From an optimization exercise on the open Yosys and OpenROAD flow, aimed at small area; shortcuts taken in it are not production practice.
The RTL was checked by simulation tests, not by an equivalence proof against the original design.
Some runs may be left out. An edit can pass the tests and still lose a function that they never use.
No activity file was given, so power comes from the tool's default toggle rates.

`run.sh`:
```
#!/bin/bash
# synth_recipe.tcl (not shown) runs the flow's synth.tcl, then flattens the netlist and writes it again
# the make line also repeats each setting of config.mk as NAME=value (left out here)
make -C /OpenROAD-flow-scripts/flow DESIGN_CONFIG=/design/flow/config.mk WORK_HOME=/design/flow/orfs CLKGATE_MAP_FILE= SYNTH_SCRIPT=/design/flow/synth_recipe.tcl finish
```
`config.mk`:
```
export PLATFORM = sky130hd
export DESIGN_NAME = tv80n
export DESIGN_NICKNAME = tv80n
export VERILOG_FILES = /design/flow/design.v
export SDC_FILE = /design/flow/constraint.sdc
export NUM_CORES = 4
export LEC_CHECK = 0
export CAP_MARGIN = 20
export CORE_MARGIN = 2
export CORE_UTILIZATION = 40
export SLEW_MARGIN = 20
```
`constraint.sdc`:
```
create_clock -name core_clock -period 12.0 [get_ports {clk}]
set_input_delay 2.4000 -clock core_clock [delete_from_list [all_inputs] [get_ports {clk}]]
set_output_delay 2.4000 -clock core_clock [all_outputs]
set_load 0.01 [all_outputs]
```
`design.v`:
```
module tv80n ( 
  m1_n, mreq_n, iorq_n, rd_n, wr_n, rfsh_n, halt_n, busak_n, A, dout, pc,
  reset_n, clk, wait_n, int_n, nmi_n, busrq_n, di
  );
  parameter Mode = 0;     
  parameter T2Write = 0;  
  parameter IOWait  = 1;  
  input         reset_n; 
  input         clk; 
  input         wait_n; 
  input         int_n; 
  input         nmi_n; 
  input         busrq_n; 
  output        m1_n; 
  output        mreq_n; 
  output        iorq_n; 
  output        rd_n; 
  output        wr_n; 
  output        rfsh_n; 
  output        halt_n; 
  output        busak_n; 
  output [15:0] A;
  input [7:0]   di;
  output [7:0]  dout;
  output [15:0] pc;
  reg           mreq_n; 
  reg           iorq_n; 
  reg           rd_n; 
  reg           wr_n; 
  reg           nxt_mreq_n; 
  reg           nxt_iorq_n; 
  reg           nxt_rd_n; 
  reg           nxt_wr_n; 
  wire          cen;
  wire          intcycle_n;
  wire          no_read;
  wire          write;
  wire          iorq;
  reg [7:0]     di_reg;
  wire [6:0]    mcycle;
  wire [6:0]    tstate;
  assign    cen = 1;
  tv80_core #(Mode, IOWait) i_tv80_core
    (
     .cen (cen),
     .m1_n (m1_n),
     .iorq (iorq),
     .no_read (no_read),
     .write (write),
     .rfsh_n (rfsh_n),
     .halt_n (halt_n),
     .wait_n (wait_n),
     .int_n (int_n),
     .nmi_n (nmi_n),
     .reset_n (reset_n),
     .busrq_n (busrq_n),
     .busak_n (busak_n),
     .clk (clk),
     .IntE (),
     .stop (),
     .A (A),
     .dinst (di),
     .di (di_reg),
     .dout (dout),
     .mc (mcycle),
     .ts (tstate),
     .intcycle_n (intcycle_n),
     .pc(pc)
     );  
  always @*
    begin
      nxt_mreq_n = 1;
      nxt_rd_n   = 1;
      nxt_iorq_n = 1;
      nxt_wr_n   = 1;
      if (mcycle[0])
        begin
	  if (tstate[1] || tstate[2])
            begin
	      nxt_rd_n = ~ intcycle_n;
	      nxt_mreq_n = ~ intcycle_n;
	      nxt_iorq_n = intcycle_n;
	    end
        end  
      else
        begin
	  if ((tstate[1] || tstate[2]) && !no_read && !write)
            begin
	      nxt_rd_n = 1'b0;
	      nxt_iorq_n = ~ iorq;
	      nxt_mreq_n = iorq;
	    end
	  if (T2Write == 0)
            begin                          
	      if (tstate[2] && write)
                begin
		  nxt_wr_n = 1'b0;
		  nxt_iorq_n = ~ iorq;
		  nxt_mreq_n = iorq;
                end
            end
	  else
            begin
	      if ((tstate[1] || (tstate[2] && !wait_n)) && write)
                begin
		  nxt_wr_n = 1'b0;
		  nxt_iorq_n = ~ iorq;
		  nxt_mreq_n = iorq;
		end
	    end  
	end  
    end  
  always @(negedge clk)
    begin
      if (!reset_n)
        begin
	  rd_n   <= 1'b1;
	  wr_n   <= 1'b1;
	  iorq_n <= 1'b1;
	  mreq_n <= 1'b1;
        end
      else
        begin
	  rd_n <= nxt_rd_n;
	  wr_n <= nxt_wr_n;
	  iorq_n <= nxt_iorq_n;
	  mreq_n <= nxt_mreq_n;
	end  
    end  
  always @(posedge clk)
    begin
      if (!reset_n)
        begin
	  di_reg <= 0;
        end
      else
        begin
	  if (tstate[2] && wait_n == 1'b1)
	    di_reg <= di;
	end  
    end  
endmodule  
module tv80_core ( 
  m1_n, iorq, no_read, write, rfsh_n, halt_n, busak_n, A, dout, mc, ts, 
  intcycle_n, IntE, stop, pc, 
  reset_n, clk, cen, wait_n, int_n, nmi_n, busrq_n, dinst, di
  );
  parameter Mode = 1;    
  parameter IOWait = 1;  
  parameter Flag_C = 0;
  parameter Flag_N = 1;
  parameter Flag_P = 2;
  parameter Flag_X = 3;
  parameter Flag_H = 4;
  parameter Flag_Y = 5;
  parameter Flag_Z = 6;
  parameter Flag_S = 7;
  input     reset_n;            
  input     clk;                
  input     cen;                
  input     wait_n;             
  input     int_n;              
  input     nmi_n;              
  input     busrq_n;            
  output    m1_n;               
  output    iorq;               
  output    no_read;            
  output    write;              
  output    rfsh_n;             
  output    halt_n;             
  output    busak_n;            
  output [15:0] A; 
  input [7:0]   dinst;  
  input [7:0]   di;     
  output [7:0]  dout;     
  output [6:0]  mc;     
  output [6:0]  ts;     
  output        intcycle_n;     
  output        IntE;           
  output        stop;        
  output [15:0] pc;  
  reg    m1_n;          
  reg    iorq;          
  reg    rfsh_n;                
  reg    halt_n;                
  reg    busak_n;               
  reg [15:0] A; 
  reg [7:0]  dout;        
  reg [6:0]  mc;        
  reg [6:0]  ts;        
  reg   intcycle_n;     
  reg   IntE;           
  reg   stop;           
  parameter     aNone    = 3'b111;
  parameter     aBC      = 3'b000;
  parameter     aDE      = 3'b001;
  parameter     aXY      = 3'b010;
  parameter     aIOA     = 3'b100;
  parameter     aSP      = 3'b101;
  parameter     aZI      = 3'b110;
  reg [7:0]     ACC, F;
  reg [7:0]     Ap, Fp;
  reg [7:0]     I;
  reg [7:0]     R;
  reg [15:0]    SP, PC;
  reg [7:0]     RegDIH;
  reg [7:0]     RegDIL;
  wire [15:0]   RegBusA;
  wire [15:0]   RegBusB;
  wire [15:0]   RegBusC;
  reg [2:0]     RegAddrA_r;
  reg [2:0]     RegAddrA;
  reg [2:0]     RegAddrB_r;
  reg [2:0]     RegAddrB;
  reg [2:0]     RegAddrC;
  reg           RegWEH;
  reg           RegWEL;
  reg           Alternate;
  reg [15:0]    TmpAddr;         
  reg [7:0]     IR;              
  reg [1:0]     ISet;            
  reg [15:0]    RegBusA_r;
  reg [15:0]    ID16;
  reg [7:0]     Save_Mux;
  reg [6:0]     tstate;
  reg [6:0]     mcycle;
  reg           last_mcycle, last_tstate;
  reg           IntE_FF1;
  reg           IntE_FF2;
  reg           Halt_FF;
  reg           BusReq_s;
  reg           BusAck;
  reg           ClkEn;
  reg           NMI_s;
  reg           INT_s;
  reg [1:0]     IStatus;
  reg [7:0]     DI_Reg;
  reg           T_Res;
  reg [1:0]     XY_State;
  reg [2:0]     Pre_XY_F_M;
  reg           NextIs_XY_Fetch;
  reg           XY_Ind;
  reg           No_BTR;
  reg           BTR_r;
  reg           Auto_Wait;
  reg           Auto_Wait_t1;
  reg           Auto_Wait_t2;
  reg           IncDecZ;
  reg [7:0]     BusB;
  reg [7:0]     BusA;
  wire [7:0]    ALU_Q;
  wire [7:0]    F_Out;
  reg [4:0]     Read_To_Reg_r;
  reg           Arith16_r;
  reg           Z16_r;
  reg [3:0]     ALU_Op_r;
  reg           Save_ALU_r;
  reg           PreserveC_r;
  reg [2:0]     mcycles;
  wire [2:0]    mcycles_d;
  wire [2:0]    tstates;
  reg           IntCycle;
  reg           NMICycle;
  wire          Inc_PC;
  wire          Inc_WZ;
  wire [3:0]    IncDec_16;
  wire [1:0]    Prefix;
  wire          Read_To_Acc;
  wire          Read_To_Reg;
  wire [3:0]     Set_BusB_To;
  wire [3:0]     Set_BusA_To;
  wire [3:0]     ALU_Op;
  wire           Save_ALU;
  wire           PreserveC;
  wire           Arith16;
  wire [2:0]     Set_Addr_To;
  wire           Jump;
  wire           JumpE;
  wire           JumpXY;
  wire           Call;
  wire           RstP;
  wire           LDZ;
  wire           LDW;
  wire           LDSPHL;
  wire           iorq_i;
  wire [2:0]     Special_LD;
  wire           ExchangeDH;
  wire           ExchangeRp;
  wire           ExchangeAF;
  wire           ExchangeRS;
  wire           I_DJNZ;
  wire           I_CPL;
  wire           I_CCF;
  wire           I_SCF;
  wire           I_RETN;
  wire           I_BT;
  wire           I_BC;
  wire           I_BTR;
  wire           I_RLD;
  wire           I_RRD;
  wire           I_INRC;
  wire           SetDI;
  wire           SetEI;
  wire [1:0]     IMode;
  wire           Halt;
  reg [15:0]     PC16;
  reg [15:0]     PC16_B;
  reg [15:0]     SP16, SP16_A, SP16_B;
  reg [15:0]     ID16_B;
  reg            Oldnmi_n;
  assign pc = PC16;
  tv80_mcode #(Mode, Flag_C, Flag_N, Flag_P, Flag_X, Flag_H, Flag_Y, Flag_Z, Flag_S) i_mcode
    (
     .IR                   (IR),
     .ISet                 (ISet),
     .MCycle               (mcycle),
     .F                    (F),
     .NMICycle             (NMICycle),
     .IntCycle             (IntCycle),
     .MCycles              (mcycles_d),
     .TStates              (tstates),
     .Prefix               (Prefix),
     .Inc_PC               (Inc_PC),
     .Inc_WZ               (Inc_WZ),
     .IncDec_16            (IncDec_16),
     .Read_To_Acc          (Read_To_Acc),
     .Read_To_Reg          (Read_To_Reg),
     .Set_BusB_To          (Set_BusB_To),
     .Set_BusA_To          (Set_BusA_To),
     .ALU_Op               (ALU_Op),
     .Save_ALU             (Save_ALU),
     .PreserveC            (PreserveC),
     .Arith16              (Arith16),
     .Set_Addr_To          (Set_Addr_To),
     .IORQ                 (iorq_i),
     .Jump                 (Jump),
     .JumpE                (JumpE),
     .JumpXY               (JumpXY),
     .Call                 (Call),
     .RstP                 (RstP),
     .LDZ                  (LDZ),
     .LDW                  (LDW),
     .LDSPHL               (LDSPHL),
     .Special_LD           (Special_LD),
     .ExchangeDH           (ExchangeDH),
     .ExchangeRp           (ExchangeRp),
     .ExchangeAF           (ExchangeAF),
     .ExchangeRS           (ExchangeRS),
     .I_DJNZ               (I_DJNZ),
     .I_CPL                (I_CPL),
     .I_CCF                (I_CCF),
     .I_SCF                (I_SCF),
     .I_RETN               (I_RETN),
     .I_BT                 (I_BT),
     .I_BC                 (I_BC),
     .I_BTR                (I_BTR),
     .I_RLD                (I_RLD),
     .I_RRD                (I_RRD),
     .I_INRC               (I_INRC),
     .SetDI                (SetDI),
     .SetEI                (SetEI),
     .IMode                (IMode),
     .Halt                 (Halt),
     .NoRead               (no_read),
     .Write                (write)
     );
  tv80_alu #(Mode, Flag_C, Flag_N, Flag_P, Flag_X, Flag_H, Flag_Y, Flag_Z, Flag_S) i_alu
    (
     .Arith16              (Arith16_r),
     .Z16                  (Z16_r),
     .ALU_Op               (ALU_Op_r),
     .IR                   (IR[5:0]),
     .ISet                 (ISet),
     .BusA                 (BusA),
     .BusB                 (BusB),
     .F_In                 (F),
     .Q                    (ALU_Q),
     .F_Out                (F_Out)
     );
  function [6:0] number_to_bitvec;
    input [2:0] num;
    begin
      case (num)
        1 : number_to_bitvec = 7'b0000001;
        2 : number_to_bitvec = 7'b0000010;
        3 : number_to_bitvec = 7'b0000100;
        4 : number_to_bitvec = 7'b0001000;
        5 : number_to_bitvec = 7'b0010000;
        6 : number_to_bitvec = 7'b0100000;
        7 : number_to_bitvec = 7'b1000000;
        default : number_to_bitvec = 7'bx;
      endcase  
    end
  endfunction  
  always @( mcycle or mcycles or tstate or tstates)
    begin
      case (mcycles)
        1 : last_mcycle = mcycle[0];
        2 : last_mcycle = mcycle[1];
        3 : last_mcycle = mcycle[2];
        4 : last_mcycle = mcycle[3];
        5 : last_mcycle = mcycle[4];
        6 : last_mcycle = mcycle[5];
        7 : last_mcycle = mcycle[6];
        default : last_mcycle = 1'bx;
      endcase  
      case (tstates)
        0 : last_tstate = tstate[0];
        1 : last_tstate = tstate[1];
        2 : last_tstate = tstate[2];
        3 : last_tstate = tstate[3];
        4 : last_tstate = tstate[4];
        5 : last_tstate = tstate[5];
        6 : last_tstate = tstate[6];
        default : last_tstate = 1'bx;
      endcase
    end  
  always @( ALU_Q or BusAck or BusB or DI_Reg
           or ExchangeRp or IR or Save_ALU_r or Set_Addr_To or XY_Ind
           or XY_State or cen or last_tstate or mcycle)
    begin
      ClkEn = cen && ~ BusAck;
      if (last_tstate)
        T_Res = 1'b1;
      else T_Res = 1'b0;
      if (XY_State != 2'b00 && XY_Ind == 1'b0 &&
          ((Set_Addr_To == aXY) ||
           (mcycle[0] && IR == 8'b11001011) ||
           (mcycle[0] && IR == 8'b00110110)))
        NextIs_XY_Fetch = 1'b1;
      else 
        NextIs_XY_Fetch = 1'b0;
      if (ExchangeRp)
        Save_Mux = BusB;
      else if (!Save_ALU_r)
        Save_Mux = DI_Reg;
      else
        Save_Mux = ALU_Q;
    end  
  always @ (posedge clk)
    begin
      if (reset_n == 1'b0 ) 
        begin
          PC <= 0;   
          A <= 0;
          TmpAddr <= 0;
          IR <= 8'b00000000;
          ISet <= 2'b00;
          XY_State <= 2'b00;
          IStatus <= 2'b00;
          mcycles <= 3'b000;
          dout <= 8'b00000000;
          ACC <= 8'hFF;
          F <= 8'hFF;
          Ap <= 8'hFF;
          Fp <= 8'hFF;
          I <= 0;
          R <= 0;
          SP <= 16'hFFFF;
          Alternate <= 1'b0;
          Read_To_Reg_r <= 5'b00000;
          Arith16_r <= 1'b0;
          BTR_r <= 1'b0;
          Z16_r <= 1'b0;
          ALU_Op_r <= 4'b0000;
          Save_ALU_r <= 1'b0;
          PreserveC_r <= 1'b0;
          XY_Ind <= 1'b0;
        end 
      else 
        begin
          if (ClkEn == 1'b1 ) 
            begin
              ALU_Op_r <= 4'b0000;
              Save_ALU_r <= 1'b0;
              Read_To_Reg_r <= 5'b00000;
              mcycles <= mcycles_d;
              if (IMode != 2'b11 ) 
                begin
                  IStatus <= IMode;
                end
              Arith16_r <= Arith16;
              PreserveC_r <= PreserveC;
              if (ISet == 2'b10 && ALU_Op[2] == 1'b0 && ALU_Op[0] == 1'b1 && mcycle[2] ) 
                begin
                  Z16_r <= 1'b1;
                end 
              else 
                begin
                  Z16_r <= 1'b0;
                end
              if (mcycle[0] && (tstate[1] | tstate[2] | tstate[3] )) 
                begin
                  if (tstate[2] && wait_n == 1'b1 ) 
                    begin
                      if (Mode < 2 ) 
                        begin
                          A[7:0] <= R;
                          A[15:8] <= I;
                          R[6:0] <= R[6:0] + 1;
                        end
                      if (Jump == 1'b0 && Call == 1'b0 && NMICycle == 1'b0 && IntCycle == 1'b0 && ~ (Halt_FF == 1'b1 || Halt == 1'b1) ) 
                        begin
                          PC <= PC16;
                        end
                      if (IntCycle == 1'b1 && IStatus == 2'b01 ) 
                        begin
                          IR <= 8'b11111111;
                        end 
                      else if (Halt_FF == 1'b1 || (IntCycle == 1'b1 && IStatus == 2'b10) || NMICycle == 1'b1 ) 
                        begin
                          IR <= 8'b00000000;
                        end 
                      else 
                        begin
                          IR <= dinst;
                        end
                      ISet <= 2'b00;
                      if (Prefix != 2'b00 ) 
                        begin
                          if (Prefix == 2'b11 ) 
                            begin
                              if (IR[5] == 1'b1 ) 
                                begin
                                  XY_State <= 2'b10;
                                end 
                              else 
                                begin
                                  XY_State <= 2'b01;
                                end
                            end 
                          else 
                            begin
                              if (Prefix == 2'b10 ) 
                                begin
                                  XY_State <= 2'b00;
                                  XY_Ind <= 1'b0;
                                end
                              ISet <= Prefix;
                            end
                        end 
                      else 
                        begin
                          XY_State <= 2'b00;
                          XY_Ind <= 1'b0;
                        end
                    end  
                end 
              else 
                begin
                  if (mcycle[5] ) 
                    begin
                      XY_Ind <= 1'b1;
                      if (Prefix == 2'b01 ) 
                        begin
                          ISet <= 2'b01;
                        end
                    end
                  if (T_Res == 1'b1 ) 
                    begin
                      BTR_r <= (I_BT || I_BC || I_BTR) && ~ No_BTR;
                      if (Jump == 1'b1 ) 
                        begin
                          A[15:8] <= DI_Reg;
                          A[7:0] <= TmpAddr[7:0];
                          PC[15:8] <= DI_Reg;
                          PC[7:0] <= TmpAddr[7:0];
                        end 
                      else if (JumpXY == 1'b1 ) 
                        begin
                          A <= RegBusC;
                          PC <= RegBusC;
                        end else if (Call == 1'b1 || RstP == 1'b1 ) 
                          begin
                            A <= TmpAddr;
                            PC <= TmpAddr;
                          end 
                        else if (last_mcycle && NMICycle == 1'b1 ) 
                          begin
                            A <= 16'b0000000001100110;
                            PC <= 16'b0000000001100110;
                          end 
                        else if (mcycle[2] && IntCycle == 1'b1 && IStatus == 2'b10 ) 
                          begin
                            A[15:8] <= I;
                            A[7:0] <= TmpAddr[7:0];
                            PC[15:8] <= I;
                            PC[7:0] <= TmpAddr[7:0];
                          end 
                        else 
                          begin
                            case (Set_Addr_To)
                              aXY :
                                begin
                                  if (XY_State == 2'b00 ) 
                                    begin
                                      A <= RegBusC;
                                    end 
                                  else 
                                    begin
                                      if (NextIs_XY_Fetch == 1'b1 )
                                        begin
                                          A <= PC;
                                        end 
                                      else 
                                        begin
                                          A <= TmpAddr;
                                        end
                                    end  
                                end  
                              aIOA :
                                begin
                                  if (Mode == 3 ) 
                                    begin
                                      A[15:8] <= 8'hFF;
                                    end 
                                  else if (Mode == 2 ) 
                                    begin
                                      A[15:8] <= DI_Reg;
                                    end 
                                  else 
                                    begin
                                      A[15:8] <= ACC;
                                    end
                                  A[7:0] <= DI_Reg;
                                end  
                              aSP :
                                begin
                                  A <= SP;
                                end
                              aBC :
                                begin
                                  if (Mode == 3 && iorq_i == 1'b1 ) 
                                    begin
                                      A[15:8] <= 8'hFF;
                                      A[7:0] <= RegBusC[7:0];
                                    end 
                                  else 
                                    begin
                                      A <= RegBusC;
                                    end
                                end  
                              aDE :
                                begin
                                  A <= RegBusC;
                                end
                              aZI :
                                begin                                  
                                  if (Inc_WZ == 1'b1 ) 
                                    begin
                                      A <= TmpAddr + 1;
                                    end 
                                  else 
                                    begin
                                      A[15:8] <= DI_Reg;
                                      A[7:0] <= TmpAddr[7:0];
                                    end
                                end  
                              default   :
                                begin                                    
                                  A <= PC;
                                end
                            endcase  
                          end  
                      Save_ALU_r <= Save_ALU;
                      ALU_Op_r <= ALU_Op;
                      if (I_CPL == 1'b1 ) 
                        begin
                          ACC <= ~ ACC;
                          F[Flag_Y] <= ~ ACC[5];
                          F[Flag_H] <= 1'b1;
                          F[Flag_X] <= ~ ACC[3];
                          F[Flag_N] <= 1'b1;
                        end
                      if (I_CCF == 1'b1 ) 
                        begin
                          F[Flag_C] <= ~ F[Flag_C];
                          F[Flag_Y] <= ACC[5];
                          F[Flag_H] <= F[Flag_C];
                          F[Flag_X] <= ACC[3];
                          F[Flag_N] <= 1'b0;
                        end
                      if (I_SCF == 1'b1 ) 
                        begin
                          F[Flag_C] <= 1'b1;
                          F[Flag_Y] <= ACC[5];
                          F[Flag_H] <= 1'b0;
                          F[Flag_X] <= ACC[3];
                          F[Flag_N] <= 1'b0;
                        end
                    end  
                  if (tstate[2] && wait_n == 1'b1 ) 
                    begin
                      if (ISet == 2'b01 && mcycle[6] ) 
                        begin
                          IR <= dinst;
                        end
                      if (JumpE == 1'b1 ) 
                        begin
                          PC <= PC16;
                        end 
                      else if (Inc_PC == 1'b1 ) 
                        begin
                          PC <= PC16;
                        end
                      if (BTR_r == 1'b1 ) 
                        begin
                          PC <= PC16;
                        end
                      if (RstP == 1'b1 ) 
                        begin
                          TmpAddr <= { 10'h0, IR[5:3], 3'h0 };
                        end
                    end
                  if (tstate[3] && mcycle[5] ) 
                    begin
                      TmpAddr <= SP16;
                    end
                  if ((tstate[2] && wait_n == 1'b1) || (tstate[4] && mcycle[0]) ) 
                    begin
                      if (IncDec_16[2:0] == 3'b111 ) 
                        begin
                          SP <= SP16;
                        end
                    end
                  if (LDSPHL == 1'b1 ) 
                    begin
                      SP <= RegBusC;
                    end
                  if (ExchangeAF == 1'b1 ) 
                    begin
                      Ap <= ACC;
                      ACC <= Ap;
                      Fp <= F;
                      F <= Fp;
                    end
                  if (ExchangeRS == 1'b1 ) 
                    begin
                      Alternate <= ~ Alternate;
                    end
                end  
              if (tstate[3] ) 
                begin
                  if (LDZ == 1'b1 ) 
                    begin
                      TmpAddr[7:0] <= DI_Reg;
                    end
                  if (LDW == 1'b1 ) 
                    begin
                      TmpAddr[15:8] <= DI_Reg;
                    end
                  if (Special_LD[2] == 1'b1 ) 
                    begin
                      case (Special_LD[1:0])
                        2'b00 :
                          begin
                            ACC <= I;
                            F[Flag_P] <= IntE_FF2;
                          end
                        2'b01 :
                          begin
                            ACC <= R;
                            F[Flag_P] <= IntE_FF2;
                          end
                        2'b10 :
                          I <= ACC;
                        default :
                          R <= ACC;
                      endcase
                    end
                end  
              if ((I_DJNZ == 1'b0 && Save_ALU_r == 1'b1) || ALU_Op_r == 4'b1001 ) 
                begin
                  if (Mode == 3 ) 
                    begin
                      F[6] <= F_Out[6];
                      F[5] <= F_Out[5];
                      F[7] <= F_Out[7];
                      if (PreserveC_r == 1'b0 ) 
                        begin
                          F[4] <= F_Out[4];
                        end
                    end 
                  else 
                    begin
                      F[7:1] <= F_Out[7:1];
                      if (PreserveC_r == 1'b0 ) 
                        begin
                          F[Flag_C] <= F_Out[0];
                        end
                    end
                end  
              if (T_Res == 1'b1 && I_INRC == 1'b1 ) 
                begin
                  F[Flag_H] <= 1'b0;
                  F[Flag_N] <= 1'b0;
                  if (DI_Reg[7:0] == 8'b00000000 ) 
                    begin
                      F[Flag_Z] <= 1'b1;
                    end 
                  else 
                    begin
                      F[Flag_Z] <= 1'b0;
                    end
                  F[Flag_S] <= DI_Reg[7];
                  F[Flag_P] <= ~ (^DI_Reg[7:0]);
                end  
              if (tstate[1] && Auto_Wait_t1 == 1'b0 ) 
                begin
                  dout <= BusB;
                  if (I_RLD == 1'b1 ) 
                    begin
                      dout[3:0] <= BusA[3:0];
                      dout[7:4] <= BusB[3:0];
                    end
                  if (I_RRD == 1'b1 ) 
                    begin
                      dout[3:0] <= BusB[7:4];
                      dout[7:4] <= BusA[3:0];
                    end
                end
              if (T_Res == 1'b1 ) 
                begin
                  Read_To_Reg_r[3:0] <= Set_BusA_To;
                  Read_To_Reg_r[4] <= Read_To_Reg;
                  if (Read_To_Acc == 1'b1 ) 
                    begin
                      Read_To_Reg_r[3:0] <= 4'b0111;
                      Read_To_Reg_r[4] <= 1'b1;
                    end
                end
              if (tstate[1] && I_BT == 1'b1 ) 
                begin
                  F[Flag_X] <= ALU_Q[3];
                  F[Flag_Y] <= ALU_Q[1];
                  F[Flag_H] <= 1'b0;
                  F[Flag_N] <= 1'b0;
                end
              if (I_BC == 1'b1 || I_BT == 1'b1 ) 
                begin
                  F[Flag_P] <= IncDecZ;
                end
              if ((tstate[1] && Save_ALU_r == 1'b0 && Auto_Wait_t1 == 1'b0) ||
                  (Save_ALU_r == 1'b1 && ALU_Op_r != 4'b0111) ) 
                begin
                  case (Read_To_Reg_r)
                    5'b10111 :
                      ACC <= Save_Mux;
                    5'b10110 :
                      dout <= Save_Mux;
                    5'b11000 :
                      SP[7:0] <= Save_Mux;
                    5'b11001 :
                      SP[15:8] <= Save_Mux;
                    5'b11011 :
                      F <= Save_Mux;
                  endcase
                end  
            end  
        end  
    end
  always @ (posedge clk)
    begin
      if (ClkEn == 1'b1 ) 
        begin
          RegAddrA_r <= { Alternate, Set_BusA_To[2:1] };
          if (XY_Ind == 1'b0 && XY_State != 2'b00 && Set_BusA_To[2:1] == 2'b10 ) 
            begin
              RegAddrA_r <= { XY_State[1],  2'b11 };
            end
          RegAddrB_r <= { Alternate, Set_BusB_To[2:1] };
          if (XY_Ind == 1'b0 && XY_State != 2'b00 && Set_BusB_To[2:1] == 2'b10 ) 
            begin
              RegAddrB_r <= { XY_State[1],  2'b11 };
            end
          RegAddrC <= { Alternate,  Set_Addr_To[1:0] };
          if ((JumpXY == 1'b1 || LDSPHL == 1'b1) ) 
            begin
              RegAddrC <= { Alternate, 2'b10 };
            end
          if (((JumpXY == 1'b1 || LDSPHL == 1'b1) && XY_State != 2'b00) || (mcycle[5]) ) 
            begin
              RegAddrC <= { XY_State[1],  2'b11 };
            end
          if (I_DJNZ == 1'b1 && Save_ALU_r == 1'b1 && Mode < 2 ) 
            begin
              IncDecZ <= F_Out[Flag_Z];
            end
          if ((tstate[2] || (tstate[3] && mcycle[0])) && IncDec_16[2:0] == 3'b100 ) 
            begin
              if (ID16 == 0 ) 
                begin
                  IncDecZ <= 1'b0;
                end 
              else 
                begin
                  IncDecZ <= 1'b1;
                end
            end
          RegBusA_r <= RegBusA;
        end
    end  
  always @( Alternate or ExchangeDH or IncDec_16
           or RegAddrA_r or RegAddrB_r or XY_State or mcycle or tstate)
    begin
      if ((tstate[2] || (tstate[3] && mcycle[0] && IncDec_16[2] == 1'b1)) && XY_State == 2'b00)
        RegAddrA = { Alternate, IncDec_16[1:0] };
      else if ((tstate[2] || (tstate[3] && mcycle[0] && IncDec_16[2] == 1'b1)) && IncDec_16[1:0] == 2'b10)
        RegAddrA = { XY_State[1], 2'b11 };
      else if (ExchangeDH == 1'b1 && tstate[3])
        RegAddrA = { Alternate, 2'b10 };
      else if (ExchangeDH == 1'b1 && tstate[4])
        RegAddrA = { Alternate, 2'b01 };
      else
        RegAddrA = RegAddrA_r;
      if (ExchangeDH == 1'b1 && tstate[3])
        RegAddrB = { Alternate, 2'b01 };
      else
        RegAddrB = RegAddrB_r;
    end  
  always @( ALU_Op_r or Auto_Wait_t1 or ExchangeDH
           or IncDec_16 or Read_To_Reg_r or Save_ALU_r or mcycle
           or tstate or wait_n)
    begin
      RegWEH = 1'b0;
      RegWEL = 1'b0;
      if ((tstate[1] && Save_ALU_r == 1'b0 && Auto_Wait_t1 == 1'b0) ||
          (Save_ALU_r == 1'b1 && ALU_Op_r != 4'b0111) ) 
        begin
          case (Read_To_Reg_r)
            5'b10000 , 5'b10001 , 5'b10010 , 5'b10011 , 5'b10100 , 5'b10101 :
              begin
                RegWEH = ~ Read_To_Reg_r[0];
                RegWEL = Read_To_Reg_r[0];
              end
          endcase  
        end  
      if (ExchangeDH == 1'b1 && (tstate[3] || tstate[4]) ) 
        begin
          RegWEH = 1'b1;
          RegWEL = 1'b1;
        end
      if (IncDec_16[2] == 1'b1 && ((tstate[2] && wait_n == 1'b1 && mcycle != 3'b001) || (tstate[3] && mcycle[0])) ) 
        begin
          case (IncDec_16[1:0])
            2'b00 , 2'b01 , 2'b10 :
              begin
                RegWEH = 1'b1;
                RegWEL = 1'b1;
              end
          endcase
        end
    end  
  always @( ExchangeDH or ID16 or IncDec_16 or RegBusA_r
           or RegBusB or Save_Mux or mcycle or tstate)
    begin
      RegDIH = Save_Mux;
      RegDIL = Save_Mux;
      if (ExchangeDH == 1'b1 && tstate[3] ) 
        begin
          RegDIH = RegBusB[15:8];
          RegDIL = RegBusB[7:0];
        end
      else if (ExchangeDH == 1'b1 && tstate[4] ) 
        begin
          RegDIH = RegBusA_r[15:8];
          RegDIL = RegBusA_r[7:0];
        end
      else if (IncDec_16[2] == 1'b1 && ((tstate[2] && mcycle != 3'b001) || (tstate[3] && mcycle[0])) ) 
        begin
          RegDIH = ID16[15:8];
          RegDIL = ID16[7:0];
        end
    end
  tv80_reg i_reg
    (
     .clk                  (clk),
     .CEN                  (ClkEn),
     .WEH                  (RegWEH),
     .WEL                  (RegWEL),
     .AddrA                (RegAddrA),
     .AddrB                (RegAddrB),
     .AddrC                (RegAddrC),
     .DIH                  (RegDIH),
     .DIL                  (RegDIL),
     .DOAH                 (RegBusA[15:8]),
     .DOAL                 (RegBusA[7:0]),
     .DOBH                 (RegBusB[15:8]),
     .DOBL                 (RegBusB[7:0]),
     .DOCH                 (RegBusC[15:8]),
     .DOCL                 (RegBusC[7:0])
     );
  always @ (posedge clk)
    begin
      if (ClkEn == 1'b1 ) 
        begin
          case (Set_BusB_To)
            4'b0111 :
              BusB <= ACC;
            4'b0000 , 4'b0001 , 4'b0010 , 4'b0011 , 4'b0100 , 4'b0101 :
              begin
                if (Set_BusB_To[0] == 1'b1 ) 
                  begin
                    BusB <= RegBusB[7:0];
                  end 
                else 
                  begin
                    BusB <= RegBusB[15:8];
                  end
              end
            4'b0110 :
              BusB <= DI_Reg;
            4'b1000 :
              BusB <= SP[7:0];
            4'b1001 :
              BusB <= SP[15:8];
            4'b1010 :
              BusB <= 8'b00000001;
            4'b1011 :
              BusB <= F;
            4'b1100 :
              BusB <= PC[7:0];
            4'b1101 :
              BusB <= PC[15:8];
            4'b1110 :
              BusB <= 8'b00000000;
            default :
              BusB <= 8'hxx;
          endcase
          case (Set_BusA_To)
            4'b0111 :
              BusA <= ACC;
            4'b0000 , 4'b0001 , 4'b0010 , 4'b0011 , 4'b0100 , 4'b0101 :
              begin
                if (Set_BusA_To[0] == 1'b1 )
                  begin
                    BusA <= RegBusA[7:0];
                  end 
                else 
                  begin
                    BusA <= RegBusA[15:8];
                  end
              end
            4'b0110 :
              BusA <= DI_Reg;
            4'b1000 :
              BusA <= SP[7:0];
            4'b1001 :
              BusA <= SP[15:8];
            4'b1010 :
              BusA <= 8'b00000000;
            default :
              BusB <= 8'hxx;
          endcase
        end
    end
  always @ (posedge clk)
    begin
      if (reset_n == 1'b0 ) 
        begin
          rfsh_n <= 1'b1;
        end 
      else
        begin
          if (cen == 1'b1 ) 
            begin
              if (mcycle[0] && ((tstate[2]  && wait_n == 1'b1) || tstate[3]) ) 
                begin
                  rfsh_n <= 1'b0;
                end 
              else 
                begin
                  rfsh_n <= 1'b1;
                end
            end
        end
    end
  always @( BusAck or Halt_FF or I_DJNZ or IntCycle
           or IntE_FF1 or di or iorq_i or mcycle or tstate)
    begin
      mc = mcycle;
      ts = tstate;
      DI_Reg = di;
      halt_n = ~ Halt_FF;
      busak_n = ~ BusAck;
      intcycle_n = ~ IntCycle;
      IntE = IntE_FF1;
      iorq = iorq_i;
      stop = I_DJNZ;
    end
  always @ (posedge clk)
    begin : sync_inputs
      if (reset_n == 1'b0 ) 
        begin
          BusReq_s <= 1'b0;
          INT_s <= 1'b0;
          NMI_s <= 1'b0;
          Oldnmi_n <= 1'b0;
        end 
      else
        begin
          if (cen == 1'b1 ) 
            begin
              BusReq_s <= ~ busrq_n;
              INT_s <= ~ int_n;
              if (NMICycle == 1'b1 ) 
                begin
                  NMI_s <= 1'b0;
                end 
              else if (nmi_n == 1'b0 && Oldnmi_n == 1'b1 ) 
                begin
                  NMI_s <= 1'b1;
                end
              Oldnmi_n <= nmi_n;
            end
        end
    end
  always @ (posedge clk)
    begin
      if (reset_n == 1'b0 ) 
        begin
          mcycle <= 7'b0000001;
          tstate <= 7'b0000001;
          Pre_XY_F_M <= 3'b000;
          Halt_FF <= 1'b0;
          BusAck <= 1'b0;
          NMICycle <= 1'b0;
          IntCycle <= 1'b0;
          IntE_FF1 <= 1'b0;
          IntE_FF2 <= 1'b0;
          No_BTR <= 1'b0;
          Auto_Wait_t1 <= 1'b0;
          Auto_Wait_t2 <= 1'b0;
          m1_n <= 1'b1;
        end 
      else
        begin
          if (cen == 1'b1 ) 
            begin
              if (T_Res == 1'b1 ) 
                begin
                  Auto_Wait_t1 <= 1'b0;
                end 
              else 
                begin
                  Auto_Wait_t1 <= Auto_Wait || iorq_i;
                end
              Auto_Wait_t2 <= Auto_Wait_t1;
              No_BTR <= (I_BT && (~ IR[4] || ~ F[Flag_P])) ||
                        (I_BC && (~ IR[4] || F[Flag_Z] || ~ F[Flag_P])) ||
                        (I_BTR && (~ IR[4] || F[Flag_Z]));
              if (tstate[2] ) 
                begin
                  if (SetEI == 1'b1 ) 
                    begin
                      IntE_FF1 <= 1'b1;
                      IntE_FF2 <= 1'b1;
                    end
                  if (I_RETN == 1'b1 ) 
                    begin
                      IntE_FF1 <= IntE_FF2;
                    end
                end
              if (tstate[3] ) 
                begin
                  if (SetDI == 1'b1 ) 
                    begin
                      IntE_FF1 <= 1'b0;
                      IntE_FF2 <= 1'b0;
                    end
                end
              if (IntCycle == 1'b1 || NMICycle == 1'b1 ) 
                begin
                  Halt_FF <= 1'b0;
                end
              if (mcycle[0] && tstate[2] && wait_n == 1'b1 ) 
                begin
                  m1_n <= 1'b1;
                end
              if (BusReq_s == 1'b1 && BusAck == 1'b1 ) 
                begin
                end 
              else 
                begin
                  BusAck <= 1'b0;
                  if (tstate[2] && wait_n == 1'b0 ) 
                    begin
                    end 
                  else if (T_Res == 1'b1 ) 
                    begin
                      if (Halt == 1'b1 ) 
                        begin
                          Halt_FF <= 1'b1;
                        end
                      if (BusReq_s == 1'b1 ) 
                        begin
                          BusAck <= 1'b1;
                        end 
                      else 
                        begin
                          tstate <= 7'b0000010;
                          if (NextIs_XY_Fetch == 1'b1 ) 
                            begin
                              mcycle <= 7'b0100000;
                              Pre_XY_F_M <= mcycle;
                              if (IR == 8'b00110110 && Mode == 0 ) 
                                begin
                                  Pre_XY_F_M <= 3'b010;
                                end
                            end 
                          else if ((mcycle[6]) || (mcycle[5] && Mode == 1 && ISet != 2'b01) ) 
                            begin
                              mcycle <= number_to_bitvec(Pre_XY_F_M + 1);
                            end 
                          else if ((last_mcycle) ||
                                   No_BTR == 1'b1 ||
                                   (mcycle[1] && I_DJNZ == 1'b1 && IncDecZ == 1'b1) ) 
                            begin
                              m1_n <= 1'b0;
                              mcycle <= 7'b0000001;
                              IntCycle <= 1'b0;
                              NMICycle <= 1'b0;
                              if (NMI_s == 1'b1 && Prefix == 2'b00 ) 
                                begin
                                  NMICycle <= 1'b1;
                                  IntE_FF1 <= 1'b0;
                                end 
                              else if ((IntE_FF1 == 1'b1 && INT_s == 1'b1) && Prefix == 2'b00 && SetEI == 1'b0 ) 
                                begin
                                  IntCycle <= 1'b1;
                                  IntE_FF1 <= 1'b0;
                                  IntE_FF2 <= 1'b0;
                                end
                            end 
                          else 
                            begin
                              mcycle <= { mcycle[5:0], mcycle[6] };
                            end
                        end
                    end 
                  else 
                    begin    
                      if ( ~(Auto_Wait == 1'b1 && Auto_Wait_t2 == 1'b0) &&
                           ~(IOWait == 1 && iorq_i == 1'b1 && Auto_Wait_t1 == 1'b0) ) 
                        begin
                          tstate <= { tstate[5:0], tstate[6] };
                        end
                    end
                end
              if (tstate[0]) 
                begin
                  m1_n <= 1'b0;
                end
            end
        end
    end
  always @( BTR_r or DI_Reg or IncDec_16 or JumpE or PC
           or RegBusA or RegBusC or SP or tstate)
    begin
      if (JumpE == 1'b1 ) 
        begin
          PC16_B = { {8{DI_Reg[7]}}, DI_Reg };
        end 
      else if (BTR_r == 1'b1 ) 
        begin
          PC16_B = -2;
        end
      else
        begin
          PC16_B = 1;
        end
      if (tstate[3])
        begin
          SP16_A = RegBusC;
          SP16_B = { {8{DI_Reg[7]}}, DI_Reg };
        end
      else
        begin
          SP16_A = SP;
          if (IncDec_16[3] == 1'b1)
            SP16_B = -1;
          else
            SP16_B = 1;
        end
      if (IncDec_16[3])  
        ID16_B = -1;
      else
        ID16_B = 1;
      ID16 = RegBusA + ID16_B;
      PC16 = PC + PC16_B;
      SP16 = SP16_A + SP16_B;
    end  
  always @( IntCycle or NMICycle or mcycle)
    begin
      Auto_Wait = 1'b0;
      if (IntCycle == 1'b1 || NMICycle == 1'b1 ) 
        begin
          if (mcycle[0] ) 
            begin
              Auto_Wait = 1'b1;
            end
        end
    end  
endmodule  
module tv80_mcode 
  ( 
   MCycles, TStates, Prefix, Inc_PC, Inc_WZ, IncDec_16, Read_To_Reg, 
   Read_To_Acc, Set_BusA_To, Set_BusB_To, ALU_Op, Save_ALU, PreserveC, 
   Arith16, Set_Addr_To, IORQ, Jump, JumpE, JumpXY, Call, RstP, LDZ, 
   LDW, LDSPHL, Special_LD, ExchangeDH, ExchangeRp, ExchangeAF, 
   ExchangeRS, I_DJNZ, I_CPL, I_CCF, I_SCF, I_RETN, I_BT, I_BC, I_BTR, 
   I_RLD, I_RRD, I_INRC, SetDI, SetEI, IMode, Halt, NoRead, Write, 
   IR, ISet, MCycle, F, NMICycle, IntCycle
   );
  parameter             Mode   = 0;
  parameter             Flag_C = 0;
  parameter             Flag_N = 1;
  parameter             Flag_P = 2;
  parameter             Flag_X = 3;
  parameter             Flag_H = 4;
  parameter             Flag_Y = 5;
  parameter             Flag_Z = 6;
  parameter             Flag_S = 7;
  input [7:0]           IR;
  input [1:0]           ISet                    ;
  input [6:0]           MCycle                  ;
  input [7:0]           F                       ;
  input                 NMICycle                ;
  input                 IntCycle                ;
  output [2:0]          MCycles                 ;
  output [2:0]          TStates                 ;
  output [1:0]          Prefix                  ;  
  output                Inc_PC                  ;
  output                Inc_WZ                  ;
  output [3:0]          IncDec_16               ;  
  output                Read_To_Reg             ;
  output                Read_To_Acc             ;
  output [3:0]          Set_BusA_To     ;  
  output [3:0]          Set_BusB_To     ;  
  output [3:0]          ALU_Op                  ;
  output                Save_ALU                ;
  output                PreserveC               ;
  output                Arith16                 ;
  output [2:0]          Set_Addr_To             ;  
  output                IORQ                    ;
  output                Jump                    ;
  output                JumpE                   ;
  output                JumpXY                  ;
  output                Call                    ;
  output                RstP                    ;
  output                LDZ                     ;
  output                LDW                     ;
  output                LDSPHL                  ;
  output [2:0]          Special_LD              ;  
  output                ExchangeDH              ;
  output                ExchangeRp              ;
  output                ExchangeAF              ;
  output                ExchangeRS              ;
  output                I_DJNZ                  ;
  output                I_CPL                   ;
  output                I_CCF                   ;
  output                I_SCF                   ;
  output                I_RETN                  ;
  output                I_BT                    ;
  output                I_BC                    ;
  output                I_BTR                   ;
  output                I_RLD                   ;
  output                I_RRD                   ;
  output                I_INRC                  ;
  output                SetDI                   ;
  output                SetEI                   ;
  output [1:0]          IMode                   ;
  output                Halt                    ;
  output                NoRead                  ;
  output                Write   ;                
  reg [2:0]             MCycles                 ;
  reg [2:0]             TStates                 ;
  reg [1:0]             Prefix                  ;  
  reg                   Inc_PC                  ;
  reg                   Inc_WZ                  ;
  reg [3:0]             IncDec_16               ;  
  reg                   Read_To_Reg             ;
  reg                   Read_To_Acc             ;
  reg [3:0]             Set_BusA_To     ;  
  reg [3:0]             Set_BusB_To     ;  
  reg [3:0]             ALU_Op                  ;
  reg                   Save_ALU                ;
  reg                   PreserveC               ;
  reg                   Arith16                 ;
  reg [2:0]             Set_Addr_To             ;  
  reg                   IORQ                    ;
  reg                   Jump                    ;
  reg                   JumpE                   ;
  reg                   JumpXY                  ;
  reg                   Call                    ;
  reg                   RstP                    ;
  reg                   LDZ                     ;
  reg                   LDW                     ;
  reg                   LDSPHL                  ;
  reg [2:0]             Special_LD              ;  
  reg                   ExchangeDH              ;
  reg                   ExchangeRp              ;
  reg                   ExchangeAF              ;
  reg                   ExchangeRS              ;
  reg                   I_DJNZ                  ;
  reg                   I_CPL                   ;
  reg                   I_CCF                   ;
  reg                   I_SCF                   ;
  reg                   I_RETN                  ;
  reg                   I_BT                    ;
  reg                   I_BC                    ;
  reg                   I_BTR                   ;
  reg                   I_RLD                   ;
  reg                   I_RRD                   ;
  reg                   I_INRC                  ;
  reg                   SetDI                   ;
  reg                   SetEI                   ;
  reg [1:0]             IMode                   ;
  reg                   Halt                    ;
  reg                   NoRead                  ;
  reg                   Write   ;                
  parameter             aNone   = 3'b111;
  parameter             aBC     = 3'b000;
  parameter             aDE     = 3'b001;
  parameter             aXY     = 3'b010;
  parameter             aIOA    = 3'b100;
  parameter             aSP     = 3'b101;
  parameter             aZI     = 3'b110;
  function is_cc_true;
    input [7:0] F;
    input [2:0] cc;
    begin
      if (Mode == 3 ) 
        begin
          case (cc)
            3'b000  : is_cc_true = F[7] == 1'b0;  
            3'b001  : is_cc_true = F[7] == 1'b1;  
            3'b010  : is_cc_true = F[4] == 1'b0;  
            3'b011  : is_cc_true = F[4] == 1'b1;  
            3'b100  : is_cc_true = 0;
            3'b101  : is_cc_true = 0;
            3'b110  : is_cc_true = 0;
            3'b111  : is_cc_true = 0;
          endcase
        end 
      else 
        begin
          case (cc)
            3'b000  : is_cc_true = F[6] == 1'b0;  
            3'b001  : is_cc_true = F[6] == 1'b1;  
            3'b010  : is_cc_true = F[0] == 1'b0;  
            3'b011  : is_cc_true = F[0] == 1'b1;  
            3'b100  : is_cc_true = F[2] == 1'b0;  
            3'b101  : is_cc_true = F[2] == 1'b1;  
            3'b110  : is_cc_true = F[7] == 1'b0;  
            3'b111  : is_cc_true = F[7] == 1'b1;  
          endcase
        end
    end
  endfunction  
  reg [2:0] DDD;
  reg [2:0] SSS;
  reg [1:0] DPAIR;
  reg [7:0] IRB;
  always @ ( F or IR or ISet or IntCycle or MCycle
            or NMICycle)
    begin
      DDD = IR[5:3];
      SSS = IR[2:0];
      DPAIR = IR[5:4];
      IRB = IR;
      MCycles = 3'b001;
      if (MCycle[0] ) 
        begin
          TStates = 3'b100;
        end 
      else 
        begin
          TStates = 3'b011;
        end
      Prefix = 2'b00;
      Inc_PC = 1'b0;
      Inc_WZ = 1'b0;
      IncDec_16 = 4'b0000;
      Read_To_Acc = 1'b0;
      Read_To_Reg = 1'b0;
      Set_BusB_To = 4'b0000;
      Set_BusA_To = 4'b0000;
      ALU_Op = { 1'b0, IR[5:3] };
      Save_ALU = 1'b0;
      PreserveC = 1'b0;
      Arith16 = 1'b0;
      IORQ = 1'b0;
      Set_Addr_To = aNone;
      Jump = 1'b0;
      JumpE = 1'b0;
      JumpXY = 1'b0;
      Call = 1'b0;
      RstP = 1'b0;
      LDZ = 1'b0;
      LDW = 1'b0;
      LDSPHL = 1'b0;
      Special_LD = 3'b000;
      ExchangeDH = 1'b0;
      ExchangeRp = 1'b0;
      ExchangeAF = 1'b0;
      ExchangeRS = 1'b0;
      I_DJNZ = 1'b0;
      I_CPL = 1'b0;
      I_CCF = 1'b0;
      I_SCF = 1'b0;
      I_RETN = 1'b0;
      I_BT = 1'b0;
      I_BC = 1'b0;
      I_BTR = 1'b0;
      I_RLD = 1'b0;
      I_RRD = 1'b0;
      I_INRC = 1'b0;
      SetDI = 1'b0;
      SetEI = 1'b0;
      IMode = 2'b11;
      Halt = 1'b0;
      NoRead = 1'b0;
      Write = 1'b0;
      case (ISet)
        2'b00  :
          begin
            casex (IRB)
              8'b01xxxxxx :
                begin
                  if (IRB[5:0] == 6'b110110)
                    Halt = 1'b1;
                  else if (IRB[2:0] == 3'b110)
                    begin
                      MCycles = 3'b010;
                      if (MCycle[0])
                        Set_Addr_To = aXY;
                      if (MCycle[1])
                        begin
                          Set_BusA_To[2:0] = DDD;
                          Read_To_Reg = 1'b1;
                        end
                    end  
                  else if (IRB[5:3] == 3'b110)
                    begin
                      MCycles = 3'b010;
                      if (MCycle[0])
                        begin
                          Set_Addr_To = aXY;
                          Set_BusB_To[2:0] = SSS;
                          Set_BusB_To[3] = 1'b0;
                        end
                      if (MCycle[1])
                        Write = 1'b1;
                    end  
                  else
                    begin
                      Set_BusB_To[2:0] = SSS;
                      ExchangeRp = 1'b1;
                      Set_BusA_To[2:0] = DDD;
                      Read_To_Reg = 1'b1;
                    end  
                end  
              8'b00xxx110 :
                begin
                  if (IRB[5:3] == 3'b110)
                    begin
                      MCycles = 3'b011;
                      if (MCycle[1])
                        begin
                          Inc_PC = 1'b1;
                          Set_Addr_To = aXY;
                          Set_BusB_To[2:0] = SSS;
                          Set_BusB_To[3] = 1'b0;
                        end
                      if (MCycle[2])
                        Write = 1'b1;
                    end  
                  else
                    begin
                      MCycles = 3'b010;
                      if (MCycle[1])
                        begin
                          Inc_PC = 1'b1;
                          Set_BusA_To[2:0] = DDD;
                          Read_To_Reg = 1'b1;
                        end
                    end
                end
              8'b00001010  :
                begin
                  MCycles = 3'b010;
                  if (MCycle[0])
                    Set_Addr_To = aBC;
                  if (MCycle[1])
                    Read_To_Acc = 1'b1;
                end  
              8'b00011010  :
                begin
                  MCycles = 3'b010;
                  if (MCycle[0])
                    Set_Addr_To = aDE;
                  if (MCycle[1])
                    Read_To_Acc = 1'b1;
                end  
              8'b00111010  :
                begin
                  if (Mode == 3 ) 
                    begin
                      MCycles = 3'b010;
                      if (MCycle[0])
                        Set_Addr_To = aXY;
                      if (MCycle[1])
                        begin
                          Read_To_Acc = 1'b1;
                          IncDec_16 = 4'b1110;
                        end
                    end 
                  else 
                    begin
                      MCycles = 3'b100;
                      if (MCycle[1])
                        begin
                          Inc_PC = 1'b1;
                          LDZ = 1'b1;
                        end
                      if (MCycle[2])
                        begin
                          Set_Addr_To = aZI;
                          Inc_PC = 1'b1;
                        end
                      if (MCycle[3])
                        begin
                          Read_To_Acc = 1'b1;
                        end
                    end  
                end  
              8'b00000010  :
                begin
                  MCycles = 3'b010;
                  if (MCycle[0])
                    begin
                      Set_Addr_To = aBC;
                      Set_BusB_To = 4'b0111;
                    end
                  if (MCycle[1])
                    begin
                      Write = 1'b1;
                    end
                end  
              8'b00010010  :
                begin
                  MCycles = 3'b010;
                  case (1'b1)  
                    MCycle[0] :
                      begin
                        Set_Addr_To = aDE;
                        Set_BusB_To = 4'b0111;
                      end
                    MCycle[1] :
                      Write = 1'b1;
                    default :;
                  endcase  
                end  
              8'b00110010  :
                begin
                  if (Mode == 3 ) 
                    begin
                      MCycles = 3'b010;
                      case (1'b1)  
                        MCycle[0] :
                          begin
                            Set_Addr_To = aXY;
                            Set_BusB_To = 4'b0111;
                          end
                        MCycle[1] :
                          begin
                            Write = 1'b1;
                            IncDec_16 = 4'b1110;
                          end
                        default :;
                      endcase  
                    end 
                  else 
                    begin
                      MCycles = 3'b100;
                      case (1'b1)  
                        MCycle[1] :
                          begin
                            Inc_PC = 1'b1;
                            LDZ = 1'b1;
                          end
                        MCycle[2] :
                          begin
                            Set_Addr_To = aZI;
                            Inc_PC = 1'b1;
                            Set_BusB_To = 4'b0111;
                          end
                        MCycle[3] :
                          begin
                            Write = 1'b1;
                          end
                        default :;
                      endcase
                    end  
                end  
              8'b00000001,8'b00010001,8'b00100001,8'b00110001  :
                begin
                  MCycles = 3'b011;
                  case (1'b1)  
                    MCycle[1] :
                      begin
                        Inc_PC = 1'b1;
                        Read_To_Reg = 1'b1;
                        if (DPAIR == 2'b11 ) 
                          begin
                            Set_BusA_To[3:0] = 4'b1000;
                          end 
                        else 
                          begin
                            Set_BusA_To[2:1] = DPAIR;
                            Set_BusA_To[0] = 1'b1;
                          end
                      end  
                    MCycle[2] :
                      begin
                        Inc_PC = 1'b1;
                        Read_To_Reg = 1'b1;
                        if (DPAIR == 2'b11 ) 
                          begin
                            Set_BusA_To[3:0] = 4'b1001;
                          end 
                        else 
                          begin
                            Set_BusA_To[2:1] = DPAIR;
                            Set_BusA_To[0] = 1'b0;
                          end
                      end  
                    default :;
                  endcase  
                end  
              8'b00101010  :
                begin
                  if (Mode == 3 ) 
                    begin
                      MCycles = 3'b010;
                      case (1'b1)  
                        MCycle[0] :
                          Set_Addr_To = aXY;
                        MCycle[1] :
                          begin
                            Read_To_Acc = 1'b1;
                            IncDec_16 = 4'b0110;
                          end
                        default :;
                      endcase
                    end 
                  else 
                    begin
                      MCycles = 3'b101;
                      case (1'b1)  
                        MCycle[1] :
                          begin
                            Inc_PC = 1'b1;
                            LDZ = 1'b1;
                          end
                        MCycle[2] :
                          begin
                            Set_Addr_To = aZI;
                            Inc_PC = 1'b1;
                            LDW = 1'b1;
                          end
                        MCycle[3] :
                          begin
                            Set_BusA_To[2:0] = 3'b101;  
                            Read_To_Reg = 1'b1;
                            Inc_WZ = 1'b1;
                            Set_Addr_To = aZI;
                          end
                        MCycle[4] :
                          begin
                            Set_BusA_To[2:0] = 3'b100;  
                            Read_To_Reg = 1'b1;
                          end
                        default :;
                      endcase
                    end  
                end  
              8'b00100010  :
                begin
                  if (Mode == 3 ) 
                    begin
                      MCycles = 3'b010;
                      case (1'b1)  
                        MCycle[0] :
                          begin
                            Set_Addr_To = aXY;
                            Set_BusB_To = 4'b0111;
                          end
                        MCycle[1] :
                          begin
                            Write = 1'b1;
                            IncDec_16 = 4'b0110;
                          end
                        default :;
                      endcase
                    end 
                  else 
                    begin
                      MCycles = 3'b101;
                      case (1'b1)  
                        MCycle[1] :
                          begin
                            Inc_PC = 1'b1;
                            LDZ = 1'b1;
                          end
                        MCycle[2] :
                          begin
                            Set_Addr_To = aZI;
                            Inc_PC = 1'b1;
                            LDW = 1'b1;
                            Set_BusB_To = 4'b0101;  
                          end
                        MCycle[3] :
                          begin
                            Inc_WZ = 1'b1;
                            Set_Addr_To = aZI;
                            Write = 1'b1;
                            Set_BusB_To = 4'b0100;  
                          end
                        MCycle[4] :                          
                          Write = 1'b1;
                        default :;
                      endcase
                    end  
                end  
              8'b11111001  :
                begin
                  TStates = 3'b110;
                  LDSPHL = 1'b1;
                end
              8'b11xx0101 :
                begin
                  MCycles = 3'b011;
                  case (1'b1)  
                    MCycle[0] :
                      begin
                        TStates = 3'b101;
                        IncDec_16 = 4'b1111;
                        Set_Addr_To = aSP;
                        if (DPAIR == 2'b11 ) 
                          begin
                            Set_BusB_To = 4'b0111;
                          end 
                        else
                          begin
                            Set_BusB_To[2:1] = DPAIR;
                            Set_BusB_To[0] = 1'b0;
                            Set_BusB_To[3] = 1'b0;
                          end
                      end  
                    MCycle[1] :
                      begin
                        IncDec_16 = 4'b1111;
                        Set_Addr_To = aSP;
                        if (DPAIR == 2'b11 ) 
                          begin
                            Set_BusB_To = 4'b1011;
                          end 
                        else 
                          begin
                            Set_BusB_To[2:1] = DPAIR;
                            Set_BusB_To[0] = 1'b1;
                            Set_BusB_To[3] = 1'b0;
                          end
                        Write = 1'b1;
                      end  
                    MCycle[2] :
                      Write = 1'b1;
                    default :;
                  endcase  
                end  
              8'b11xx0001 :
                begin
                  MCycles = 3'b011;
                  case (1'b1)  
                    MCycle[0] :
                      Set_Addr_To = aSP;
                    MCycle[1] :
                      begin
                        IncDec_16 = 4'b0111;
                        Set_Addr_To = aSP;
                        Read_To_Reg = 1'b1;
                        if (DPAIR == 2'b11 ) 
                          begin
                            Set_BusA_To[3:0] = 4'b1011;
                          end 
                        else 
                          begin
                            Set_BusA_To[2:1] = DPAIR;
                            Set_BusA_To[0] = 1'b1;
                          end
                      end  
                    MCycle[2] :
                      begin
                        IncDec_16 = 4'b0111;
                        Read_To_Reg = 1'b1;
                        if (DPAIR == 2'b11 ) 
                          begin
                            Set_BusA_To[3:0] = 4'b0111;
                          end 
                        else 
                          begin
                            Set_BusA_To[2:1] = DPAIR;
                            Set_BusA_To[0] = 1'b0;
                          end
                      end  
                    default :;
                  endcase  
                end  
              8'b11101011  :
                begin
                  if (Mode != 3 ) 
                    begin
                      ExchangeDH = 1'b1;
                    end
                end
              8'b00001000  :
                begin
                  if (Mode == 3 ) 
                    begin
                      MCycles = 3'b101;
                      case (1'b1)  
                        MCycle[1] :
                          begin
                            Inc_PC = 1'b1;
                            LDZ = 1'b1;
                          end
                        MCycle[2] :
                          begin
                            Set_Addr_To = aZI;
                            Inc_PC = 1'b1;
                            LDW = 1'b1;
                            Set_BusB_To = 4'b1000;
                          end
                        MCycle[3] :
                          begin
                            Inc_WZ = 1'b1;
                            Set_Addr_To = aZI;
                            Write = 1'b1;
                            Set_BusB_To = 4'b1001;
                          end
                        MCycle[4] :
                          Write = 1'b1;
                        default :;
                      endcase
                    end 
                  else if (Mode < 2 ) 
                    begin
                      ExchangeAF = 1'b1;
                    end
                end  
              8'b11011001  :
                begin
                  if (Mode == 3 ) 
                    begin
                      MCycles = 3'b011;
                      case (1'b1)  
                        MCycle[0] :
                          Set_Addr_To = aSP;
                        MCycle[1] :
                          begin
                            IncDec_16 = 4'b0111;
                            Set_Addr_To = aSP;
                            LDZ = 1'b1;
                          end
                        MCycle[2] :
                          begin
                            Jump = 1'b1;
                            IncDec_16 = 4'b0111;
                            I_RETN = 1'b1;
                            SetEI = 1'b1;
                          end
                        default :;
                      endcase
                    end 
                  else if (Mode < 2 ) 
                    begin
                      ExchangeRS = 1'b1;
                    end
                end  
              8'b11100011  :
                begin
                  if (Mode != 3 ) 
                    begin
                      MCycles = 3'b101;
                      case (1'b1)  
                        MCycle[0] :
                          Set_Addr_To = aSP;
                        MCycle[1] :
                          begin
                            Read_To_Reg = 1'b1;
                            Set_BusA_To = 4'b0101;
                            Set_BusB_To = 4'b0101;
                            Set_Addr_To = aSP;
                          end
                        MCycle[2] :
                          begin
                            IncDec_16 = 4'b0111;
                            Set_Addr_To = aSP;
                            TStates = 3'b100;
                            Write = 1'b1;
                          end
                        MCycle[3] :
                          begin
                            Read_To_Reg = 1'b1;
                            Set_BusA_To = 4'b0100;
                            Set_BusB_To = 4'b0100;
                            Set_Addr_To = aSP;
                          end
                        MCycle[4] :
                          begin
                            IncDec_16 = 4'b1111;
                            TStates = 3'b101;
                            Write = 1'b1;
                          end
                        default :;
                      endcase
                    end  
                end  
              8'b10xxxxxx :
                begin
                  if (IR[2:0] == 3'b110)
                    begin
                      MCycles = 3'b010;
                      case (1'b1)  
                        MCycle[0] :
                          Set_Addr_To = aXY;
                        MCycle[1] :
                          begin
                            Read_To_Reg = 1'b1;
                            Save_ALU = 1'b1;
                            Set_BusB_To[2:0] = SSS;
                            Set_BusA_To[2:0] = 3'b111;
                          end
                        default :;
                      endcase  
                    end  
                  else
                    begin
                      Set_BusB_To[2:0] = SSS;
                      Set_BusA_To[2:0] = 3'b111;
                      Read_To_Reg = 1'b1;
                      Save_ALU = 1'b1;
                    end  
                end  
              8'b11xxx110 :
                begin
                  MCycles = 3'b010;
                  if (MCycle[1] ) 
                    begin
                      Inc_PC = 1'b1;
                      Read_To_Reg = 1'b1;
                      Save_ALU = 1'b1;
                      Set_BusB_To[2:0] = SSS;
                      Set_BusA_To[2:0] = 3'b111;
                    end
                end
              8'b00xxx100 :
                begin
                  if (IRB[5:3] == 3'b110)
                    begin
                      MCycles = 3'b011;
                      case (1'b1)  
                        MCycle[0] :
                          Set_Addr_To = aXY;
                        MCycle[1] :
                          begin
                            TStates = 3'b100;
                            Set_Addr_To = aXY;
                            Read_To_Reg = 1'b1;
                            Save_ALU = 1'b1;
                            PreserveC = 1'b1;
                            ALU_Op = 4'b0000;
                            Set_BusB_To = 4'b1010;
                            Set_BusA_To[2:0] = DDD;
                          end  
                        MCycle[2] :
                          Write = 1'b1;
                        default :;
                      endcase  
                    end  
                  else
                    begin
                      Set_BusB_To = 4'b1010;
                      Set_BusA_To[2:0] = DDD;
                      Read_To_Reg = 1'b1;
                      Save_ALU = 1'b1;
                      PreserveC = 1'b1;
                      ALU_Op = 4'b0000;
                    end
                end
              8'b00xxx101 :
                begin               
                  if (IRB[5:3] == 3'b110)
                    begin
                      MCycles = 3'b011;
                      case (1'b1)  
                        MCycle[0] :
                          Set_Addr_To = aXY;
                        MCycle[1] :
                          begin
                            TStates = 3'b100;
                            Set_Addr_To = aXY;
                            ALU_Op = 4'b0010;
                            Read_To_Reg = 1'b1;
                            Save_ALU = 1'b1;
                            PreserveC = 1'b1;
                            Set_BusB_To = 4'b1010;
                            Set_BusA_To[2:0] = DDD;
                          end  
                        MCycle[2] :
                          Write = 1'b1;
                        default :;
                      endcase  
                    end
                  else
                    begin
                      Set_BusB_To = 4'b1010;
                      Set_BusA_To[2:0] = DDD;
                      Read_To_Reg = 1'b1;
                      Save_ALU = 1'b1;
                      PreserveC = 1'b1;
                      ALU_Op = 4'b0010;
                    end
                end
              8'b00100111  :
                begin
                  Set_BusA_To[2:0] = 3'b111;
                  Read_To_Reg = 1'b1;
                  ALU_Op = 4'b1100;
                  Save_ALU = 1'b1;
                end
              8'b00101111  :
                I_CPL = 1'b1;
              8'b00111111  :
                I_CCF = 1'b1;
              8'b00110111  :
                I_SCF = 1'b1;
              8'b00000000  :
                begin
                  if (NMICycle == 1'b1 ) 
                    begin
                      MCycles = 3'b011;
                      case (1'b1)  
                        MCycle[0] :
                          begin
                            TStates = 3'b101;
                            IncDec_16 = 4'b1111;
                            Set_Addr_To = aSP;
                            Set_BusB_To = 4'b1101;
                          end
                        MCycle[1] :
                          begin
                            TStates = 3'b100;
                            Write = 1'b1;
                            IncDec_16 = 4'b1111;
                            Set_Addr_To = aSP;
                            Set_BusB_To = 4'b1100;
                          end
                        MCycle[2] :
                          begin
                            TStates = 3'b100;
                            Write = 1'b1;
                          end
                        default :;
                      endcase  
                    end 
                  else if (IntCycle == 1'b1 ) 
                    begin
                      MCycles = 3'b101;
                      case (1'b1)  
                        MCycle[0] :
                          begin
                            LDZ = 1'b1;
                            TStates = 3'b101;
                            IncDec_16 = 4'b1111;
                            Set_Addr_To = aSP;
                            Set_BusB_To = 4'b1101;
                          end
                        MCycle[1] :
                          begin
                            TStates = 3'b100;
                            Write = 1'b1;
                            IncDec_16 = 4'b1111;
                            Set_Addr_To = aSP;
                            Set_BusB_To = 4'b1100;
                          end
                        MCycle[2] :
                          begin
                            TStates = 3'b100;
                            Write = 1'b1;
                          end
                        MCycle[3] :
                          begin
                            Inc_PC = 1'b1;
                            LDZ = 1'b1;
                          end
                        MCycle[4] :
                          Jump = 1'b1;
                        default :;
                      endcase
                    end
                end  
              8'b11110011  :
                SetDI = 1'b1;
              8'b11111011  :
                SetEI = 1'b1;
              8'b00001001,8'b00011001,8'b00101001,8'b00111001  :
                begin
                  MCycles = 3'b011;
                  case (1'b1)  
                    MCycle[1] :
                      begin
                        NoRead = 1'b1;
                        ALU_Op = 4'b0000;
                        Read_To_Reg = 1'b1;
                        Save_ALU = 1'b1;
                        Set_BusA_To[2:0] = 3'b101;
                        case (IR[5:4])
                          0,1,2  :
                            begin
                              Set_BusB_To[2:1] = IR[5:4];
                              Set_BusB_To[0] = 1'b1;
                            end
                          default :
                            Set_BusB_To = 4'b1000;
                        endcase  
                        TStates = 3'b100;
                        Arith16 = 1'b1;
                      end  
                    MCycle[2] :
                      begin
                        NoRead = 1'b1;
                        Read_To_Reg = 1'b1;
                        Save_ALU = 1'b1;
                        ALU_Op = 4'b0001;
                        Set_BusA_To[2:0] = 3'b100;
                        case (IR[5:4])
                          0,1,2  :
                            Set_BusB_To[2:1] = IR[5:4];
                          default :
                            Set_BusB_To = 4'b1001;
                        endcase
                        Arith16 = 1'b1;
                      end  
                    default :;
                  endcase  
                end  
              8'b00000011,8'b00010011,8'b00100011,8'b00110011  :
                begin
                  TStates = 3'b110;
                  IncDec_16[3:2] = 2'b01;
                  IncDec_16[1:0] = DPAIR;
                end
              8'b00001011,8'b00011011,8'b00101011,8'b00111011  :
                begin
                  TStates = 3'b110;
                  IncDec_16[3:2] = 2'b11;
                  IncDec_16[1:0] = DPAIR;
                end
              8'b00000111,
                  8'b00010111,
                  8'b00001111,
                  8'b00011111 :
                    begin
                      Set_BusA_To[2:0] = 3'b111;
                      ALU_Op = 4'b1000;
                      Read_To_Reg = 1'b1;
                      Save_ALU = 1'b1;
                    end  
              8'b11000011  :
                begin
                  MCycles = 3'b011;
                  if (MCycle[1])
                    begin
                      Inc_PC = 1'b1;
                      LDZ = 1'b1;
                    end
                  if (MCycle[2])
                    begin
                      Inc_PC = 1'b1;
                      Jump = 1'b1;
                    end
                end  
              8'b11000010,8'b11001010,8'b11010010,8'b11011010,8'b11100010,8'b11101010,8'b11110010,8'b11111010  :
                begin
                  if (IR[5] == 1'b1 && Mode == 3 ) 
                    begin
                      case (IRB[4:3])
                        2'b00  :
                          begin
                            MCycles = 3'b010;
                            case (1'b1)  
                              MCycle[0] :
                                begin
                                  Set_Addr_To = aBC;
                                  Set_BusB_To   = 4'b0111;
                                end
                              MCycle[1] :
                                begin
                                  Write = 1'b1;
                                  IORQ = 1'b1;
                                end
                              default :;
                            endcase  
                          end  
                        2'b01  :
                          begin
                            MCycles = 3'b100;
                            case (1'b1)  
                              MCycle[1] :
                                begin
                                  Inc_PC = 1'b1;
                                  LDZ = 1'b1;
                                end
                              MCycle[2] :
                                begin
                                  Set_Addr_To = aZI;
                                  Inc_PC = 1'b1;
                                  Set_BusB_To = 4'b0111;
                                end
                              MCycle[3] :
                                Write = 1'b1;
                              default :;
                            endcase  
                          end  
                        2'b10  :
                          begin
                            MCycles = 3'b010;
                            case (1'b1)  
                              MCycle[0] :
                                Set_Addr_To = aBC;
                              MCycle[1] :
                                begin
                                  Read_To_Acc = 1'b1;
                                  IORQ = 1'b1;
                                end
                              default :;
                            endcase  
                          end  
                        2'b11  :
                          begin
                            MCycles = 3'b100;
                            case (1'b1)  
                              MCycle[1] :
                                begin
                                  Inc_PC = 1'b1;
                                  LDZ = 1'b1;
                                end
                              MCycle[2] :
                                begin
                                  Set_Addr_To = aZI;
                                  Inc_PC = 1'b1;
                                end
                              MCycle[3] :
                                Read_To_Acc = 1'b1;
                              default :;
                            endcase  
                          end
                      endcase
                    end 
                  else 
                    begin
                      MCycles = 3'b011;
                      case (1'b1)  
                        MCycle[1] :
                          begin
                            Inc_PC = 1'b1;
                            LDZ = 1'b1;
                          end
                        MCycle[2] :
                          begin
                            Inc_PC = 1'b1;
                            if (is_cc_true(F, IR[5:3]) ) 
                              begin
                                Jump = 1'b1;
                              end
                          end
                        default :;
                      endcase
                    end  
                end  
              8'b00011000  :
                begin
                  if (Mode != 2 ) 
                    begin
                      MCycles = 3'b011;
                      case (1'b1)  
                        MCycle[1] :
                          Inc_PC = 1'b1;
                        MCycle[2] :
                          begin
                            NoRead = 1'b1;
                            JumpE = 1'b1;
                            TStates = 3'b101;
                          end
                        default :;
                      endcase
                    end  
                end  
              8'b00111000  :
                begin
                  if (Mode != 2 ) 
                    begin
                      MCycles = 3'b011;
                      case (1'b1)  
                        MCycle[1] :
                          begin
                            Inc_PC = 1'b1;
                            if (F[Flag_C] == 1'b0 ) 
                              begin
                                MCycles = 3'b010;
                              end
                          end
                        MCycle[2] :
                          begin
                            NoRead = 1'b1;
                            JumpE = 1'b1;
                            TStates = 3'b101;
                          end
                        default :;
                      endcase
                    end  
                end  
              8'b00110000  :
                begin
                  if (Mode != 2 ) 
                    begin
                      MCycles = 3'b011;
                      case (1'b1)  
                        MCycle[1] :
                          begin
                            Inc_PC = 1'b1;
                            if (F[Flag_C] == 1'b1 ) 
                              begin
                                MCycles = 3'b010;
                              end
                          end
                        MCycle[2] :
                          begin
                            NoRead = 1'b1;
                            JumpE = 1'b1;
                            TStates = 3'b101;
                          end
                        default :;
                      endcase
                    end  
                end  
              8'b00101000  :
                begin
                  if (Mode != 2 ) 
                    begin
                      MCycles = 3'b011;
                      case (1'b1)  
                        MCycle[1] :
                          begin
                            Inc_PC = 1'b1;
                            if (F[Flag_Z] == 1'b0 ) 
                              begin
                                MCycles = 3'b010;
                              end
                          end
                        MCycle[2] :
                          begin
                            NoRead = 1'b1;
                            JumpE = 1'b1;
                            TStates = 3'b101;
                          end
                        default :;
                      endcase
                    end  
                end  
              8'b00100000  :
                begin
                  if (Mode != 2 ) 
                    begin
                      MCycles = 3'b011;
                      case (1'b1)  
                        MCycle[1] :
                          begin
                            Inc_PC = 1'b1;
                            if (F[Flag_Z] == 1'b1 ) 
                              begin
                                MCycles = 3'b010;
                              end
                          end
                        MCycle[2] :
                          begin                            
                            NoRead = 1'b1;
                            JumpE = 1'b1;
                            TStates = 3'b101;
                          end
                        default :;
                      endcase
                    end  
                end  
              8'b11101001  :
                JumpXY = 1'b1;
              8'b00010000  :
                begin
                  if (Mode == 3 ) 
                    begin
                      I_DJNZ = 1'b1;
                    end 
                  else if (Mode < 2 ) 
                    begin
                      MCycles = 3'b011;
                      case (1'b1)  
                        MCycle[0] :
                          begin
                            TStates = 3'b101;
                            I_DJNZ = 1'b1;
                            Set_BusB_To = 4'b1010;
                            Set_BusA_To[2:0] = 3'b000;
                            Read_To_Reg = 1'b1;
                            Save_ALU = 1'b1;
                            ALU_Op = 4'b0010;
                          end
                        MCycle[1] :
                          begin
                            I_DJNZ = 1'b1;
                            Inc_PC = 1'b1;
                          end
                        MCycle[2] :
                          begin
                            NoRead = 1'b1;
                            JumpE = 1'b1;
                            TStates = 3'b101;
                          end
                        default :;
                      endcase
                    end  
                end  
              8'b11001101  :
                begin
                  MCycles = 3'b101;
                  case (1'b1)  
                    MCycle[1] :
                      begin
                        Inc_PC = 1'b1;
                        LDZ = 1'b1;
                      end
                    MCycle[2] :
                      begin
                        IncDec_16 = 4'b1111;
                        Inc_PC = 1'b1;
                        TStates = 3'b100;
                        Set_Addr_To = aSP;
                        LDW = 1'b1;
                        Set_BusB_To = 4'b1101;
                      end
                    MCycle[3] :
                      begin
                        Write = 1'b1;
                        IncDec_16 = 4'b1111;
                        Set_Addr_To = aSP;
                        Set_BusB_To = 4'b1100;
                      end
                    MCycle[4] :
                      begin
                        Write = 1'b1;
                        Call = 1'b1;
                      end
                    default :;
                  endcase  
                end  
              8'b11000100,8'b11001100,8'b11010100,8'b11011100,8'b11100100,8'b11101100,8'b11110100,8'b11111100  :
                begin
                  if (IR[5] == 1'b0 || Mode != 3 ) 
                    begin
                      MCycles = 3'b101;
                      case (1'b1)  
                        MCycle[1] :
                          begin
                            Inc_PC = 1'b1;
                            LDZ = 1'b1;
                          end
                        MCycle[2] :
                          begin
                            Inc_PC = 1'b1;
                            LDW = 1'b1;
                            if (is_cc_true(F, IR[5:3]) ) 
                              begin
                                IncDec_16 = 4'b1111;
                                Set_Addr_To = aSP;
                                TStates = 3'b100;
                                Set_BusB_To = 4'b1101;
                              end 
                            else 
                              begin
                                MCycles = 3'b011;
                              end  
                          end  
                        MCycle[3] :
                          begin
                            Write = 1'b1;
                            IncDec_16 = 4'b1111;
                            Set_Addr_To = aSP;
                            Set_BusB_To = 4'b1100;
                          end
                        MCycle[4] :
                          begin
                            Write = 1'b1;
                            Call = 1'b1;
                          end
                        default :;
                      endcase
                    end  
                end  
              8'b11001001  :
                begin
                  MCycles = 3'b011;
                  case (1'b1)  
                    MCycle[0] :
                      begin
                        TStates = 3'b101;
                        Set_Addr_To = aSP;
                      end
                    MCycle[1] :
                      begin
                        IncDec_16 = 4'b0111;
                        Set_Addr_To = aSP;
                        LDZ = 1'b1;
                      end
                    MCycle[2] :
                      begin
                        Jump = 1'b1;
                        IncDec_16 = 4'b0111;
                      end
                    default :;
                  endcase  
                end  
              8'b11000000,8'b11001000,8'b11010000,8'b11011000,8'b11100000,8'b11101000,8'b11110000,8'b11111000  :
                begin                  
                  if (IR[5] == 1'b1 && Mode == 3 ) 
                    begin
                      case (IRB[4:3])
                        2'b00  :
                          begin
                            MCycles = 3'b011;
                            case (1'b1)  
                              MCycle[1] :
                                begin
                                  Inc_PC = 1'b1;
                                  Set_Addr_To = aIOA;
                                  Set_BusB_To   = 4'b0111;
                                end
                              MCycle[2] :
                                Write = 1'b1;
                              default :;
                            endcase  
                          end  
                        2'b01  :
                          begin
                            MCycles = 3'b011;
                            case (1'b1)  
                              MCycle[1] :
                                begin
                                  ALU_Op = 4'b0000;
                                  Inc_PC = 1'b1;
                                  Read_To_Reg = 1'b1;
                                  Save_ALU = 1'b1;
                                  Set_BusA_To = 4'b1000;
                                  Set_BusB_To = 4'b0110;
                                end
                              MCycle[2] :
                                begin
                                  NoRead = 1'b1;
                                  Read_To_Reg = 1'b1;
                                  Save_ALU = 1'b1;
                                  ALU_Op = 4'b0001;
                                  Set_BusA_To = 4'b1001;
                                  Set_BusB_To = 4'b1110;         
                                end
                              default :;
                            endcase  
                          end  
                        2'b10  :
                          begin
                            MCycles = 3'b011;
                            case (1'b1)  
                              MCycle[1] :
                                begin
                                  Inc_PC = 1'b1;
                                  Set_Addr_To = aIOA;
                                end
                              MCycle[2] :
                                Read_To_Acc = 1'b1;
                              default :;
                            endcase  
                          end  
                        2'b11  :
                          begin
                            MCycles = 3'b101;
                            case (1'b1)  
                              MCycle[1] :
                                begin
                                  Inc_PC = 1'b1;
                                  LDZ = 1'b1;
                                end
                              MCycle[2] :
                                begin
                                  Set_Addr_To = aZI;
                                  Inc_PC = 1'b1;
                                  LDW = 1'b1;
                                end
                              MCycle[3] :
                                begin
                                  Set_BusA_To[2:0] = 3'b101;  
                                  Read_To_Reg = 1'b1;
                                  Inc_WZ = 1'b1;
                                  Set_Addr_To = aZI;
                                end
                              MCycle[4] :
                                begin
                                  Set_BusA_To[2:0] = 3'b100;  
                                  Read_To_Reg = 1'b1;
                                end
                              default :;
                            endcase  
                          end  
                      endcase  
                    end 
                  else 
                    begin
                      MCycles = 3'b011;
                      case (1'b1)  
                        MCycle[0] :
                          begin
                            if (is_cc_true(F, IR[5:3]) )                              
                              begin
                                Set_Addr_To = aSP;
                              end 
                            else 
                              begin
                                MCycles = 3'b001;
                              end
                            TStates = 3'b101;
                          end  
                        MCycle[1] :
                          begin
                            IncDec_16 = 4'b0111;
                            Set_Addr_To = aSP;
                            LDZ = 1'b1;
                          end
                        MCycle[2] :
                          begin
                            Jump = 1'b1;
                            IncDec_16 = 4'b0111;
                          end
                        default :;
                      endcase
                    end  
                end  
              8'b11000111,8'b11001111,8'b11010111,8'b11011111,8'b11100111,8'b11101111,8'b11110111,8'b11111111  :
                begin
                  MCycles = 3'b011;
                  case (1'b1)  
                    MCycle[0] :
                      begin
                        TStates = 3'b101;
                        IncDec_16 = 4'b1111;
                        Set_Addr_To = aSP;
                        Set_BusB_To = 4'b1101;
                      end
                    MCycle[1] :
                      begin
                        Write = 1'b1;
                        IncDec_16 = 4'b1111;
                        Set_Addr_To = aSP;
                        Set_BusB_To = 4'b1100;
                      end
                    MCycle[2] :
                      begin
                        Write = 1'b1;
                        RstP = 1'b1;
                      end
                    default :;
                  endcase  
                end  
              8'b11011011  :
                begin
                  if (Mode != 3 ) 
                    begin
                      MCycles = 3'b011;
                      case (1'b1)  
                        MCycle[1] :
                          begin
                            Inc_PC = 1'b1;
                            Set_Addr_To = aIOA;
                          end
                        MCycle[2] :
                          begin
                            Read_To_Acc = 1'b1;
                            IORQ = 1'b1;
                          end
                        default :;
                      endcase
                    end  
                end  
              8'b11010011  :
                begin
                  if (Mode != 3 ) 
                    begin
                      MCycles = 3'b011;
                      case (1'b1)  
                        MCycle[1] :
                          begin
                            Inc_PC = 1'b1;
                            Set_Addr_To = aIOA;
                            Set_BusB_To = 4'b0111;
                          end
                        MCycle[2] :
                          begin
                            Write = 1'b1;
                            IORQ = 1'b1;
                          end
                        default :;
                      endcase
                    end  
                end  
              8'b11001011  :
                begin
                  if (Mode != 2 ) 
                    begin
                      Prefix = 2'b01;
                    end
                end              
              8'b11101101  :
                begin
                  if (Mode < 2 ) 
                    begin
                      Prefix = 2'b10;
                    end
                end
              8'b11011101,8'b11111101  :
                begin
                  if (Mode < 2 ) 
                    begin
                      Prefix = 2'b11;
                    end
                end
            endcase  
          end  
        2'b01  :
          begin
            Set_BusA_To[2:0] = IR[2:0];
            Set_BusB_To[2:0] = IR[2:0];
            case (IRB)
              8'b00000000,8'b00000001,8'b00000010,8'b00000011,8'b00000100,8'b00000101,8'b00000111,
              8'b00010000,8'b00010001,8'b00010010,8'b00010011,8'b00010100,8'b00010101,8'b00010111,
              8'b00001000,8'b00001001,8'b00001010,8'b00001011,8'b00001100,8'b00001101,8'b00001111,
              8'b00011000,8'b00011001,8'b00011010,8'b00011011,8'b00011100,8'b00011101,8'b00011111,
              8'b00100000,8'b00100001,8'b00100010,8'b00100011,8'b00100100,8'b00100101,8'b00100111,
              8'b00101000,8'b00101001,8'b00101010,8'b00101011,8'b00101100,8'b00101101,8'b00101111,
              8'b00110000,8'b00110001,8'b00110010,8'b00110011,8'b00110100,8'b00110101,8'b00110111,
              8'b00111000,8'b00111001,8'b00111010,8'b00111011,8'b00111100,8'b00111101,8'b00111111 :
                begin
                  if (MCycle[0] ) begin
                    ALU_Op = 4'b1000;
                    Read_To_Reg = 1'b1;
                    Save_ALU = 1'b1;
                  end
                end  
              8'b00000110,8'b00010110,8'b00001110,8'b00011110,8'b00101110,8'b00111110,8'b00100110,8'b00110110  :
                begin
                  MCycles = 3'b011;
                  case (1'b1)  
                    MCycle[0], MCycle[6] :
                      Set_Addr_To = aXY;
                    MCycle[1] :
                      begin
                        ALU_Op = 4'b1000;
                        Read_To_Reg = 1'b1;
                        Save_ALU = 1'b1;
                        Set_Addr_To = aXY;
                        TStates = 3'b100;
                      end
                    MCycle[2] :
                      Write = 1'b1;
                    default :;
                  endcase  
                end  
              8'b01000000,8'b01000001,8'b01000010,8'b01000011,8'b01000100,8'b01000101,8'b01000111,
                  8'b01001000,8'b01001001,8'b01001010,8'b01001011,8'b01001100,8'b01001101,8'b01001111,
                  8'b01010000,8'b01010001,8'b01010010,8'b01010011,8'b01010100,8'b01010101,8'b01010111,
                  8'b01011000,8'b01011001,8'b01011010,8'b01011011,8'b01011100,8'b01011101,8'b01011111,
                  8'b01100000,8'b01100001,8'b01100010,8'b01100011,8'b01100100,8'b01100101,8'b01100111,
                  8'b01101000,8'b01101001,8'b01101010,8'b01101011,8'b01101100,8'b01101101,8'b01101111,
                  8'b01110000,8'b01110001,8'b01110010,8'b01110011,8'b01110100,8'b01110101,8'b01110111,
                  8'b01111000,8'b01111001,8'b01111010,8'b01111011,8'b01111100,8'b01111101,8'b01111111 :
                    begin
                      if (MCycle[0] )
                        begin
                          Set_BusB_To[2:0] = IR[2:0];
                          ALU_Op = 4'b1001;
                        end
                    end  
              8'b01000110,8'b01001110,8'b01010110,8'b01011110,8'b01100110,8'b01101110,8'b01110110,8'b01111110  :
                begin
                  MCycles = 3'b010;
                  case (1'b1)  
                    MCycle[0], MCycle[6] :
                      Set_Addr_To = aXY;
                    MCycle[1] :
                      begin
                        ALU_Op = 4'b1001;
                        TStates = 3'b100;
                      end
                    default :;
                  endcase  
                end  
              8'b11000000,8'b11000001,8'b11000010,8'b11000011,8'b11000100,8'b11000101,8'b11000111,
                  8'b11001000,8'b11001001,8'b11001010,8'b11001011,8'b11001100,8'b11001101,8'b11001111,
                  8'b11010000,8'b11010001,8'b11010010,8'b11010011,8'b11010100,8'b11010101,8'b11010111,
                  8'b11011000,8'b11011001,8'b11011010,8'b11011011,8'b11011100,8'b11011101,8'b11011111,
                  8'b11100000,8'b11100001,8'b11100010,8'b11100011,8'b11100100,8'b11100101,8'b11100111,
                  8'b11101000,8'b11101001,8'b11101010,8'b11101011,8'b11101100,8'b11101101,8'b11101111,
                  8'b11110000,8'b11110001,8'b11110010,8'b11110011,8'b11110100,8'b11110101,8'b11110111,
                  8'b11111000,8'b11111001,8'b11111010,8'b11111011,8'b11111100,8'b11111101,8'b11111111 :
                    begin
                      if (MCycle[0] ) 
                        begin
                          ALU_Op = 4'b1010;
                          Read_To_Reg = 1'b1;
                          Save_ALU = 1'b1;
                        end
                    end  
              8'b11000110,8'b11001110,8'b11010110,8'b11011110,8'b11100110,8'b11101110,8'b11110110,8'b11111110  :
                begin
                  MCycles = 3'b011;
                  case (1'b1)  
                    MCycle[0], MCycle[6] :
                      Set_Addr_To = aXY;
                    MCycle[1] :
                      begin
                        ALU_Op = 4'b1010;
                        Read_To_Reg = 1'b1;
                        Save_ALU = 1'b1;
                        Set_Addr_To = aXY;
                        TStates = 3'b100;
                      end
                    MCycle[2] :
                      Write = 1'b1;
                    default :;
                  endcase  
                end  
              8'b10000000,8'b10000001,8'b10000010,8'b10000011,8'b10000100,8'b10000101,8'b10000111,
                  8'b10001000,8'b10001001,8'b10001010,8'b10001011,8'b10001100,8'b10001101,8'b10001111,
                  8'b10010000,8'b10010001,8'b10010010,8'b10010011,8'b10010100,8'b10010101,8'b10010111,
                  8'b10011000,8'b10011001,8'b10011010,8'b10011011,8'b10011100,8'b10011101,8'b10011111,
                  8'b10100000,8'b10100001,8'b10100010,8'b10100011,8'b10100100,8'b10100101,8'b10100111,
                  8'b10101000,8'b10101001,8'b10101010,8'b10101011,8'b10101100,8'b10101101,8'b10101111,
                  8'b10110000,8'b10110001,8'b10110010,8'b10110011,8'b10110100,8'b10110101,8'b10110111,
                  8'b10111000,8'b10111001,8'b10111010,8'b10111011,8'b10111100,8'b10111101,8'b10111111 :
                    begin
                      if (MCycle[0] ) 
                        begin
                          ALU_Op = 4'b1011;
                          Read_To_Reg = 1'b1;
                          Save_ALU = 1'b1;
                        end
                    end  
              8'b10000110,8'b10001110,8'b10010110,8'b10011110,8'b10100110,8'b10101110,8'b10110110,8'b10111110  :
                begin
                  MCycles = 3'b011;
                  case (1'b1)  
                    MCycle[0], MCycle[6] :
                      Set_Addr_To = aXY;
                    MCycle[1] :
                      begin
                        ALU_Op = 4'b1011;
                        Read_To_Reg = 1'b1;
                        Save_ALU = 1'b1;
                        Set_Addr_To = aXY;
                        TStates = 3'b100;
                      end
                    MCycle[2] :
                      Write = 1'b1;
                    default :;
                  endcase  
                end  
            endcase  
          end  
        default :
          begin : default_ed_block
            case (IRB)
              8'b00000000,8'b00000001,8'b00000010,8'b00000011,8'b00000100,8'b00000101,8'b00000110,8'b00000111
                ,8'b00001000,8'b00001001,8'b00001010,8'b00001011,8'b00001100,8'b00001101,8'b00001110,8'b00001111
                  ,8'b00010000,8'b00010001,8'b00010010,8'b00010011,8'b00010100,8'b00010101,8'b00010110,8'b00010111
                    ,8'b00011000,8'b00011001,8'b00011010,8'b00011011,8'b00011100,8'b00011101,8'b00011110,8'b00011111
                      ,8'b00100000,8'b00100001,8'b00100010,8'b00100011,8'b00100100,8'b00100101,8'b00100110,8'b00100111
                        ,8'b00101000,8'b00101001,8'b00101010,8'b00101011,8'b00101100,8'b00101101,8'b00101110,8'b00101111
                          ,8'b00110000,8'b00110001,8'b00110010,8'b00110011,8'b00110100,8'b00110101,8'b00110110,8'b00110111
                            ,8'b00111000,8'b00111001,8'b00111010,8'b00111011,8'b00111100,8'b00111101,8'b00111110,8'b00111111
                              ,8'b10000000,8'b10000001,8'b10000010,8'b10000011,8'b10000100,8'b10000101,8'b10000110,8'b10000111
                                ,8'b10001000,8'b10001001,8'b10001010,8'b10001011,8'b10001100,8'b10001101,8'b10001110,8'b10001111
                                  ,8'b10010000,8'b10010001,8'b10010010,8'b10010011,8'b10010100,8'b10010101,8'b10010110,8'b10010111
                                    ,8'b10011000,8'b10011001,8'b10011010,8'b10011011,8'b10011100,8'b10011101,8'b10011110,8'b10011111
                                      ,                                            8'b10100100,8'b10100101,8'b10100110,8'b10100111
                                        ,                                            8'b10101100,8'b10101101,8'b10101110,8'b10101111
                                          ,                                            8'b10110100,8'b10110101,8'b10110110,8'b10110111
                                            ,                                            8'b10111100,8'b10111101,8'b10111110,8'b10111111
                                              ,8'b11000000,8'b11000001,8'b11000010,8'b11000011,8'b11000100,8'b11000101,8'b11000110,8'b11000111
                                                ,8'b11001000,8'b11001001,8'b11001010,8'b11001011,8'b11001100,8'b11001101,8'b11001110,8'b11001111
                                                  ,8'b11010000,8'b11010001,8'b11010010,8'b11010011,8'b11010100,8'b11010101,8'b11010110,8'b11010111
                                                    ,8'b11011000,8'b11011001,8'b11011010,8'b11011011,8'b11011100,8'b11011101,8'b11011110,8'b11011111
                                                      ,8'b11100000,8'b11100001,8'b11100010,8'b11100011,8'b11100100,8'b11100101,8'b11100110,8'b11100111
                                                        ,8'b11101000,8'b11101001,8'b11101010,8'b11101011,8'b11101100,8'b11101101,8'b11101110,8'b11101111
                                                          ,8'b11110000,8'b11110001,8'b11110010,8'b11110011,8'b11110100,8'b11110101,8'b11110110,8'b11110111
                                                            ,8'b11111000,8'b11111001,8'b11111010,8'b11111011,8'b11111100,8'b11111101,8'b11111110,8'b11111111 :
                                                              ;  
              8'b01111110,8'b01111111  :
                ;
              8'b01010111  :
                begin
                  Special_LD = 3'b100;
                  TStates = 3'b101;
                end
              8'b01011111  :
                begin
                  Special_LD = 3'b101;
                  TStates = 3'b101;
                end
              8'b01000111  :
                begin
                  Special_LD = 3'b110;
                  TStates = 3'b101;
                end
              8'b01001111  :
                begin
                  Special_LD = 3'b111;
                  TStates = 3'b101;
                end
              8'b01001011,8'b01011011,8'b01101011,8'b01111011  :
                begin
                  MCycles = 3'b101;
                  case (1'b1)  
                    MCycle[1] :
                      begin
                        Inc_PC = 1'b1;
                        LDZ = 1'b1;
                      end
                    MCycle[2] :
                      begin
                        Set_Addr_To = aZI;
                        Inc_PC = 1'b1;
                        LDW = 1'b1;
                      end
                    MCycle[3] :
                      begin
                        Read_To_Reg = 1'b1;
                        if (IR[5:4] == 2'b11 ) 
                          begin
                            Set_BusA_To = 4'b1000;
                          end 
                        else 
                          begin
                            Set_BusA_To[2:1] = IR[5:4];
                            Set_BusA_To[0] = 1'b1;
                          end
                        Inc_WZ = 1'b1;
                        Set_Addr_To = aZI;
                      end  
                    MCycle[4] :
                      begin
                        Read_To_Reg = 1'b1;
                        if (IR[5:4] == 2'b11 ) 
                          begin
                            Set_BusA_To = 4'b1001;
                          end 
                        else 
                          begin
                            Set_BusA_To[2:1] = IR[5:4];
                            Set_BusA_To[0] = 1'b0;
                          end
                      end  
                    default :;
                  endcase  
                end  
              8'b01000011,8'b01010011,8'b01100011,8'b01110011  :
                begin
                  MCycles = 3'b101;
                  case (1'b1)  
                    MCycle[1] :
                      begin
                        Inc_PC = 1'b1;
                        LDZ = 1'b1;
                      end
                    MCycle[2] :
                      begin
                        Set_Addr_To = aZI;
                        Inc_PC = 1'b1;
                        LDW = 1'b1;
                        if (IR[5:4] == 2'b11 ) 
                          begin
                            Set_BusB_To = 4'b1000;
                          end 
                        else 
                          begin
                            Set_BusB_To[2:1] = IR[5:4];
                            Set_BusB_To[0] = 1'b1;
                            Set_BusB_To[3] = 1'b0;
                          end
                      end  
                    MCycle[3] :
                      begin
                        Inc_WZ = 1'b1;
                        Set_Addr_To = aZI;
                        Write = 1'b1;
                        if (IR[5:4] == 2'b11 ) 
                          begin
                            Set_BusB_To = 4'b1001;
                          end 
                        else 
                          begin
                            Set_BusB_To[2:1] = IR[5:4];
                            Set_BusB_To[0] = 1'b0;
                            Set_BusB_To[3] = 1'b0;
                          end
                      end  
                    MCycle[4] :
                      begin
                        Write = 1'b1;
                      end
                    default :;
                  endcase  
                end  
              8'b10100000 , 8'b10101000 , 8'b10110000 , 8'b10111000  :
                begin
                  MCycles = 3'b100;
                  case (1'b1)  
                    MCycle[0] :
                      begin
                        Set_Addr_To = aXY;
                        IncDec_16 = 4'b1100;  
                      end
                    MCycle[1] :
                      begin
                        Set_BusB_To = 4'b0110;
                        Set_BusA_To[2:0] = 3'b111;
                        ALU_Op = 4'b0000;
                        Set_Addr_To = aDE;
                        if (IR[3] == 1'b0 ) 
                          begin
                            IncDec_16 = 4'b0110;  
                          end 
                        else 
                          begin
                            IncDec_16 = 4'b1110;
                          end
                      end  
                    MCycle[2] :
                      begin
                        I_BT = 1'b1;
                        TStates = 3'b101;
                        Write = 1'b1;
                        if (IR[3] == 1'b0 ) 
                          begin
                            IncDec_16 = 4'b0101;  
                          end 
                        else 
                          begin
                            IncDec_16 = 4'b1101;
                          end
                      end  
                    MCycle[3] :
                      begin
                        NoRead = 1'b1;
                        TStates = 3'b101;
                      end
                    default :;
                  endcase  
                end  
              8'b10100001 , 8'b10101001 , 8'b10110001 , 8'b10111001  :
                begin
                  MCycles = 3'b100;
                  case (1'b1)  
                    MCycle[0] :
                      begin
                        Set_Addr_To = aXY;
                        IncDec_16 = 4'b1100;  
                      end
                    MCycle[1] :
                      begin
                        Set_BusB_To = 4'b0110;
                        Set_BusA_To[2:0] = 3'b111;
                        ALU_Op = 4'b0111;
                        Save_ALU = 1'b1;
                        PreserveC = 1'b1;
                        if (IR[3] == 1'b0 ) 
                          begin
                            IncDec_16 = 4'b0110;
                          end 
                        else 
                          begin
                            IncDec_16 = 4'b1110;
                          end
                      end  
                    MCycle[2] :
                      begin
                        NoRead = 1'b1;
                        I_BC = 1'b1;
                        TStates = 3'b101;
                      end
                    MCycle[3] :
                      begin
                        NoRead = 1'b1;
                        TStates = 3'b101;
                      end
                    default :;
                  endcase  
                end  
              8'b01000100,8'b01001100,8'b01010100,8'b01011100,8'b01100100,8'b01101100,8'b01110100,8'b01111100  :
                begin
                  ALU_Op = 4'b0010;
                  Set_BusB_To = 4'b0111;
                  Set_BusA_To = 4'b1010;
                  Read_To_Acc = 1'b1;
                  Save_ALU = 1'b1;
                end
              8'b01000110,8'b01001110,8'b01100110,8'b01101110  :
                begin
                  IMode = 2'b00;
                end
              8'b01010110,8'b01110110  :
                IMode = 2'b01;
              8'b01011110,8'b01110111  :
                IMode = 2'b10;
              8'b01001010,8'b01011010,8'b01101010,8'b01111010  :
                begin
                  MCycles = 3'b011;
                  case (1'b1)  
                    MCycle[1] :
                      begin
                        NoRead = 1'b1;
                        ALU_Op = 4'b0001;
                        Read_To_Reg = 1'b1;
                        Save_ALU = 1'b1;
                        Set_BusA_To[2:0] = 3'b101;
                        case (IR[5:4])
                          0,1,2  :
                            begin
                              Set_BusB_To[2:1] = IR[5:4];
                              Set_BusB_To[0] = 1'b1;
                            end
                          default :
                            Set_BusB_To = 4'b1000;
                        endcase
                        TStates = 3'b100;
                      end  
                    MCycle[2] :
                      begin
                        NoRead = 1'b1;
                        Read_To_Reg = 1'b1;
                        Save_ALU = 1'b1;
                        ALU_Op = 4'b0001;
                        Set_BusA_To[2:0] = 3'b100;
                        case (IR[5:4])
                          0,1,2  :
                            begin
                              Set_BusB_To[2:1] = IR[5:4];
                              Set_BusB_To[0] = 1'b0;
                            end
                          default :
                            Set_BusB_To = 4'b1001;
                        endcase  
                      end  
                    default :;
                  endcase  
                end  
              8'b01000010,8'b01010010,8'b01100010,8'b01110010  :
                begin
                  MCycles = 3'b011;
                  case (1'b1)  
                    MCycle[1] :
                      begin
                        NoRead = 1'b1;
                        ALU_Op = 4'b0011;
                        Read_To_Reg = 1'b1;
                        Save_ALU = 1'b1;
                        Set_BusA_To[2:0] = 3'b101;
                        case (IR[5:4])
                          0,1,2  :
                            begin
                              Set_BusB_To[2:1] = IR[5:4];
                              Set_BusB_To[0] = 1'b1;
                            end
                          default :
                            Set_BusB_To = 4'b1000;
                        endcase
                        TStates = 3'b100;
                      end  
                    MCycle[2] :
                      begin
                        NoRead = 1'b1;
                        ALU_Op = 4'b0011;
                        Read_To_Reg = 1'b1;
                        Save_ALU = 1'b1;
                        Set_BusA_To[2:0] = 3'b100;
                        case (IR[5:4])
                          0,1,2  :
                            Set_BusB_To[2:1] = IR[5:4];
                          default :
                            Set_BusB_To = 4'b1001;
                        endcase
                      end  
                    default :;
                  endcase  
                end  
              8'b01101111  :
                begin
                  MCycles = 3'b100;
                  case (1'b1)  
                    MCycle[1] :
                      begin
                        NoRead = 1'b1;
                        Set_Addr_To = aXY;
                      end
                    MCycle[2] :
                      begin
                        Read_To_Reg = 1'b1;
                        Set_BusB_To[2:0] = 3'b110;
                        Set_BusA_To[2:0] = 3'b111;
                        ALU_Op = 4'b1101;
                        TStates = 3'b100;
                        Set_Addr_To = aXY;
                        Save_ALU = 1'b1;
                      end
                    MCycle[3] :
                      begin
                        I_RLD = 1'b1;
                        Write = 1'b1;
                      end
                    default :;
                  endcase  
                end  
              8'b01100111  :
                begin
                  MCycles = 3'b100;
                  case (1'b1)  
                    MCycle[1] :
                      Set_Addr_To = aXY;
                    MCycle[2] :
                      begin
                        Read_To_Reg = 1'b1;
                        Set_BusB_To[2:0] = 3'b110;
                        Set_BusA_To[2:0] = 3'b111;
                        ALU_Op = 4'b1110;
                        TStates = 3'b100;
                        Set_Addr_To = aXY;
                        Save_ALU = 1'b1;
                      end
                    MCycle[3] :
                      begin
                        I_RRD = 1'b1;
                        Write = 1'b1;
                      end
                    default :;
                  endcase  
                end  
              8'b01000101,8'b01001101,8'b01010101,8'b01011101,8'b01100101,8'b01101101,8'b01110101,8'b01111101  :
                begin
                  MCycles = 3'b011;
                  case (1'b1)  
                    MCycle[0] :
                      Set_Addr_To = aSP;
                    MCycle[1] :
                      begin
                        IncDec_16 = 4'b0111;
                        Set_Addr_To = aSP;
                        LDZ = 1'b1;
                      end
                    MCycle[2] :
                      begin
                        Jump = 1'b1;
                        IncDec_16 = 4'b0111;
                        I_RETN = 1'b1;
                      end
                    default :;
                  endcase  
                end  
              8'b01000000,8'b01001000,8'b01010000,8'b01011000,8'b01100000,8'b01101000,8'b01110000,8'b01111000  :
                begin
                  MCycles = 3'b010;
                  case (1'b1)  
                    MCycle[0] :
                      Set_Addr_To = aBC;
                    MCycle[1] :
                      begin
                        IORQ = 1'b1;
                        if (IR[5:3] != 3'b110 ) 
                          begin
                            Read_To_Reg = 1'b1;
                            Set_BusA_To[2:0] = IR[5:3];
                          end
                        I_INRC = 1'b1;
                      end
                    default :;
                  endcase  
                end  
              8'b01000001,8'b01001001,8'b01010001,8'b01011001,8'b01100001,8'b01101001,8'b01110001,8'b01111001  :
                begin
                  MCycles = 3'b010;
                  case (1'b1)  
                    MCycle[0] :
                      begin
                        Set_Addr_To = aBC;
                        Set_BusB_To[2:0]        = IR[5:3];
                        if (IR[5:3] == 3'b110 ) 
                          begin
                            Set_BusB_To[3] = 1'b1;
                          end
                      end
                    MCycle[1] :
                      begin
                        Write = 1'b1;
                        IORQ = 1'b1;
                      end
                    default :;
                  endcase  
                end  
              8'b10100010 , 8'b10101010 , 8'b10110010 , 8'b10111010  :
                begin
                  MCycles = 3'b100;
                  case (1'b1)  
                    MCycle[0] :
                      begin
                        Set_Addr_To = aBC;
                        Set_BusB_To = 4'b1010;
                        Set_BusA_To = 4'b0000;
                        Read_To_Reg = 1'b1;
                        Save_ALU = 1'b1;
                        ALU_Op = 4'b0010;
                      end
                    MCycle[1] :
                      begin
                        IORQ = 1'b1;
                        Set_BusB_To = 4'b0110;
                        Set_Addr_To = aXY;
                      end
                    MCycle[2] :
                      begin
                        if (IR[3] == 1'b0 ) 
                          begin
			    IncDec_16 = 4'b0110;
                          end 
                        else 
                          begin
			    IncDec_16 = 4'b1110;
                          end
                        TStates = 3'b100;
                        Write = 1'b1;
                        I_BTR = 1'b1;
                      end  
                    MCycle[3] :
                      begin
                        NoRead = 1'b1;
                        TStates = 3'b101;
                      end
                    default :;
                  endcase  
                end  
              8'b10100011 , 8'b10101011 , 8'b10110011 , 8'b10111011  :
                begin
                  MCycles = 3'b100;
                  case (1'b1)  
                    MCycle[0] :
                      begin
                        TStates = 3'b101;
                        Set_Addr_To = aXY;
                        Set_BusB_To = 4'b1010;
                        Set_BusA_To = 4'b0000;
                        Read_To_Reg = 1'b1;
                        Save_ALU = 1'b1;
                        ALU_Op = 4'b0010;
                      end
                    MCycle[1] :
                      begin
                        Set_BusB_To = 4'b0110;
                        Set_Addr_To = aBC;
                        if (IR[3] == 1'b0 ) 
                          begin
                            IncDec_16 = 4'b0110;
                          end 
                        else 
                          begin
                            IncDec_16 = 4'b1110;
                          end
                      end
                    MCycle[2] :
                      begin
                        if (IR[3] == 1'b0 ) 
                          begin
                            IncDec_16 = 4'b0010;
                          end 
                        else 
                          begin
                            IncDec_16 = 4'b1010;
                          end
                        IORQ = 1'b1;
                        Write = 1'b1;
                        I_BTR = 1'b1;
                      end  
                    MCycle[3] :
                      begin
                        NoRead = 1'b1;
                        TStates = 3'b101;
                      end
                    default :;
                  endcase  
                end  
            endcase  
          end  
      endcase  
      if (Mode == 1 ) 
        begin
          if (MCycle[0] ) 
            begin
            end 
          else 
            begin
              TStates = 3'b011;
            end
        end
      if (Mode == 3 ) 
        begin
          if (MCycle[0] ) 
            begin
            end 
          else 
            begin
              TStates = 3'b100;
            end
        end
      if (Mode < 2 ) 
        begin
          if (MCycle[5] ) 
            begin
              Inc_PC = 1'b1;
              if (Mode == 1 ) 
                begin
                  Set_Addr_To = aXY;
                  TStates = 3'b100;
                  Set_BusB_To[2:0] = SSS;
                  Set_BusB_To[3] = 1'b0;
                end
              if (IRB == 8'b00110110 || IRB == 8'b11001011 ) 
                begin
                  Set_Addr_To = aNone;
                end
            end
          if (MCycle[6] ) 
            begin
              if (Mode == 0 ) 
                begin
                  TStates = 3'b101;
                end
              if (ISet != 2'b01 ) 
                begin
                  Set_Addr_To = aXY;
                end
              Set_BusB_To[2:0] = SSS;
              Set_BusB_To[3] = 1'b0;
              if (IRB == 8'b00110110 || ISet == 2'b01 ) 
                begin
                  Inc_PC = 1'b1;
                end 
              else 
                begin
                  NoRead = 1'b1;
                end
            end
        end  
    end  
endmodule  
module tv80_reg ( 
  DOBH, DOAL, DOCL, DOBL, DOCH, DOAH, 
  AddrC, AddrA, AddrB, DIH, DIL, clk, CEN, WEH, WEL
  );
    input  [2:0] AddrC;
    output [7:0] DOBH;
    input  [2:0] AddrA;
    input  [2:0] AddrB;
    input  [7:0] DIH;
    output [7:0] DOAL;
    output [7:0] DOCL;
    input  [7:0] DIL;
    output [7:0] DOBL;
    output [7:0] DOCH;
    output [7:0] DOAH;
    input  clk, CEN, WEH, WEL;
  reg [7:0] RegsH [0:7];
  reg [7:0] RegsL [0:7];
  always @(posedge clk)
    begin
      if (CEN)
        begin
          if (WEH) RegsH[AddrA] <= DIH;
          if (WEL) RegsL[AddrA] <= DIL;
        end
    end
  assign DOAH = RegsH[AddrA];
  assign DOAL = RegsL[AddrA];
  assign DOBH = RegsH[AddrB];
  assign DOBL = RegsL[AddrB];
  assign DOCH = RegsH[AddrC];
  assign DOCL = RegsL[AddrC];
  wire [7:0] H = RegsH[2];
  wire [7:0] L = RegsL[2];
endmodule
module tv80_alu ( 
  Q, F_Out, 
  Arith16, Z16, ALU_Op, IR, ISet, BusA, BusB, F_In
  );
  parameter		Mode   = 0;
  parameter		Flag_C = 0;
  parameter		Flag_N = 1;
  parameter		Flag_P = 2;
  parameter		Flag_X = 3;
  parameter		Flag_H = 4;
  parameter		Flag_Y = 5;
  parameter		Flag_Z = 6;
  parameter		Flag_S = 7;
  input 		Arith16;
  input 		Z16;
  input [3:0]           ALU_Op ;
  input [5:0]           IR;
  input [1:0]           ISet;
  input [7:0]           BusA;
  input [7:0]           BusB;
  input [7:0]           F_In;
  output [7:0]          Q;
  output [7:0]          F_Out;
  reg [7:0]             Q;
  reg [7:0]             F_Out;
  function [4:0] AddSub4;
    input [3:0] A;
    input [3:0] B;
    input Sub;
    input Carry_In;
    begin
      AddSub4 = { 1'b0, A } + { 1'b0, (Sub)?~B:B } + Carry_In;
    end
  endfunction  
  function [3:0] AddSub3;
    input [2:0] A;
    input [2:0] B;
    input Sub;
    input Carry_In;
    begin
      AddSub3 = { 1'b0, A } + { 1'b0, (Sub)?~B:B } + Carry_In;
    end
  endfunction  
  function [1:0] AddSub1;
    input A;
    input B;
    input Sub;
    input Carry_In;
    begin
      AddSub1 = { 1'b0, A } + { 1'b0, (Sub)?~B:B } + Carry_In;
    end
  endfunction  
  reg UseCarry;
  reg Carry7_v;
  reg OverFlow_v;
  reg HalfCarry_v;
  reg Carry_v;
  reg [7:0] Q_v;
  reg [7:0] BitMask;
  always @( ALU_Op or BusA or BusB or F_In or IR)
    begin
      case (IR[5:3])
        3'b000 : BitMask = 8'b00000001;
        3'b001 : BitMask = 8'b00000010;
        3'b010 : BitMask = 8'b00000100; 
        3'b011 : BitMask = 8'b00001000; 
        3'b100 : BitMask = 8'b00010000; 
        3'b101 : BitMask = 8'b00100000; 
        3'b110 : BitMask = 8'b01000000; 
        default: BitMask = 8'b10000000; 
      endcase  
      UseCarry = ~ ALU_Op[2] && ALU_Op[0];
      { HalfCarry_v, Q_v[3:0] } = AddSub4(BusA[3:0], BusB[3:0], ALU_Op[1], ALU_Op[1] ^ (UseCarry && F_In[Flag_C]) );
      { Carry7_v, Q_v[6:4]  } = AddSub3(BusA[6:4], BusB[6:4], ALU_Op[1], HalfCarry_v);
      { Carry_v, Q_v[7] } = AddSub1(BusA[7], BusB[7], ALU_Op[1], Carry7_v);
      OverFlow_v = Carry_v ^ Carry7_v;
    end  
  reg [7:0] Q_t;
  reg [8:0] DAA_Q;
  always @ ( ALU_Op or Arith16 or BitMask or BusA or BusB
	    or Carry_v or F_In or HalfCarry_v or IR or ISet
	    or OverFlow_v or Q_v or Z16)
    begin
      Q_t = 8'hxx;
      DAA_Q = {9{1'bx}};
      F_Out = F_In;
      case (ALU_Op)
	4'b0000, 4'b0001,  4'b0010, 4'b0011, 4'b0100, 4'b0101, 4'b0110, 4'b0111 :
          begin
	    F_Out[Flag_N] = 1'b0;
	    F_Out[Flag_C] = 1'b0;
	    case (ALU_Op[2:0])
	      3'b000, 3'b001 :  
                begin
		  Q_t = Q_v;
		  F_Out[Flag_C] = Carry_v;
		  F_Out[Flag_H] = HalfCarry_v;
		  F_Out[Flag_P] = OverFlow_v;
                end
	      3'b010, 3'b011, 3'b111 :  
                begin
		  Q_t = Q_v;
		  F_Out[Flag_N] = 1'b1;
		  F_Out[Flag_C] = ~ Carry_v;
		  F_Out[Flag_H] = ~ HalfCarry_v;
		  F_Out[Flag_P] = OverFlow_v;
                end
	      3'b100 :  
                begin
		  Q_t[7:0] = BusA & BusB;
		  F_Out[Flag_H] = 1'b1;
                end
	      3'b101 :  
                begin
		  Q_t[7:0] = BusA ^ BusB;
		  F_Out[Flag_H] = 1'b0;
                end
	      default :  
                begin
		  Q_t[7:0] = BusA | BusB;
		  F_Out[Flag_H] = 1'b0;
                end
	    endcase  
	    if (ALU_Op[2:0] == 3'b111 ) 
              begin  
		F_Out[Flag_X] = BusB[3];
		F_Out[Flag_Y] = BusB[5];
	      end 
            else 
              begin
		F_Out[Flag_X] = Q_t[3];
		F_Out[Flag_Y] = Q_t[5];
	      end
	    if (Q_t[7:0] == 8'b00000000 ) 
              begin
		F_Out[Flag_Z] = 1'b1;
		if (Z16 == 1'b1 ) 
                  begin
		    F_Out[Flag_Z] = F_In[Flag_Z];	 
		  end
	      end 
            else 
              begin
		F_Out[Flag_Z] = 1'b0;
	      end  
	    F_Out[Flag_S] = Q_t[7];
	    case (ALU_Op[2:0])
	      3'b000, 3'b001, 3'b010, 3'b011, 3'b111 :  
                ;
	      default :
	        F_Out[Flag_P] = ~(^Q_t);                    
	    endcase  
	    if (Arith16 == 1'b1 ) 
              begin
		F_Out[Flag_S] = F_In[Flag_S];
		F_Out[Flag_Z] = F_In[Flag_Z];
		F_Out[Flag_P] = F_In[Flag_P];
	      end
          end  
	4'b1100 :
          begin
	    F_Out[Flag_H] = F_In[Flag_H];
	    F_Out[Flag_C] = F_In[Flag_C];
	    DAA_Q[7:0] = BusA;
	    DAA_Q[8] = 1'b0;
	    if (F_In[Flag_N] == 1'b0 ) 
              begin
		if (DAA_Q[3:0] > 9 || F_In[Flag_H] == 1'b1 ) 
                  begin
		    if ((DAA_Q[3:0] > 9) ) 
                      begin
			F_Out[Flag_H] = 1'b1;
		      end 
                    else 
                      begin
			F_Out[Flag_H] = 1'b0;
		      end
		    DAA_Q = DAA_Q + 6;
		  end  
		if (DAA_Q[8:4] > 9 || F_In[Flag_C] == 1'b1 ) 
                  begin
		    DAA_Q = DAA_Q + 96;  
		  end
	      end 
            else 
              begin
		if (DAA_Q[3:0] > 9 || F_In[Flag_H] == 1'b1 ) 
                  begin
		    if (DAA_Q[3:0] > 5 ) 
                      begin
			F_Out[Flag_H] = 1'b0;
		      end
		    DAA_Q[7:0] = DAA_Q[7:0] - 6;
		  end
		if (BusA > 153 || F_In[Flag_C] == 1'b1 ) 
                  begin
		    DAA_Q = DAA_Q - 352;  
		  end
	      end  
	    F_Out[Flag_X] = DAA_Q[3];
	    F_Out[Flag_Y] = DAA_Q[5];
	    F_Out[Flag_C] = F_In[Flag_C] || DAA_Q[8];
	    Q_t = DAA_Q[7:0];
	    if (DAA_Q[7:0] == 8'b00000000 ) 
              begin
		F_Out[Flag_Z] = 1'b1;
	      end 
            else 
              begin
		F_Out[Flag_Z] = 1'b0;
	      end
	    F_Out[Flag_S] = DAA_Q[7];
	    F_Out[Flag_P] = ~ (^DAA_Q);
          end  
	4'b1101, 4'b1110 :
          begin
	    Q_t[7:4] = BusA[7:4];
	    if (ALU_Op[0] == 1'b1 ) 
              begin
		Q_t[3:0] = BusB[7:4];
	      end 
            else 
              begin
		Q_t[3:0] = BusB[3:0];
	      end
	    F_Out[Flag_H] = 1'b0;
	    F_Out[Flag_N] = 1'b0;
	    F_Out[Flag_X] = Q_t[3];
	    F_Out[Flag_Y] = Q_t[5];
	    if (Q_t[7:0] == 8'b00000000 ) 
              begin
		F_Out[Flag_Z] = 1'b1;
	      end 
            else 
              begin
		F_Out[Flag_Z] = 1'b0;
	      end
	    F_Out[Flag_S] = Q_t[7];
            F_Out[Flag_P] = ~(^Q_t);
          end  
	4'b1001 :
          begin
	    Q_t[7:0] = BusB & BitMask;
	    F_Out[Flag_S] = Q_t[7];
	    if (Q_t[7:0] == 8'b00000000 ) 
              begin
		F_Out[Flag_Z] = 1'b1;
		F_Out[Flag_P] = 1'b1;
	      end 
            else 
              begin
		F_Out[Flag_Z] = 1'b0;
		F_Out[Flag_P] = 1'b0;
	      end
	    F_Out[Flag_H] = 1'b1;
	    F_Out[Flag_N] = 1'b0;
	    F_Out[Flag_X] = 1'b0;
	    F_Out[Flag_Y] = 1'b0;
	    if (IR[2:0] != 3'b110 ) 
              begin
		F_Out[Flag_X] = BusB[3];
		F_Out[Flag_Y] = BusB[5];
	      end
          end  
	4'b1010 :
	  Q_t[7:0] = BusB | BitMask;
	4'b1011 :
	  Q_t[7:0] = BusB & ~ BitMask;
	4'b1000 :
          begin
	    case (IR[5:3])
	      3'b000 :  
                begin
		  Q_t[7:1] = BusA[6:0];
		  Q_t[0] = BusA[7];
		  F_Out[Flag_C] = BusA[7];
                end
	      3'b010 :  
                begin
		  Q_t[7:1] = BusA[6:0];
		  Q_t[0] = F_In[Flag_C];
		  F_Out[Flag_C] = BusA[7];
                end
	      3'b001 :  
                begin
		  Q_t[6:0] = BusA[7:1];
		  Q_t[7] = BusA[0];
		  F_Out[Flag_C] = BusA[0];
                end
	      3'b011 :  
                begin                        
		  Q_t[6:0] = BusA[7:1];
		  Q_t[7] = F_In[Flag_C];
		  F_Out[Flag_C] = BusA[0];
                end
	      3'b100 :  
                begin
		  Q_t[7:1] = BusA[6:0];
		  Q_t[0] = 1'b0;
		  F_Out[Flag_C] = BusA[7];
                end
	      3'b110 :  
                begin
		  if (Mode == 3 ) 
                    begin
		      Q_t[7:4] = BusA[3:0];
		      Q_t[3:0] = BusA[7:4];
		      F_Out[Flag_C] = 1'b0;                            
		    end 
                  else 
                    begin
		      Q_t[7:1] = BusA[6:0];
		      Q_t[0] = 1'b1;
		      F_Out[Flag_C] = BusA[7];
		    end  
                end  
	      3'b101 :  
                begin
		  Q_t[6:0] = BusA[7:1];
		  Q_t[7] = BusA[7];
		  F_Out[Flag_C] = BusA[0];
                end
	      default :  
                begin
		  Q_t[6:0] = BusA[7:1];
		  Q_t[7] = 1'b0;
		  F_Out[Flag_C] = BusA[0];
                end
	    endcase  
	    F_Out[Flag_H] = 1'b0;
	    F_Out[Flag_N] = 1'b0;
	    F_Out[Flag_X] = Q_t[3];
	    F_Out[Flag_Y] = Q_t[5];
	    F_Out[Flag_S] = Q_t[7];
	    if (Q_t[7:0] == 8'b00000000 ) 
              begin
		F_Out[Flag_Z] = 1'b1;
	      end 
            else 
              begin
		F_Out[Flag_Z] = 1'b0;
	      end
            F_Out[Flag_P] = ~(^Q_t);
	    if (ISet == 2'b00 ) 
              begin
		F_Out[Flag_P] = F_In[Flag_P];
		F_Out[Flag_S] = F_In[Flag_S];
		F_Out[Flag_Z] = F_In[Flag_Z];
	      end
          end  
	default :
	  ;
      endcase  
      Q = Q_t;
    end  
endmodule  
```
==> run_1/congestion.png <==
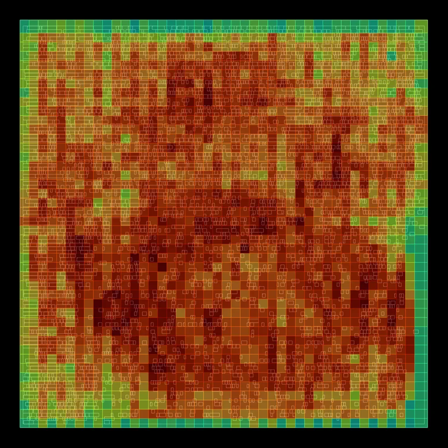
fin util: 45.2%
global-route met1 utilization: 63.1%

==> run_1/layer_met3.png <==
(1.5 px per um)
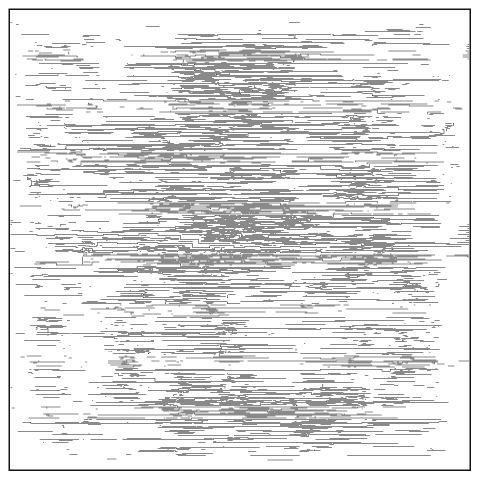
nets with wire on the layer	1061
wire length on this layer	37.5 mm

==> run_1/power_grid.png <==
(1.5 px per um) Pins as bars on the die edge. Tap cells in grey.
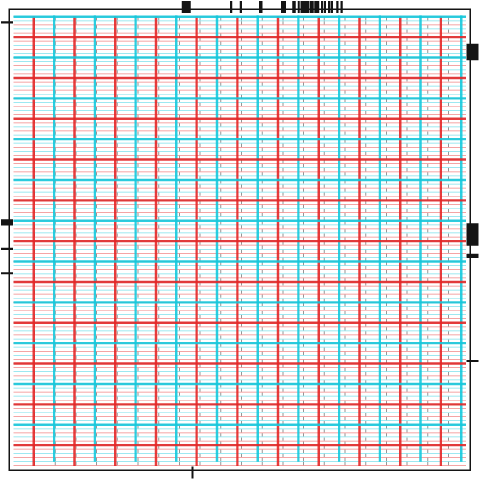
colour	net
cyan	VDD
red	VSS
tap cells	1176
met5 straps	22
met1 rails	111
met4 straps	22
rows	110

==> results.yml, run 1 <==
floorplanning:
  core_um2: 90300
  die_x_um: 306
  io_pins: 62
synthesis:
  synth_ff_type: "dfxtp_1"
  muxShareOfSynthArea_pct: 6.51
  synth_top_family_by_area: "compound AO/OA/AOI/OAI gates"
  synth_edf_count: 170
  synthesis.nets: 5075
  ys_seq_area_share_pct: 24.7
  ys_warn_count: 5
  ys_types: 119
  synthAdderAreaFrac_pct: 3.82
clock_tree:
  path_clk_slew_ns: 0.06
  cts_root_buf: "clkbuf_16"
  clock_path_buffers: 3
  hold_buffers: 0
  post_cts_buffers: 0
  cts_tree: "done"
  clock_sinks: 367
cells_and_area:
  fin_cells: 6127
  top_regs: "i_tv80_core.i_reg.RegsH: 64 flops, i_tv80_core.i_reg.RegsL: 64 flops"
  nets: 5015
  post_route_cells_drive_above_1_share_pct: 11.5
sta:
  rsz0062_at_grt: "false"
  relSlewSlack_pct: 6.72
  worst_slack_ns: 1.11
  holdWs_ns: 0.456
routing:
  wl_per_cell_um: 40.2
  num_vias: 46082
  wl_met1_um: 92500
  antenna_left: 0
  highest_layer: "met5"
  drt_iter0_drc: 8782
worst_setup_path:
  required_ns: 12.36
  path_class: "flop to flop"
  crit_path_max_fanout: 60
place:
  finalWeightedCongestion: 1.12
  place_inst: 6018
run_status:
  status: "no timing/DRC/antenna violations"
pwr:
  ir_drop_mv: 0.196
  p_leak_nw: 14.8
global_route:
  grt_max_degree: 81
  antenna_found_initial: 23
  grt_use_total_pct: 50.4
run 1: placed cells by master (no fill, tap or decap), drive strengths merged, types with 108 or more instances in the layout:
cell type / Yosys / layout
nor2: 487 / 487
o211ai: 108 / 108
buf: 130 / 283
nand3: 174 / 174
o21ai: 379 / 379
inv: 116 / 119
nand2: 608 / 608
dfxtp: 197 / 197
nor3: 133 / 133
mux2i: 122 / 122
a21oi: 453 / 453
edfxtp: 170 / 170
run 1: layer usage:
metal,GRT usage (%),up-vias
li1,-,18646
met3,22.6,1025
met1,63.1,22214
met4,31.0,26
met5,1.55,-
met2,70.1,4171
run 1: final cells by class:
| cell class | instances | area [um2] |
|---|---|---|
| diodes | 19 | 47.5 |
| clock buffers | 59 | 1230 |
| clock inverters | 29 | 307 |
| fillers | 9210 | 49500 |
| inverters | 123 | 464 |
| multi-input cells | 4010 | 25400 |
| flip-flops and latches | 367 | 9070 |
| well taps | 1176 | 1470 |
| repair buffers | 344 | 2740 |
run 1: critical path: cells and delay by family (launching register included):
kind | cells | cell delay [ns]
fa+ha+maj | 1 | 0.46
flops | 1 | 0.85
buf+inv | 1 | 0.48
mux | 1 | 0.52
simple gates | 9 | 3.05
compound gates | 18 | 5.21
run 1: synthesized netlist by cell type, types with 25 or more instances:
master    instances  area share, %
a211oi_1        102            2.1
a21o_1           36           0.74
a21oi_1         451            6.2
a221oi_1         65            1.6
a22oi_1          76            1.6
a31oi_1          71            1.2
and2_1           29           0.50
and3_1           40           0.68
buf_1            46           0.47
buf_2            59           0.81
clkbuf_1        323            3.3
dfxtp_1         197             11
edfxtp_1        170             14
ha_1             98            3.4
inv_1           114            1.2
mux2_2           37            1.1
mux2i_1         122            3.3
mux4_2           33            2.0
nand2_1         608            6.2
nand2b_1         27           0.46
nand3_1         173            2.4
nand4_1          54           0.92
nor2_1          487            5.0
nor2b_1          59            1.0
nor3_1          131            1.8
nor4_1           32           0.55
o211ai_1        107            2.2
o21a_1           25           0.51
o21ai_0         365            5.0
o221ai_1         37           0.89
o22ai_1         100            1.7
or3_1            35           0.60
xnor2_1          66            1.6
run 1: how the worst max path moves through the flow:
stage | from | endpoint | slack [ns] | cells after the start
global route | i_tv80_core.IR[4] | mreq_n | 1.05 | 13
CTS | i_tv80_core.IR[0] | mreq_n | 1.59 | 14
global placement | i_tv80_core.IR[0] | mreq_n | 1.50 | 14
detailed placement | i_tv80_core.IR[0] | mreq_n | 1.59 | 14
floorplan | i_tv80_core.IR[3] | mreq_n | 2.48 | 18
finish | i_tv80_core.IR[4] | i_tv80_core.i_reg.RegsH[5][6] | 1.11 | 30
run 1: where the power goes:
| part | total [mW] | leakage (nW) | internal (mW) | switching, mW |
|---|---|---|---|---|
| Sequential | 1.79 | 3.24 | 1.50 | 0.288 |
| Clock | 1.45 | 0.741 | 0.836 | 0.617 |
| Combinational | 3.89 | 10.8 | 1.37 | 2.53 |
| Total | 7.13 | 14.8 | 3.70 | 3.43 |
run 1: cells by family (layout without fill, tap and decap cells):
group                    count (synthesis)  after routing
adder cells (fa/ha/maj)                107            107
AND/OR/NAND/NOR                       1831           1831
other                                    0             19
buffers and inverters                  578            555
flip-flops                             367            367
multiplexers                           192            192
AO/OA/AOI/OAI                         1790           1790
XOR/XNOR                                90             90
run 1: stage by stage:
step | utilization (%) | cell area [um2]
3_5_place_dp | 43.3 | 39100
3_3_place_gp | 43.3 | 39100
2_1_floorplan | - | 36600
6_report | 45.2 | 40800
5_1_grt | 45.1 | 40700
4_1_cts | 45.0 | 40700
==> run_1/layer_met2.png <==
(1.5 px per um)
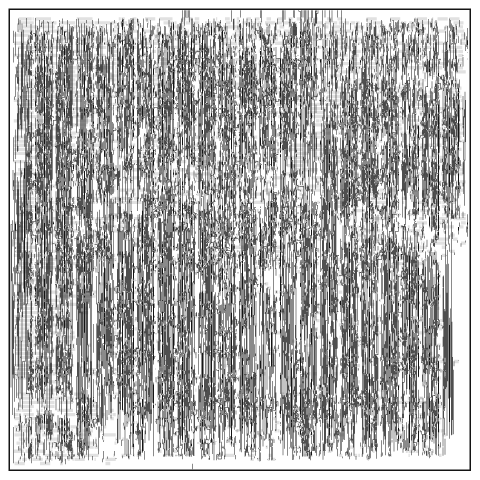

## Run 2: large edit since run 1, in outline
design.v: 3978 -> 10018 lines; modules unchanged: 0
  tv80n: edited, 142 -> 10018 lines
  removed: tv80_core, tv80_mcode, tv80_reg, tv80_alu
--- a/config.mk
+++ b/config.mk
@@ -6,4 +6,5 @@
 export NUM_CORES = 4
 export LEC_CHECK = 0
+export ABC_AREA = 1
 export CAP_MARGIN = 20
 export CORE_MARGIN = 2
==> run_2/layer_met2.png <==
(2 px per um)
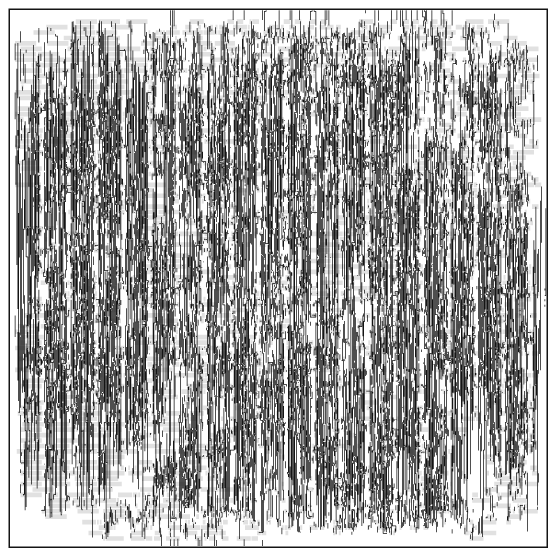
longest straight run	106 um
nets with wire on the layer	3383

==> run_2/io_placement.png <==
(2 px per um) Pins as bars across the die edge, other pins in grey.
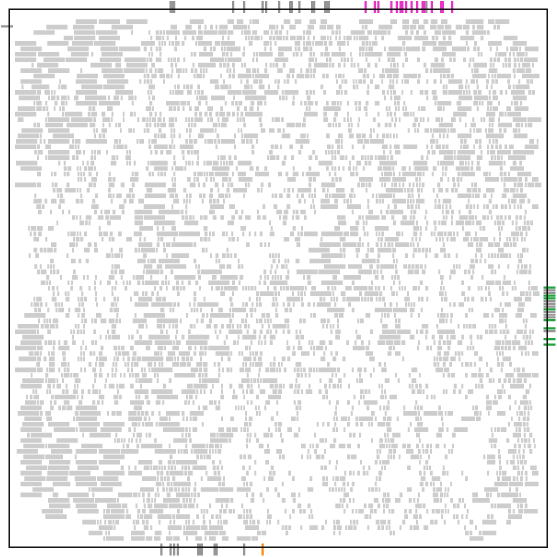
colour	port	pins	direction	edge
magenta	A	16	output	north
orange	rfsh_n	1	output	south
green	dout	8	output	east

==> run_2/layer_met3.png <==
(2 px per um)
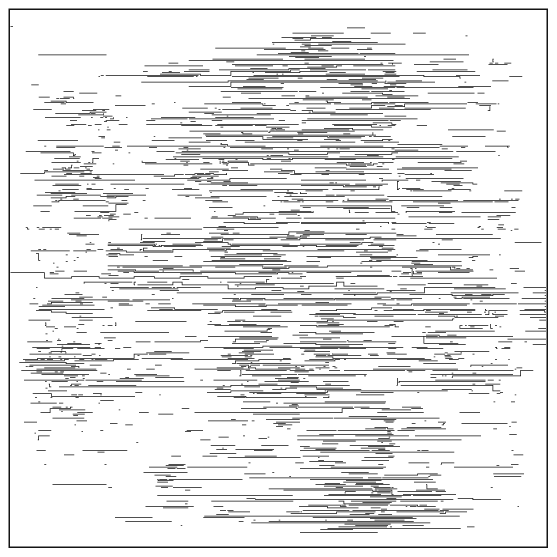
via count: 33138
Total Routed Length: 169000 um

==> run 2 against run 1 <==
Synthesized cell count fell by 19%. Clock-buffer cell count is 3 lower. Core utilization rose by 0.10 points. Synthesized area fell by 24%. Critical path depth decreased by 2. Via count fell by 28%. Cell count decreased by 18%. Sequential share of layout area increased by 6.8 points.
==> results.yml, run 2 <==
run_status:
  status: "no timing/DRC/antenna violations"
sta:
  relSlewSlack_pct: 12.8
  rsz0062_at_grt: "false"
  holdWs_ns: 0.464
synthesis:
  ys_seq_area_share_pct: 32.4
  yosysTopAreaCellShare_pct: 18.3
  synthTopCellsByCount: "nand2_1, inv_1, nor2_1"
  ys_types: 82
  ys_warn_count: 1
  synthTopCellsByArea: "edfxtp_1, dfxtp_1, nand2_1"
  yosysMostFrequentCell: "nand2_1"
  yosysTopAreaCell: "edfxtp_1"
floorplanning:
  core_um2: 68800
  io_pins: 62
clock_tree:
  path_clk_slew_ns: 0.07
  clock_sinks: 367
  clock_path_buffers: 3
  post_cts_buffers: 0
  cts_tree: "done"
  hold_buffers: 0
pwr:
  sw_frac_of_total_pct: 56.4
  comb_power_share_pct: 62.4
  clkPwrFrac_pct: 16.3
  p_leak_nw: 12.9
  p_int_mw: 4.03
  ir_drop_mv: 0.187
  switchingPower_mw: 5.21
  p_seq_share_pct: 21.4
global_route:
  antenna_found_initial: 7
worst_setup_path:
  crit_path_max_fanout: 15
  required_ns: 9.60
cells_and_area:
  fin_cells: 5014
  post_route_cells_drive_above_1_share_pct: 7.16
  top_regs: "i_tv80_core.i_reg.RegsH: 64 flops, i_tv80_core.i_reg.RegsL: 64 flops"
place:
  finalWeightedCongestion: 1.14
  place_inst: 4922
routing:
  antenna_left: 0
  wl_per_cell_um: 33.7
## run 2: cell count changes after synthesis, moves of 60 or more
cell and delta:
a22oi_1 -60, mux2i_1 -120, nor2_1 -93, a21oi_1 -151, a211oi_1 -78, nand2_1 +150, clkbuf_1 -209, inv_1 +418
## run 2: worst paths after layout
check	slack, ns	endpoint	startpoint
hold reg to reg	0.46	i_tv80_core.Fp[5]	i_tv80_core.Fp[5]
setup reg to reg	2.27	i_tv80_core.i_reg.RegsH[6][6]	i_tv80_core.ISet[1]
setup / recovery	1.87	pc[15]	i_tv80_core.IR[4]
hold / removal	0.46	i_tv80_core.Fp[5]	i_tv80_core.Fp[5]
## run 2: worst max-delay path, delay by kind of cell, from the launching register on
kind	cells	cell delay, ns
and+or+nand+nor	9	1.98
adders and majority gates	6	1.75
buffers and inverters	10	1.58
DFF	1	0.95
AOI/OAI and AO/OA	2	0.65
xor gates and xnor gates	1	0.23
## run 2: cell families (layout without fill, tap and decap cells)
family | Yosys count | count (layout) | synth area share (%)
AND/OR/NAND/NOR | 1570 | 1570 | 24.3
AO/OA/AOI/OAI | 1205 | 1205 | 26.9
buffers and inverters | 742 | 795 | 10.3
flip-flops | 367 | 367 | 32.4
adder cells (fa/ha/maj) | 87 | 87 | 4.41
XOR/XNOR | 53 | 53 | 1.66
multiplexers | 2 | 2 | 0.0716
other | 0 | 4 | 0
## run 2: layout make-up
cell class / count / area (um2)
repair buffers: 115 / 1010
inverters: 591 / 2230
clock inverters: 33 / 379
well taps: 931 / 1160
clock buffers: 56 / 1250
diodes: 4 / 10.0
flip-flops and latches: 367 / 9050
fillers: 7336 / 37700
multi-input cells: 2917 / 16000
## run 2: through the flow
step / utilization [%] / power [mW] / setup slack [ns] / cell area, um2
2_1_floorplan: - / 5.12 / 2.77 / 27900
3_3_place_gp: 42.9 / 7.41 / 2.56 / 29500
3_5_place_dp: 42.9 / 7.37 / 2.57 / 29500
4_1_cts: 45.2 / 8.87 / 2.12 / 31100
5_1_grt: 45.2 / 9.54 / 1.57 / 31100
6_report: 45.3 / 9.24 / 1.87 / 31100
## run 2: power groups by stage
stage | clock network, mW | logic [mW] | registers (mW)
after floorplan | 0.00259 | 3.34 | 1.77
after global placement | 0.00259 | 5.45 | 1.96
after detailed placement | 0.00259 | 5.40 | 1.96
after CTS | 1.50 | 5.42 | 1.94
after global routing | 1.55 | 6.02 | 1.97
final | 1.50 | 5.76 | 1.97
## run 2: layer usage
| metal | up-vias | wire, um | share of wire (%) | track usage, % |
|---|---|---|---|---|
| met4 | 2 | 15000 | 8.9 | 33.1 |
| met5 | - | 11 | 0.0065 | 0 |
| met1 | 15782 | 62100 | 37 | 56.3 |
| li1 | 14055 | - | - | - |
| met3 | 739 | 20400 | 12 | 12.5 |
| met2 | 2560 | 71200 | 42 | 69.4 |
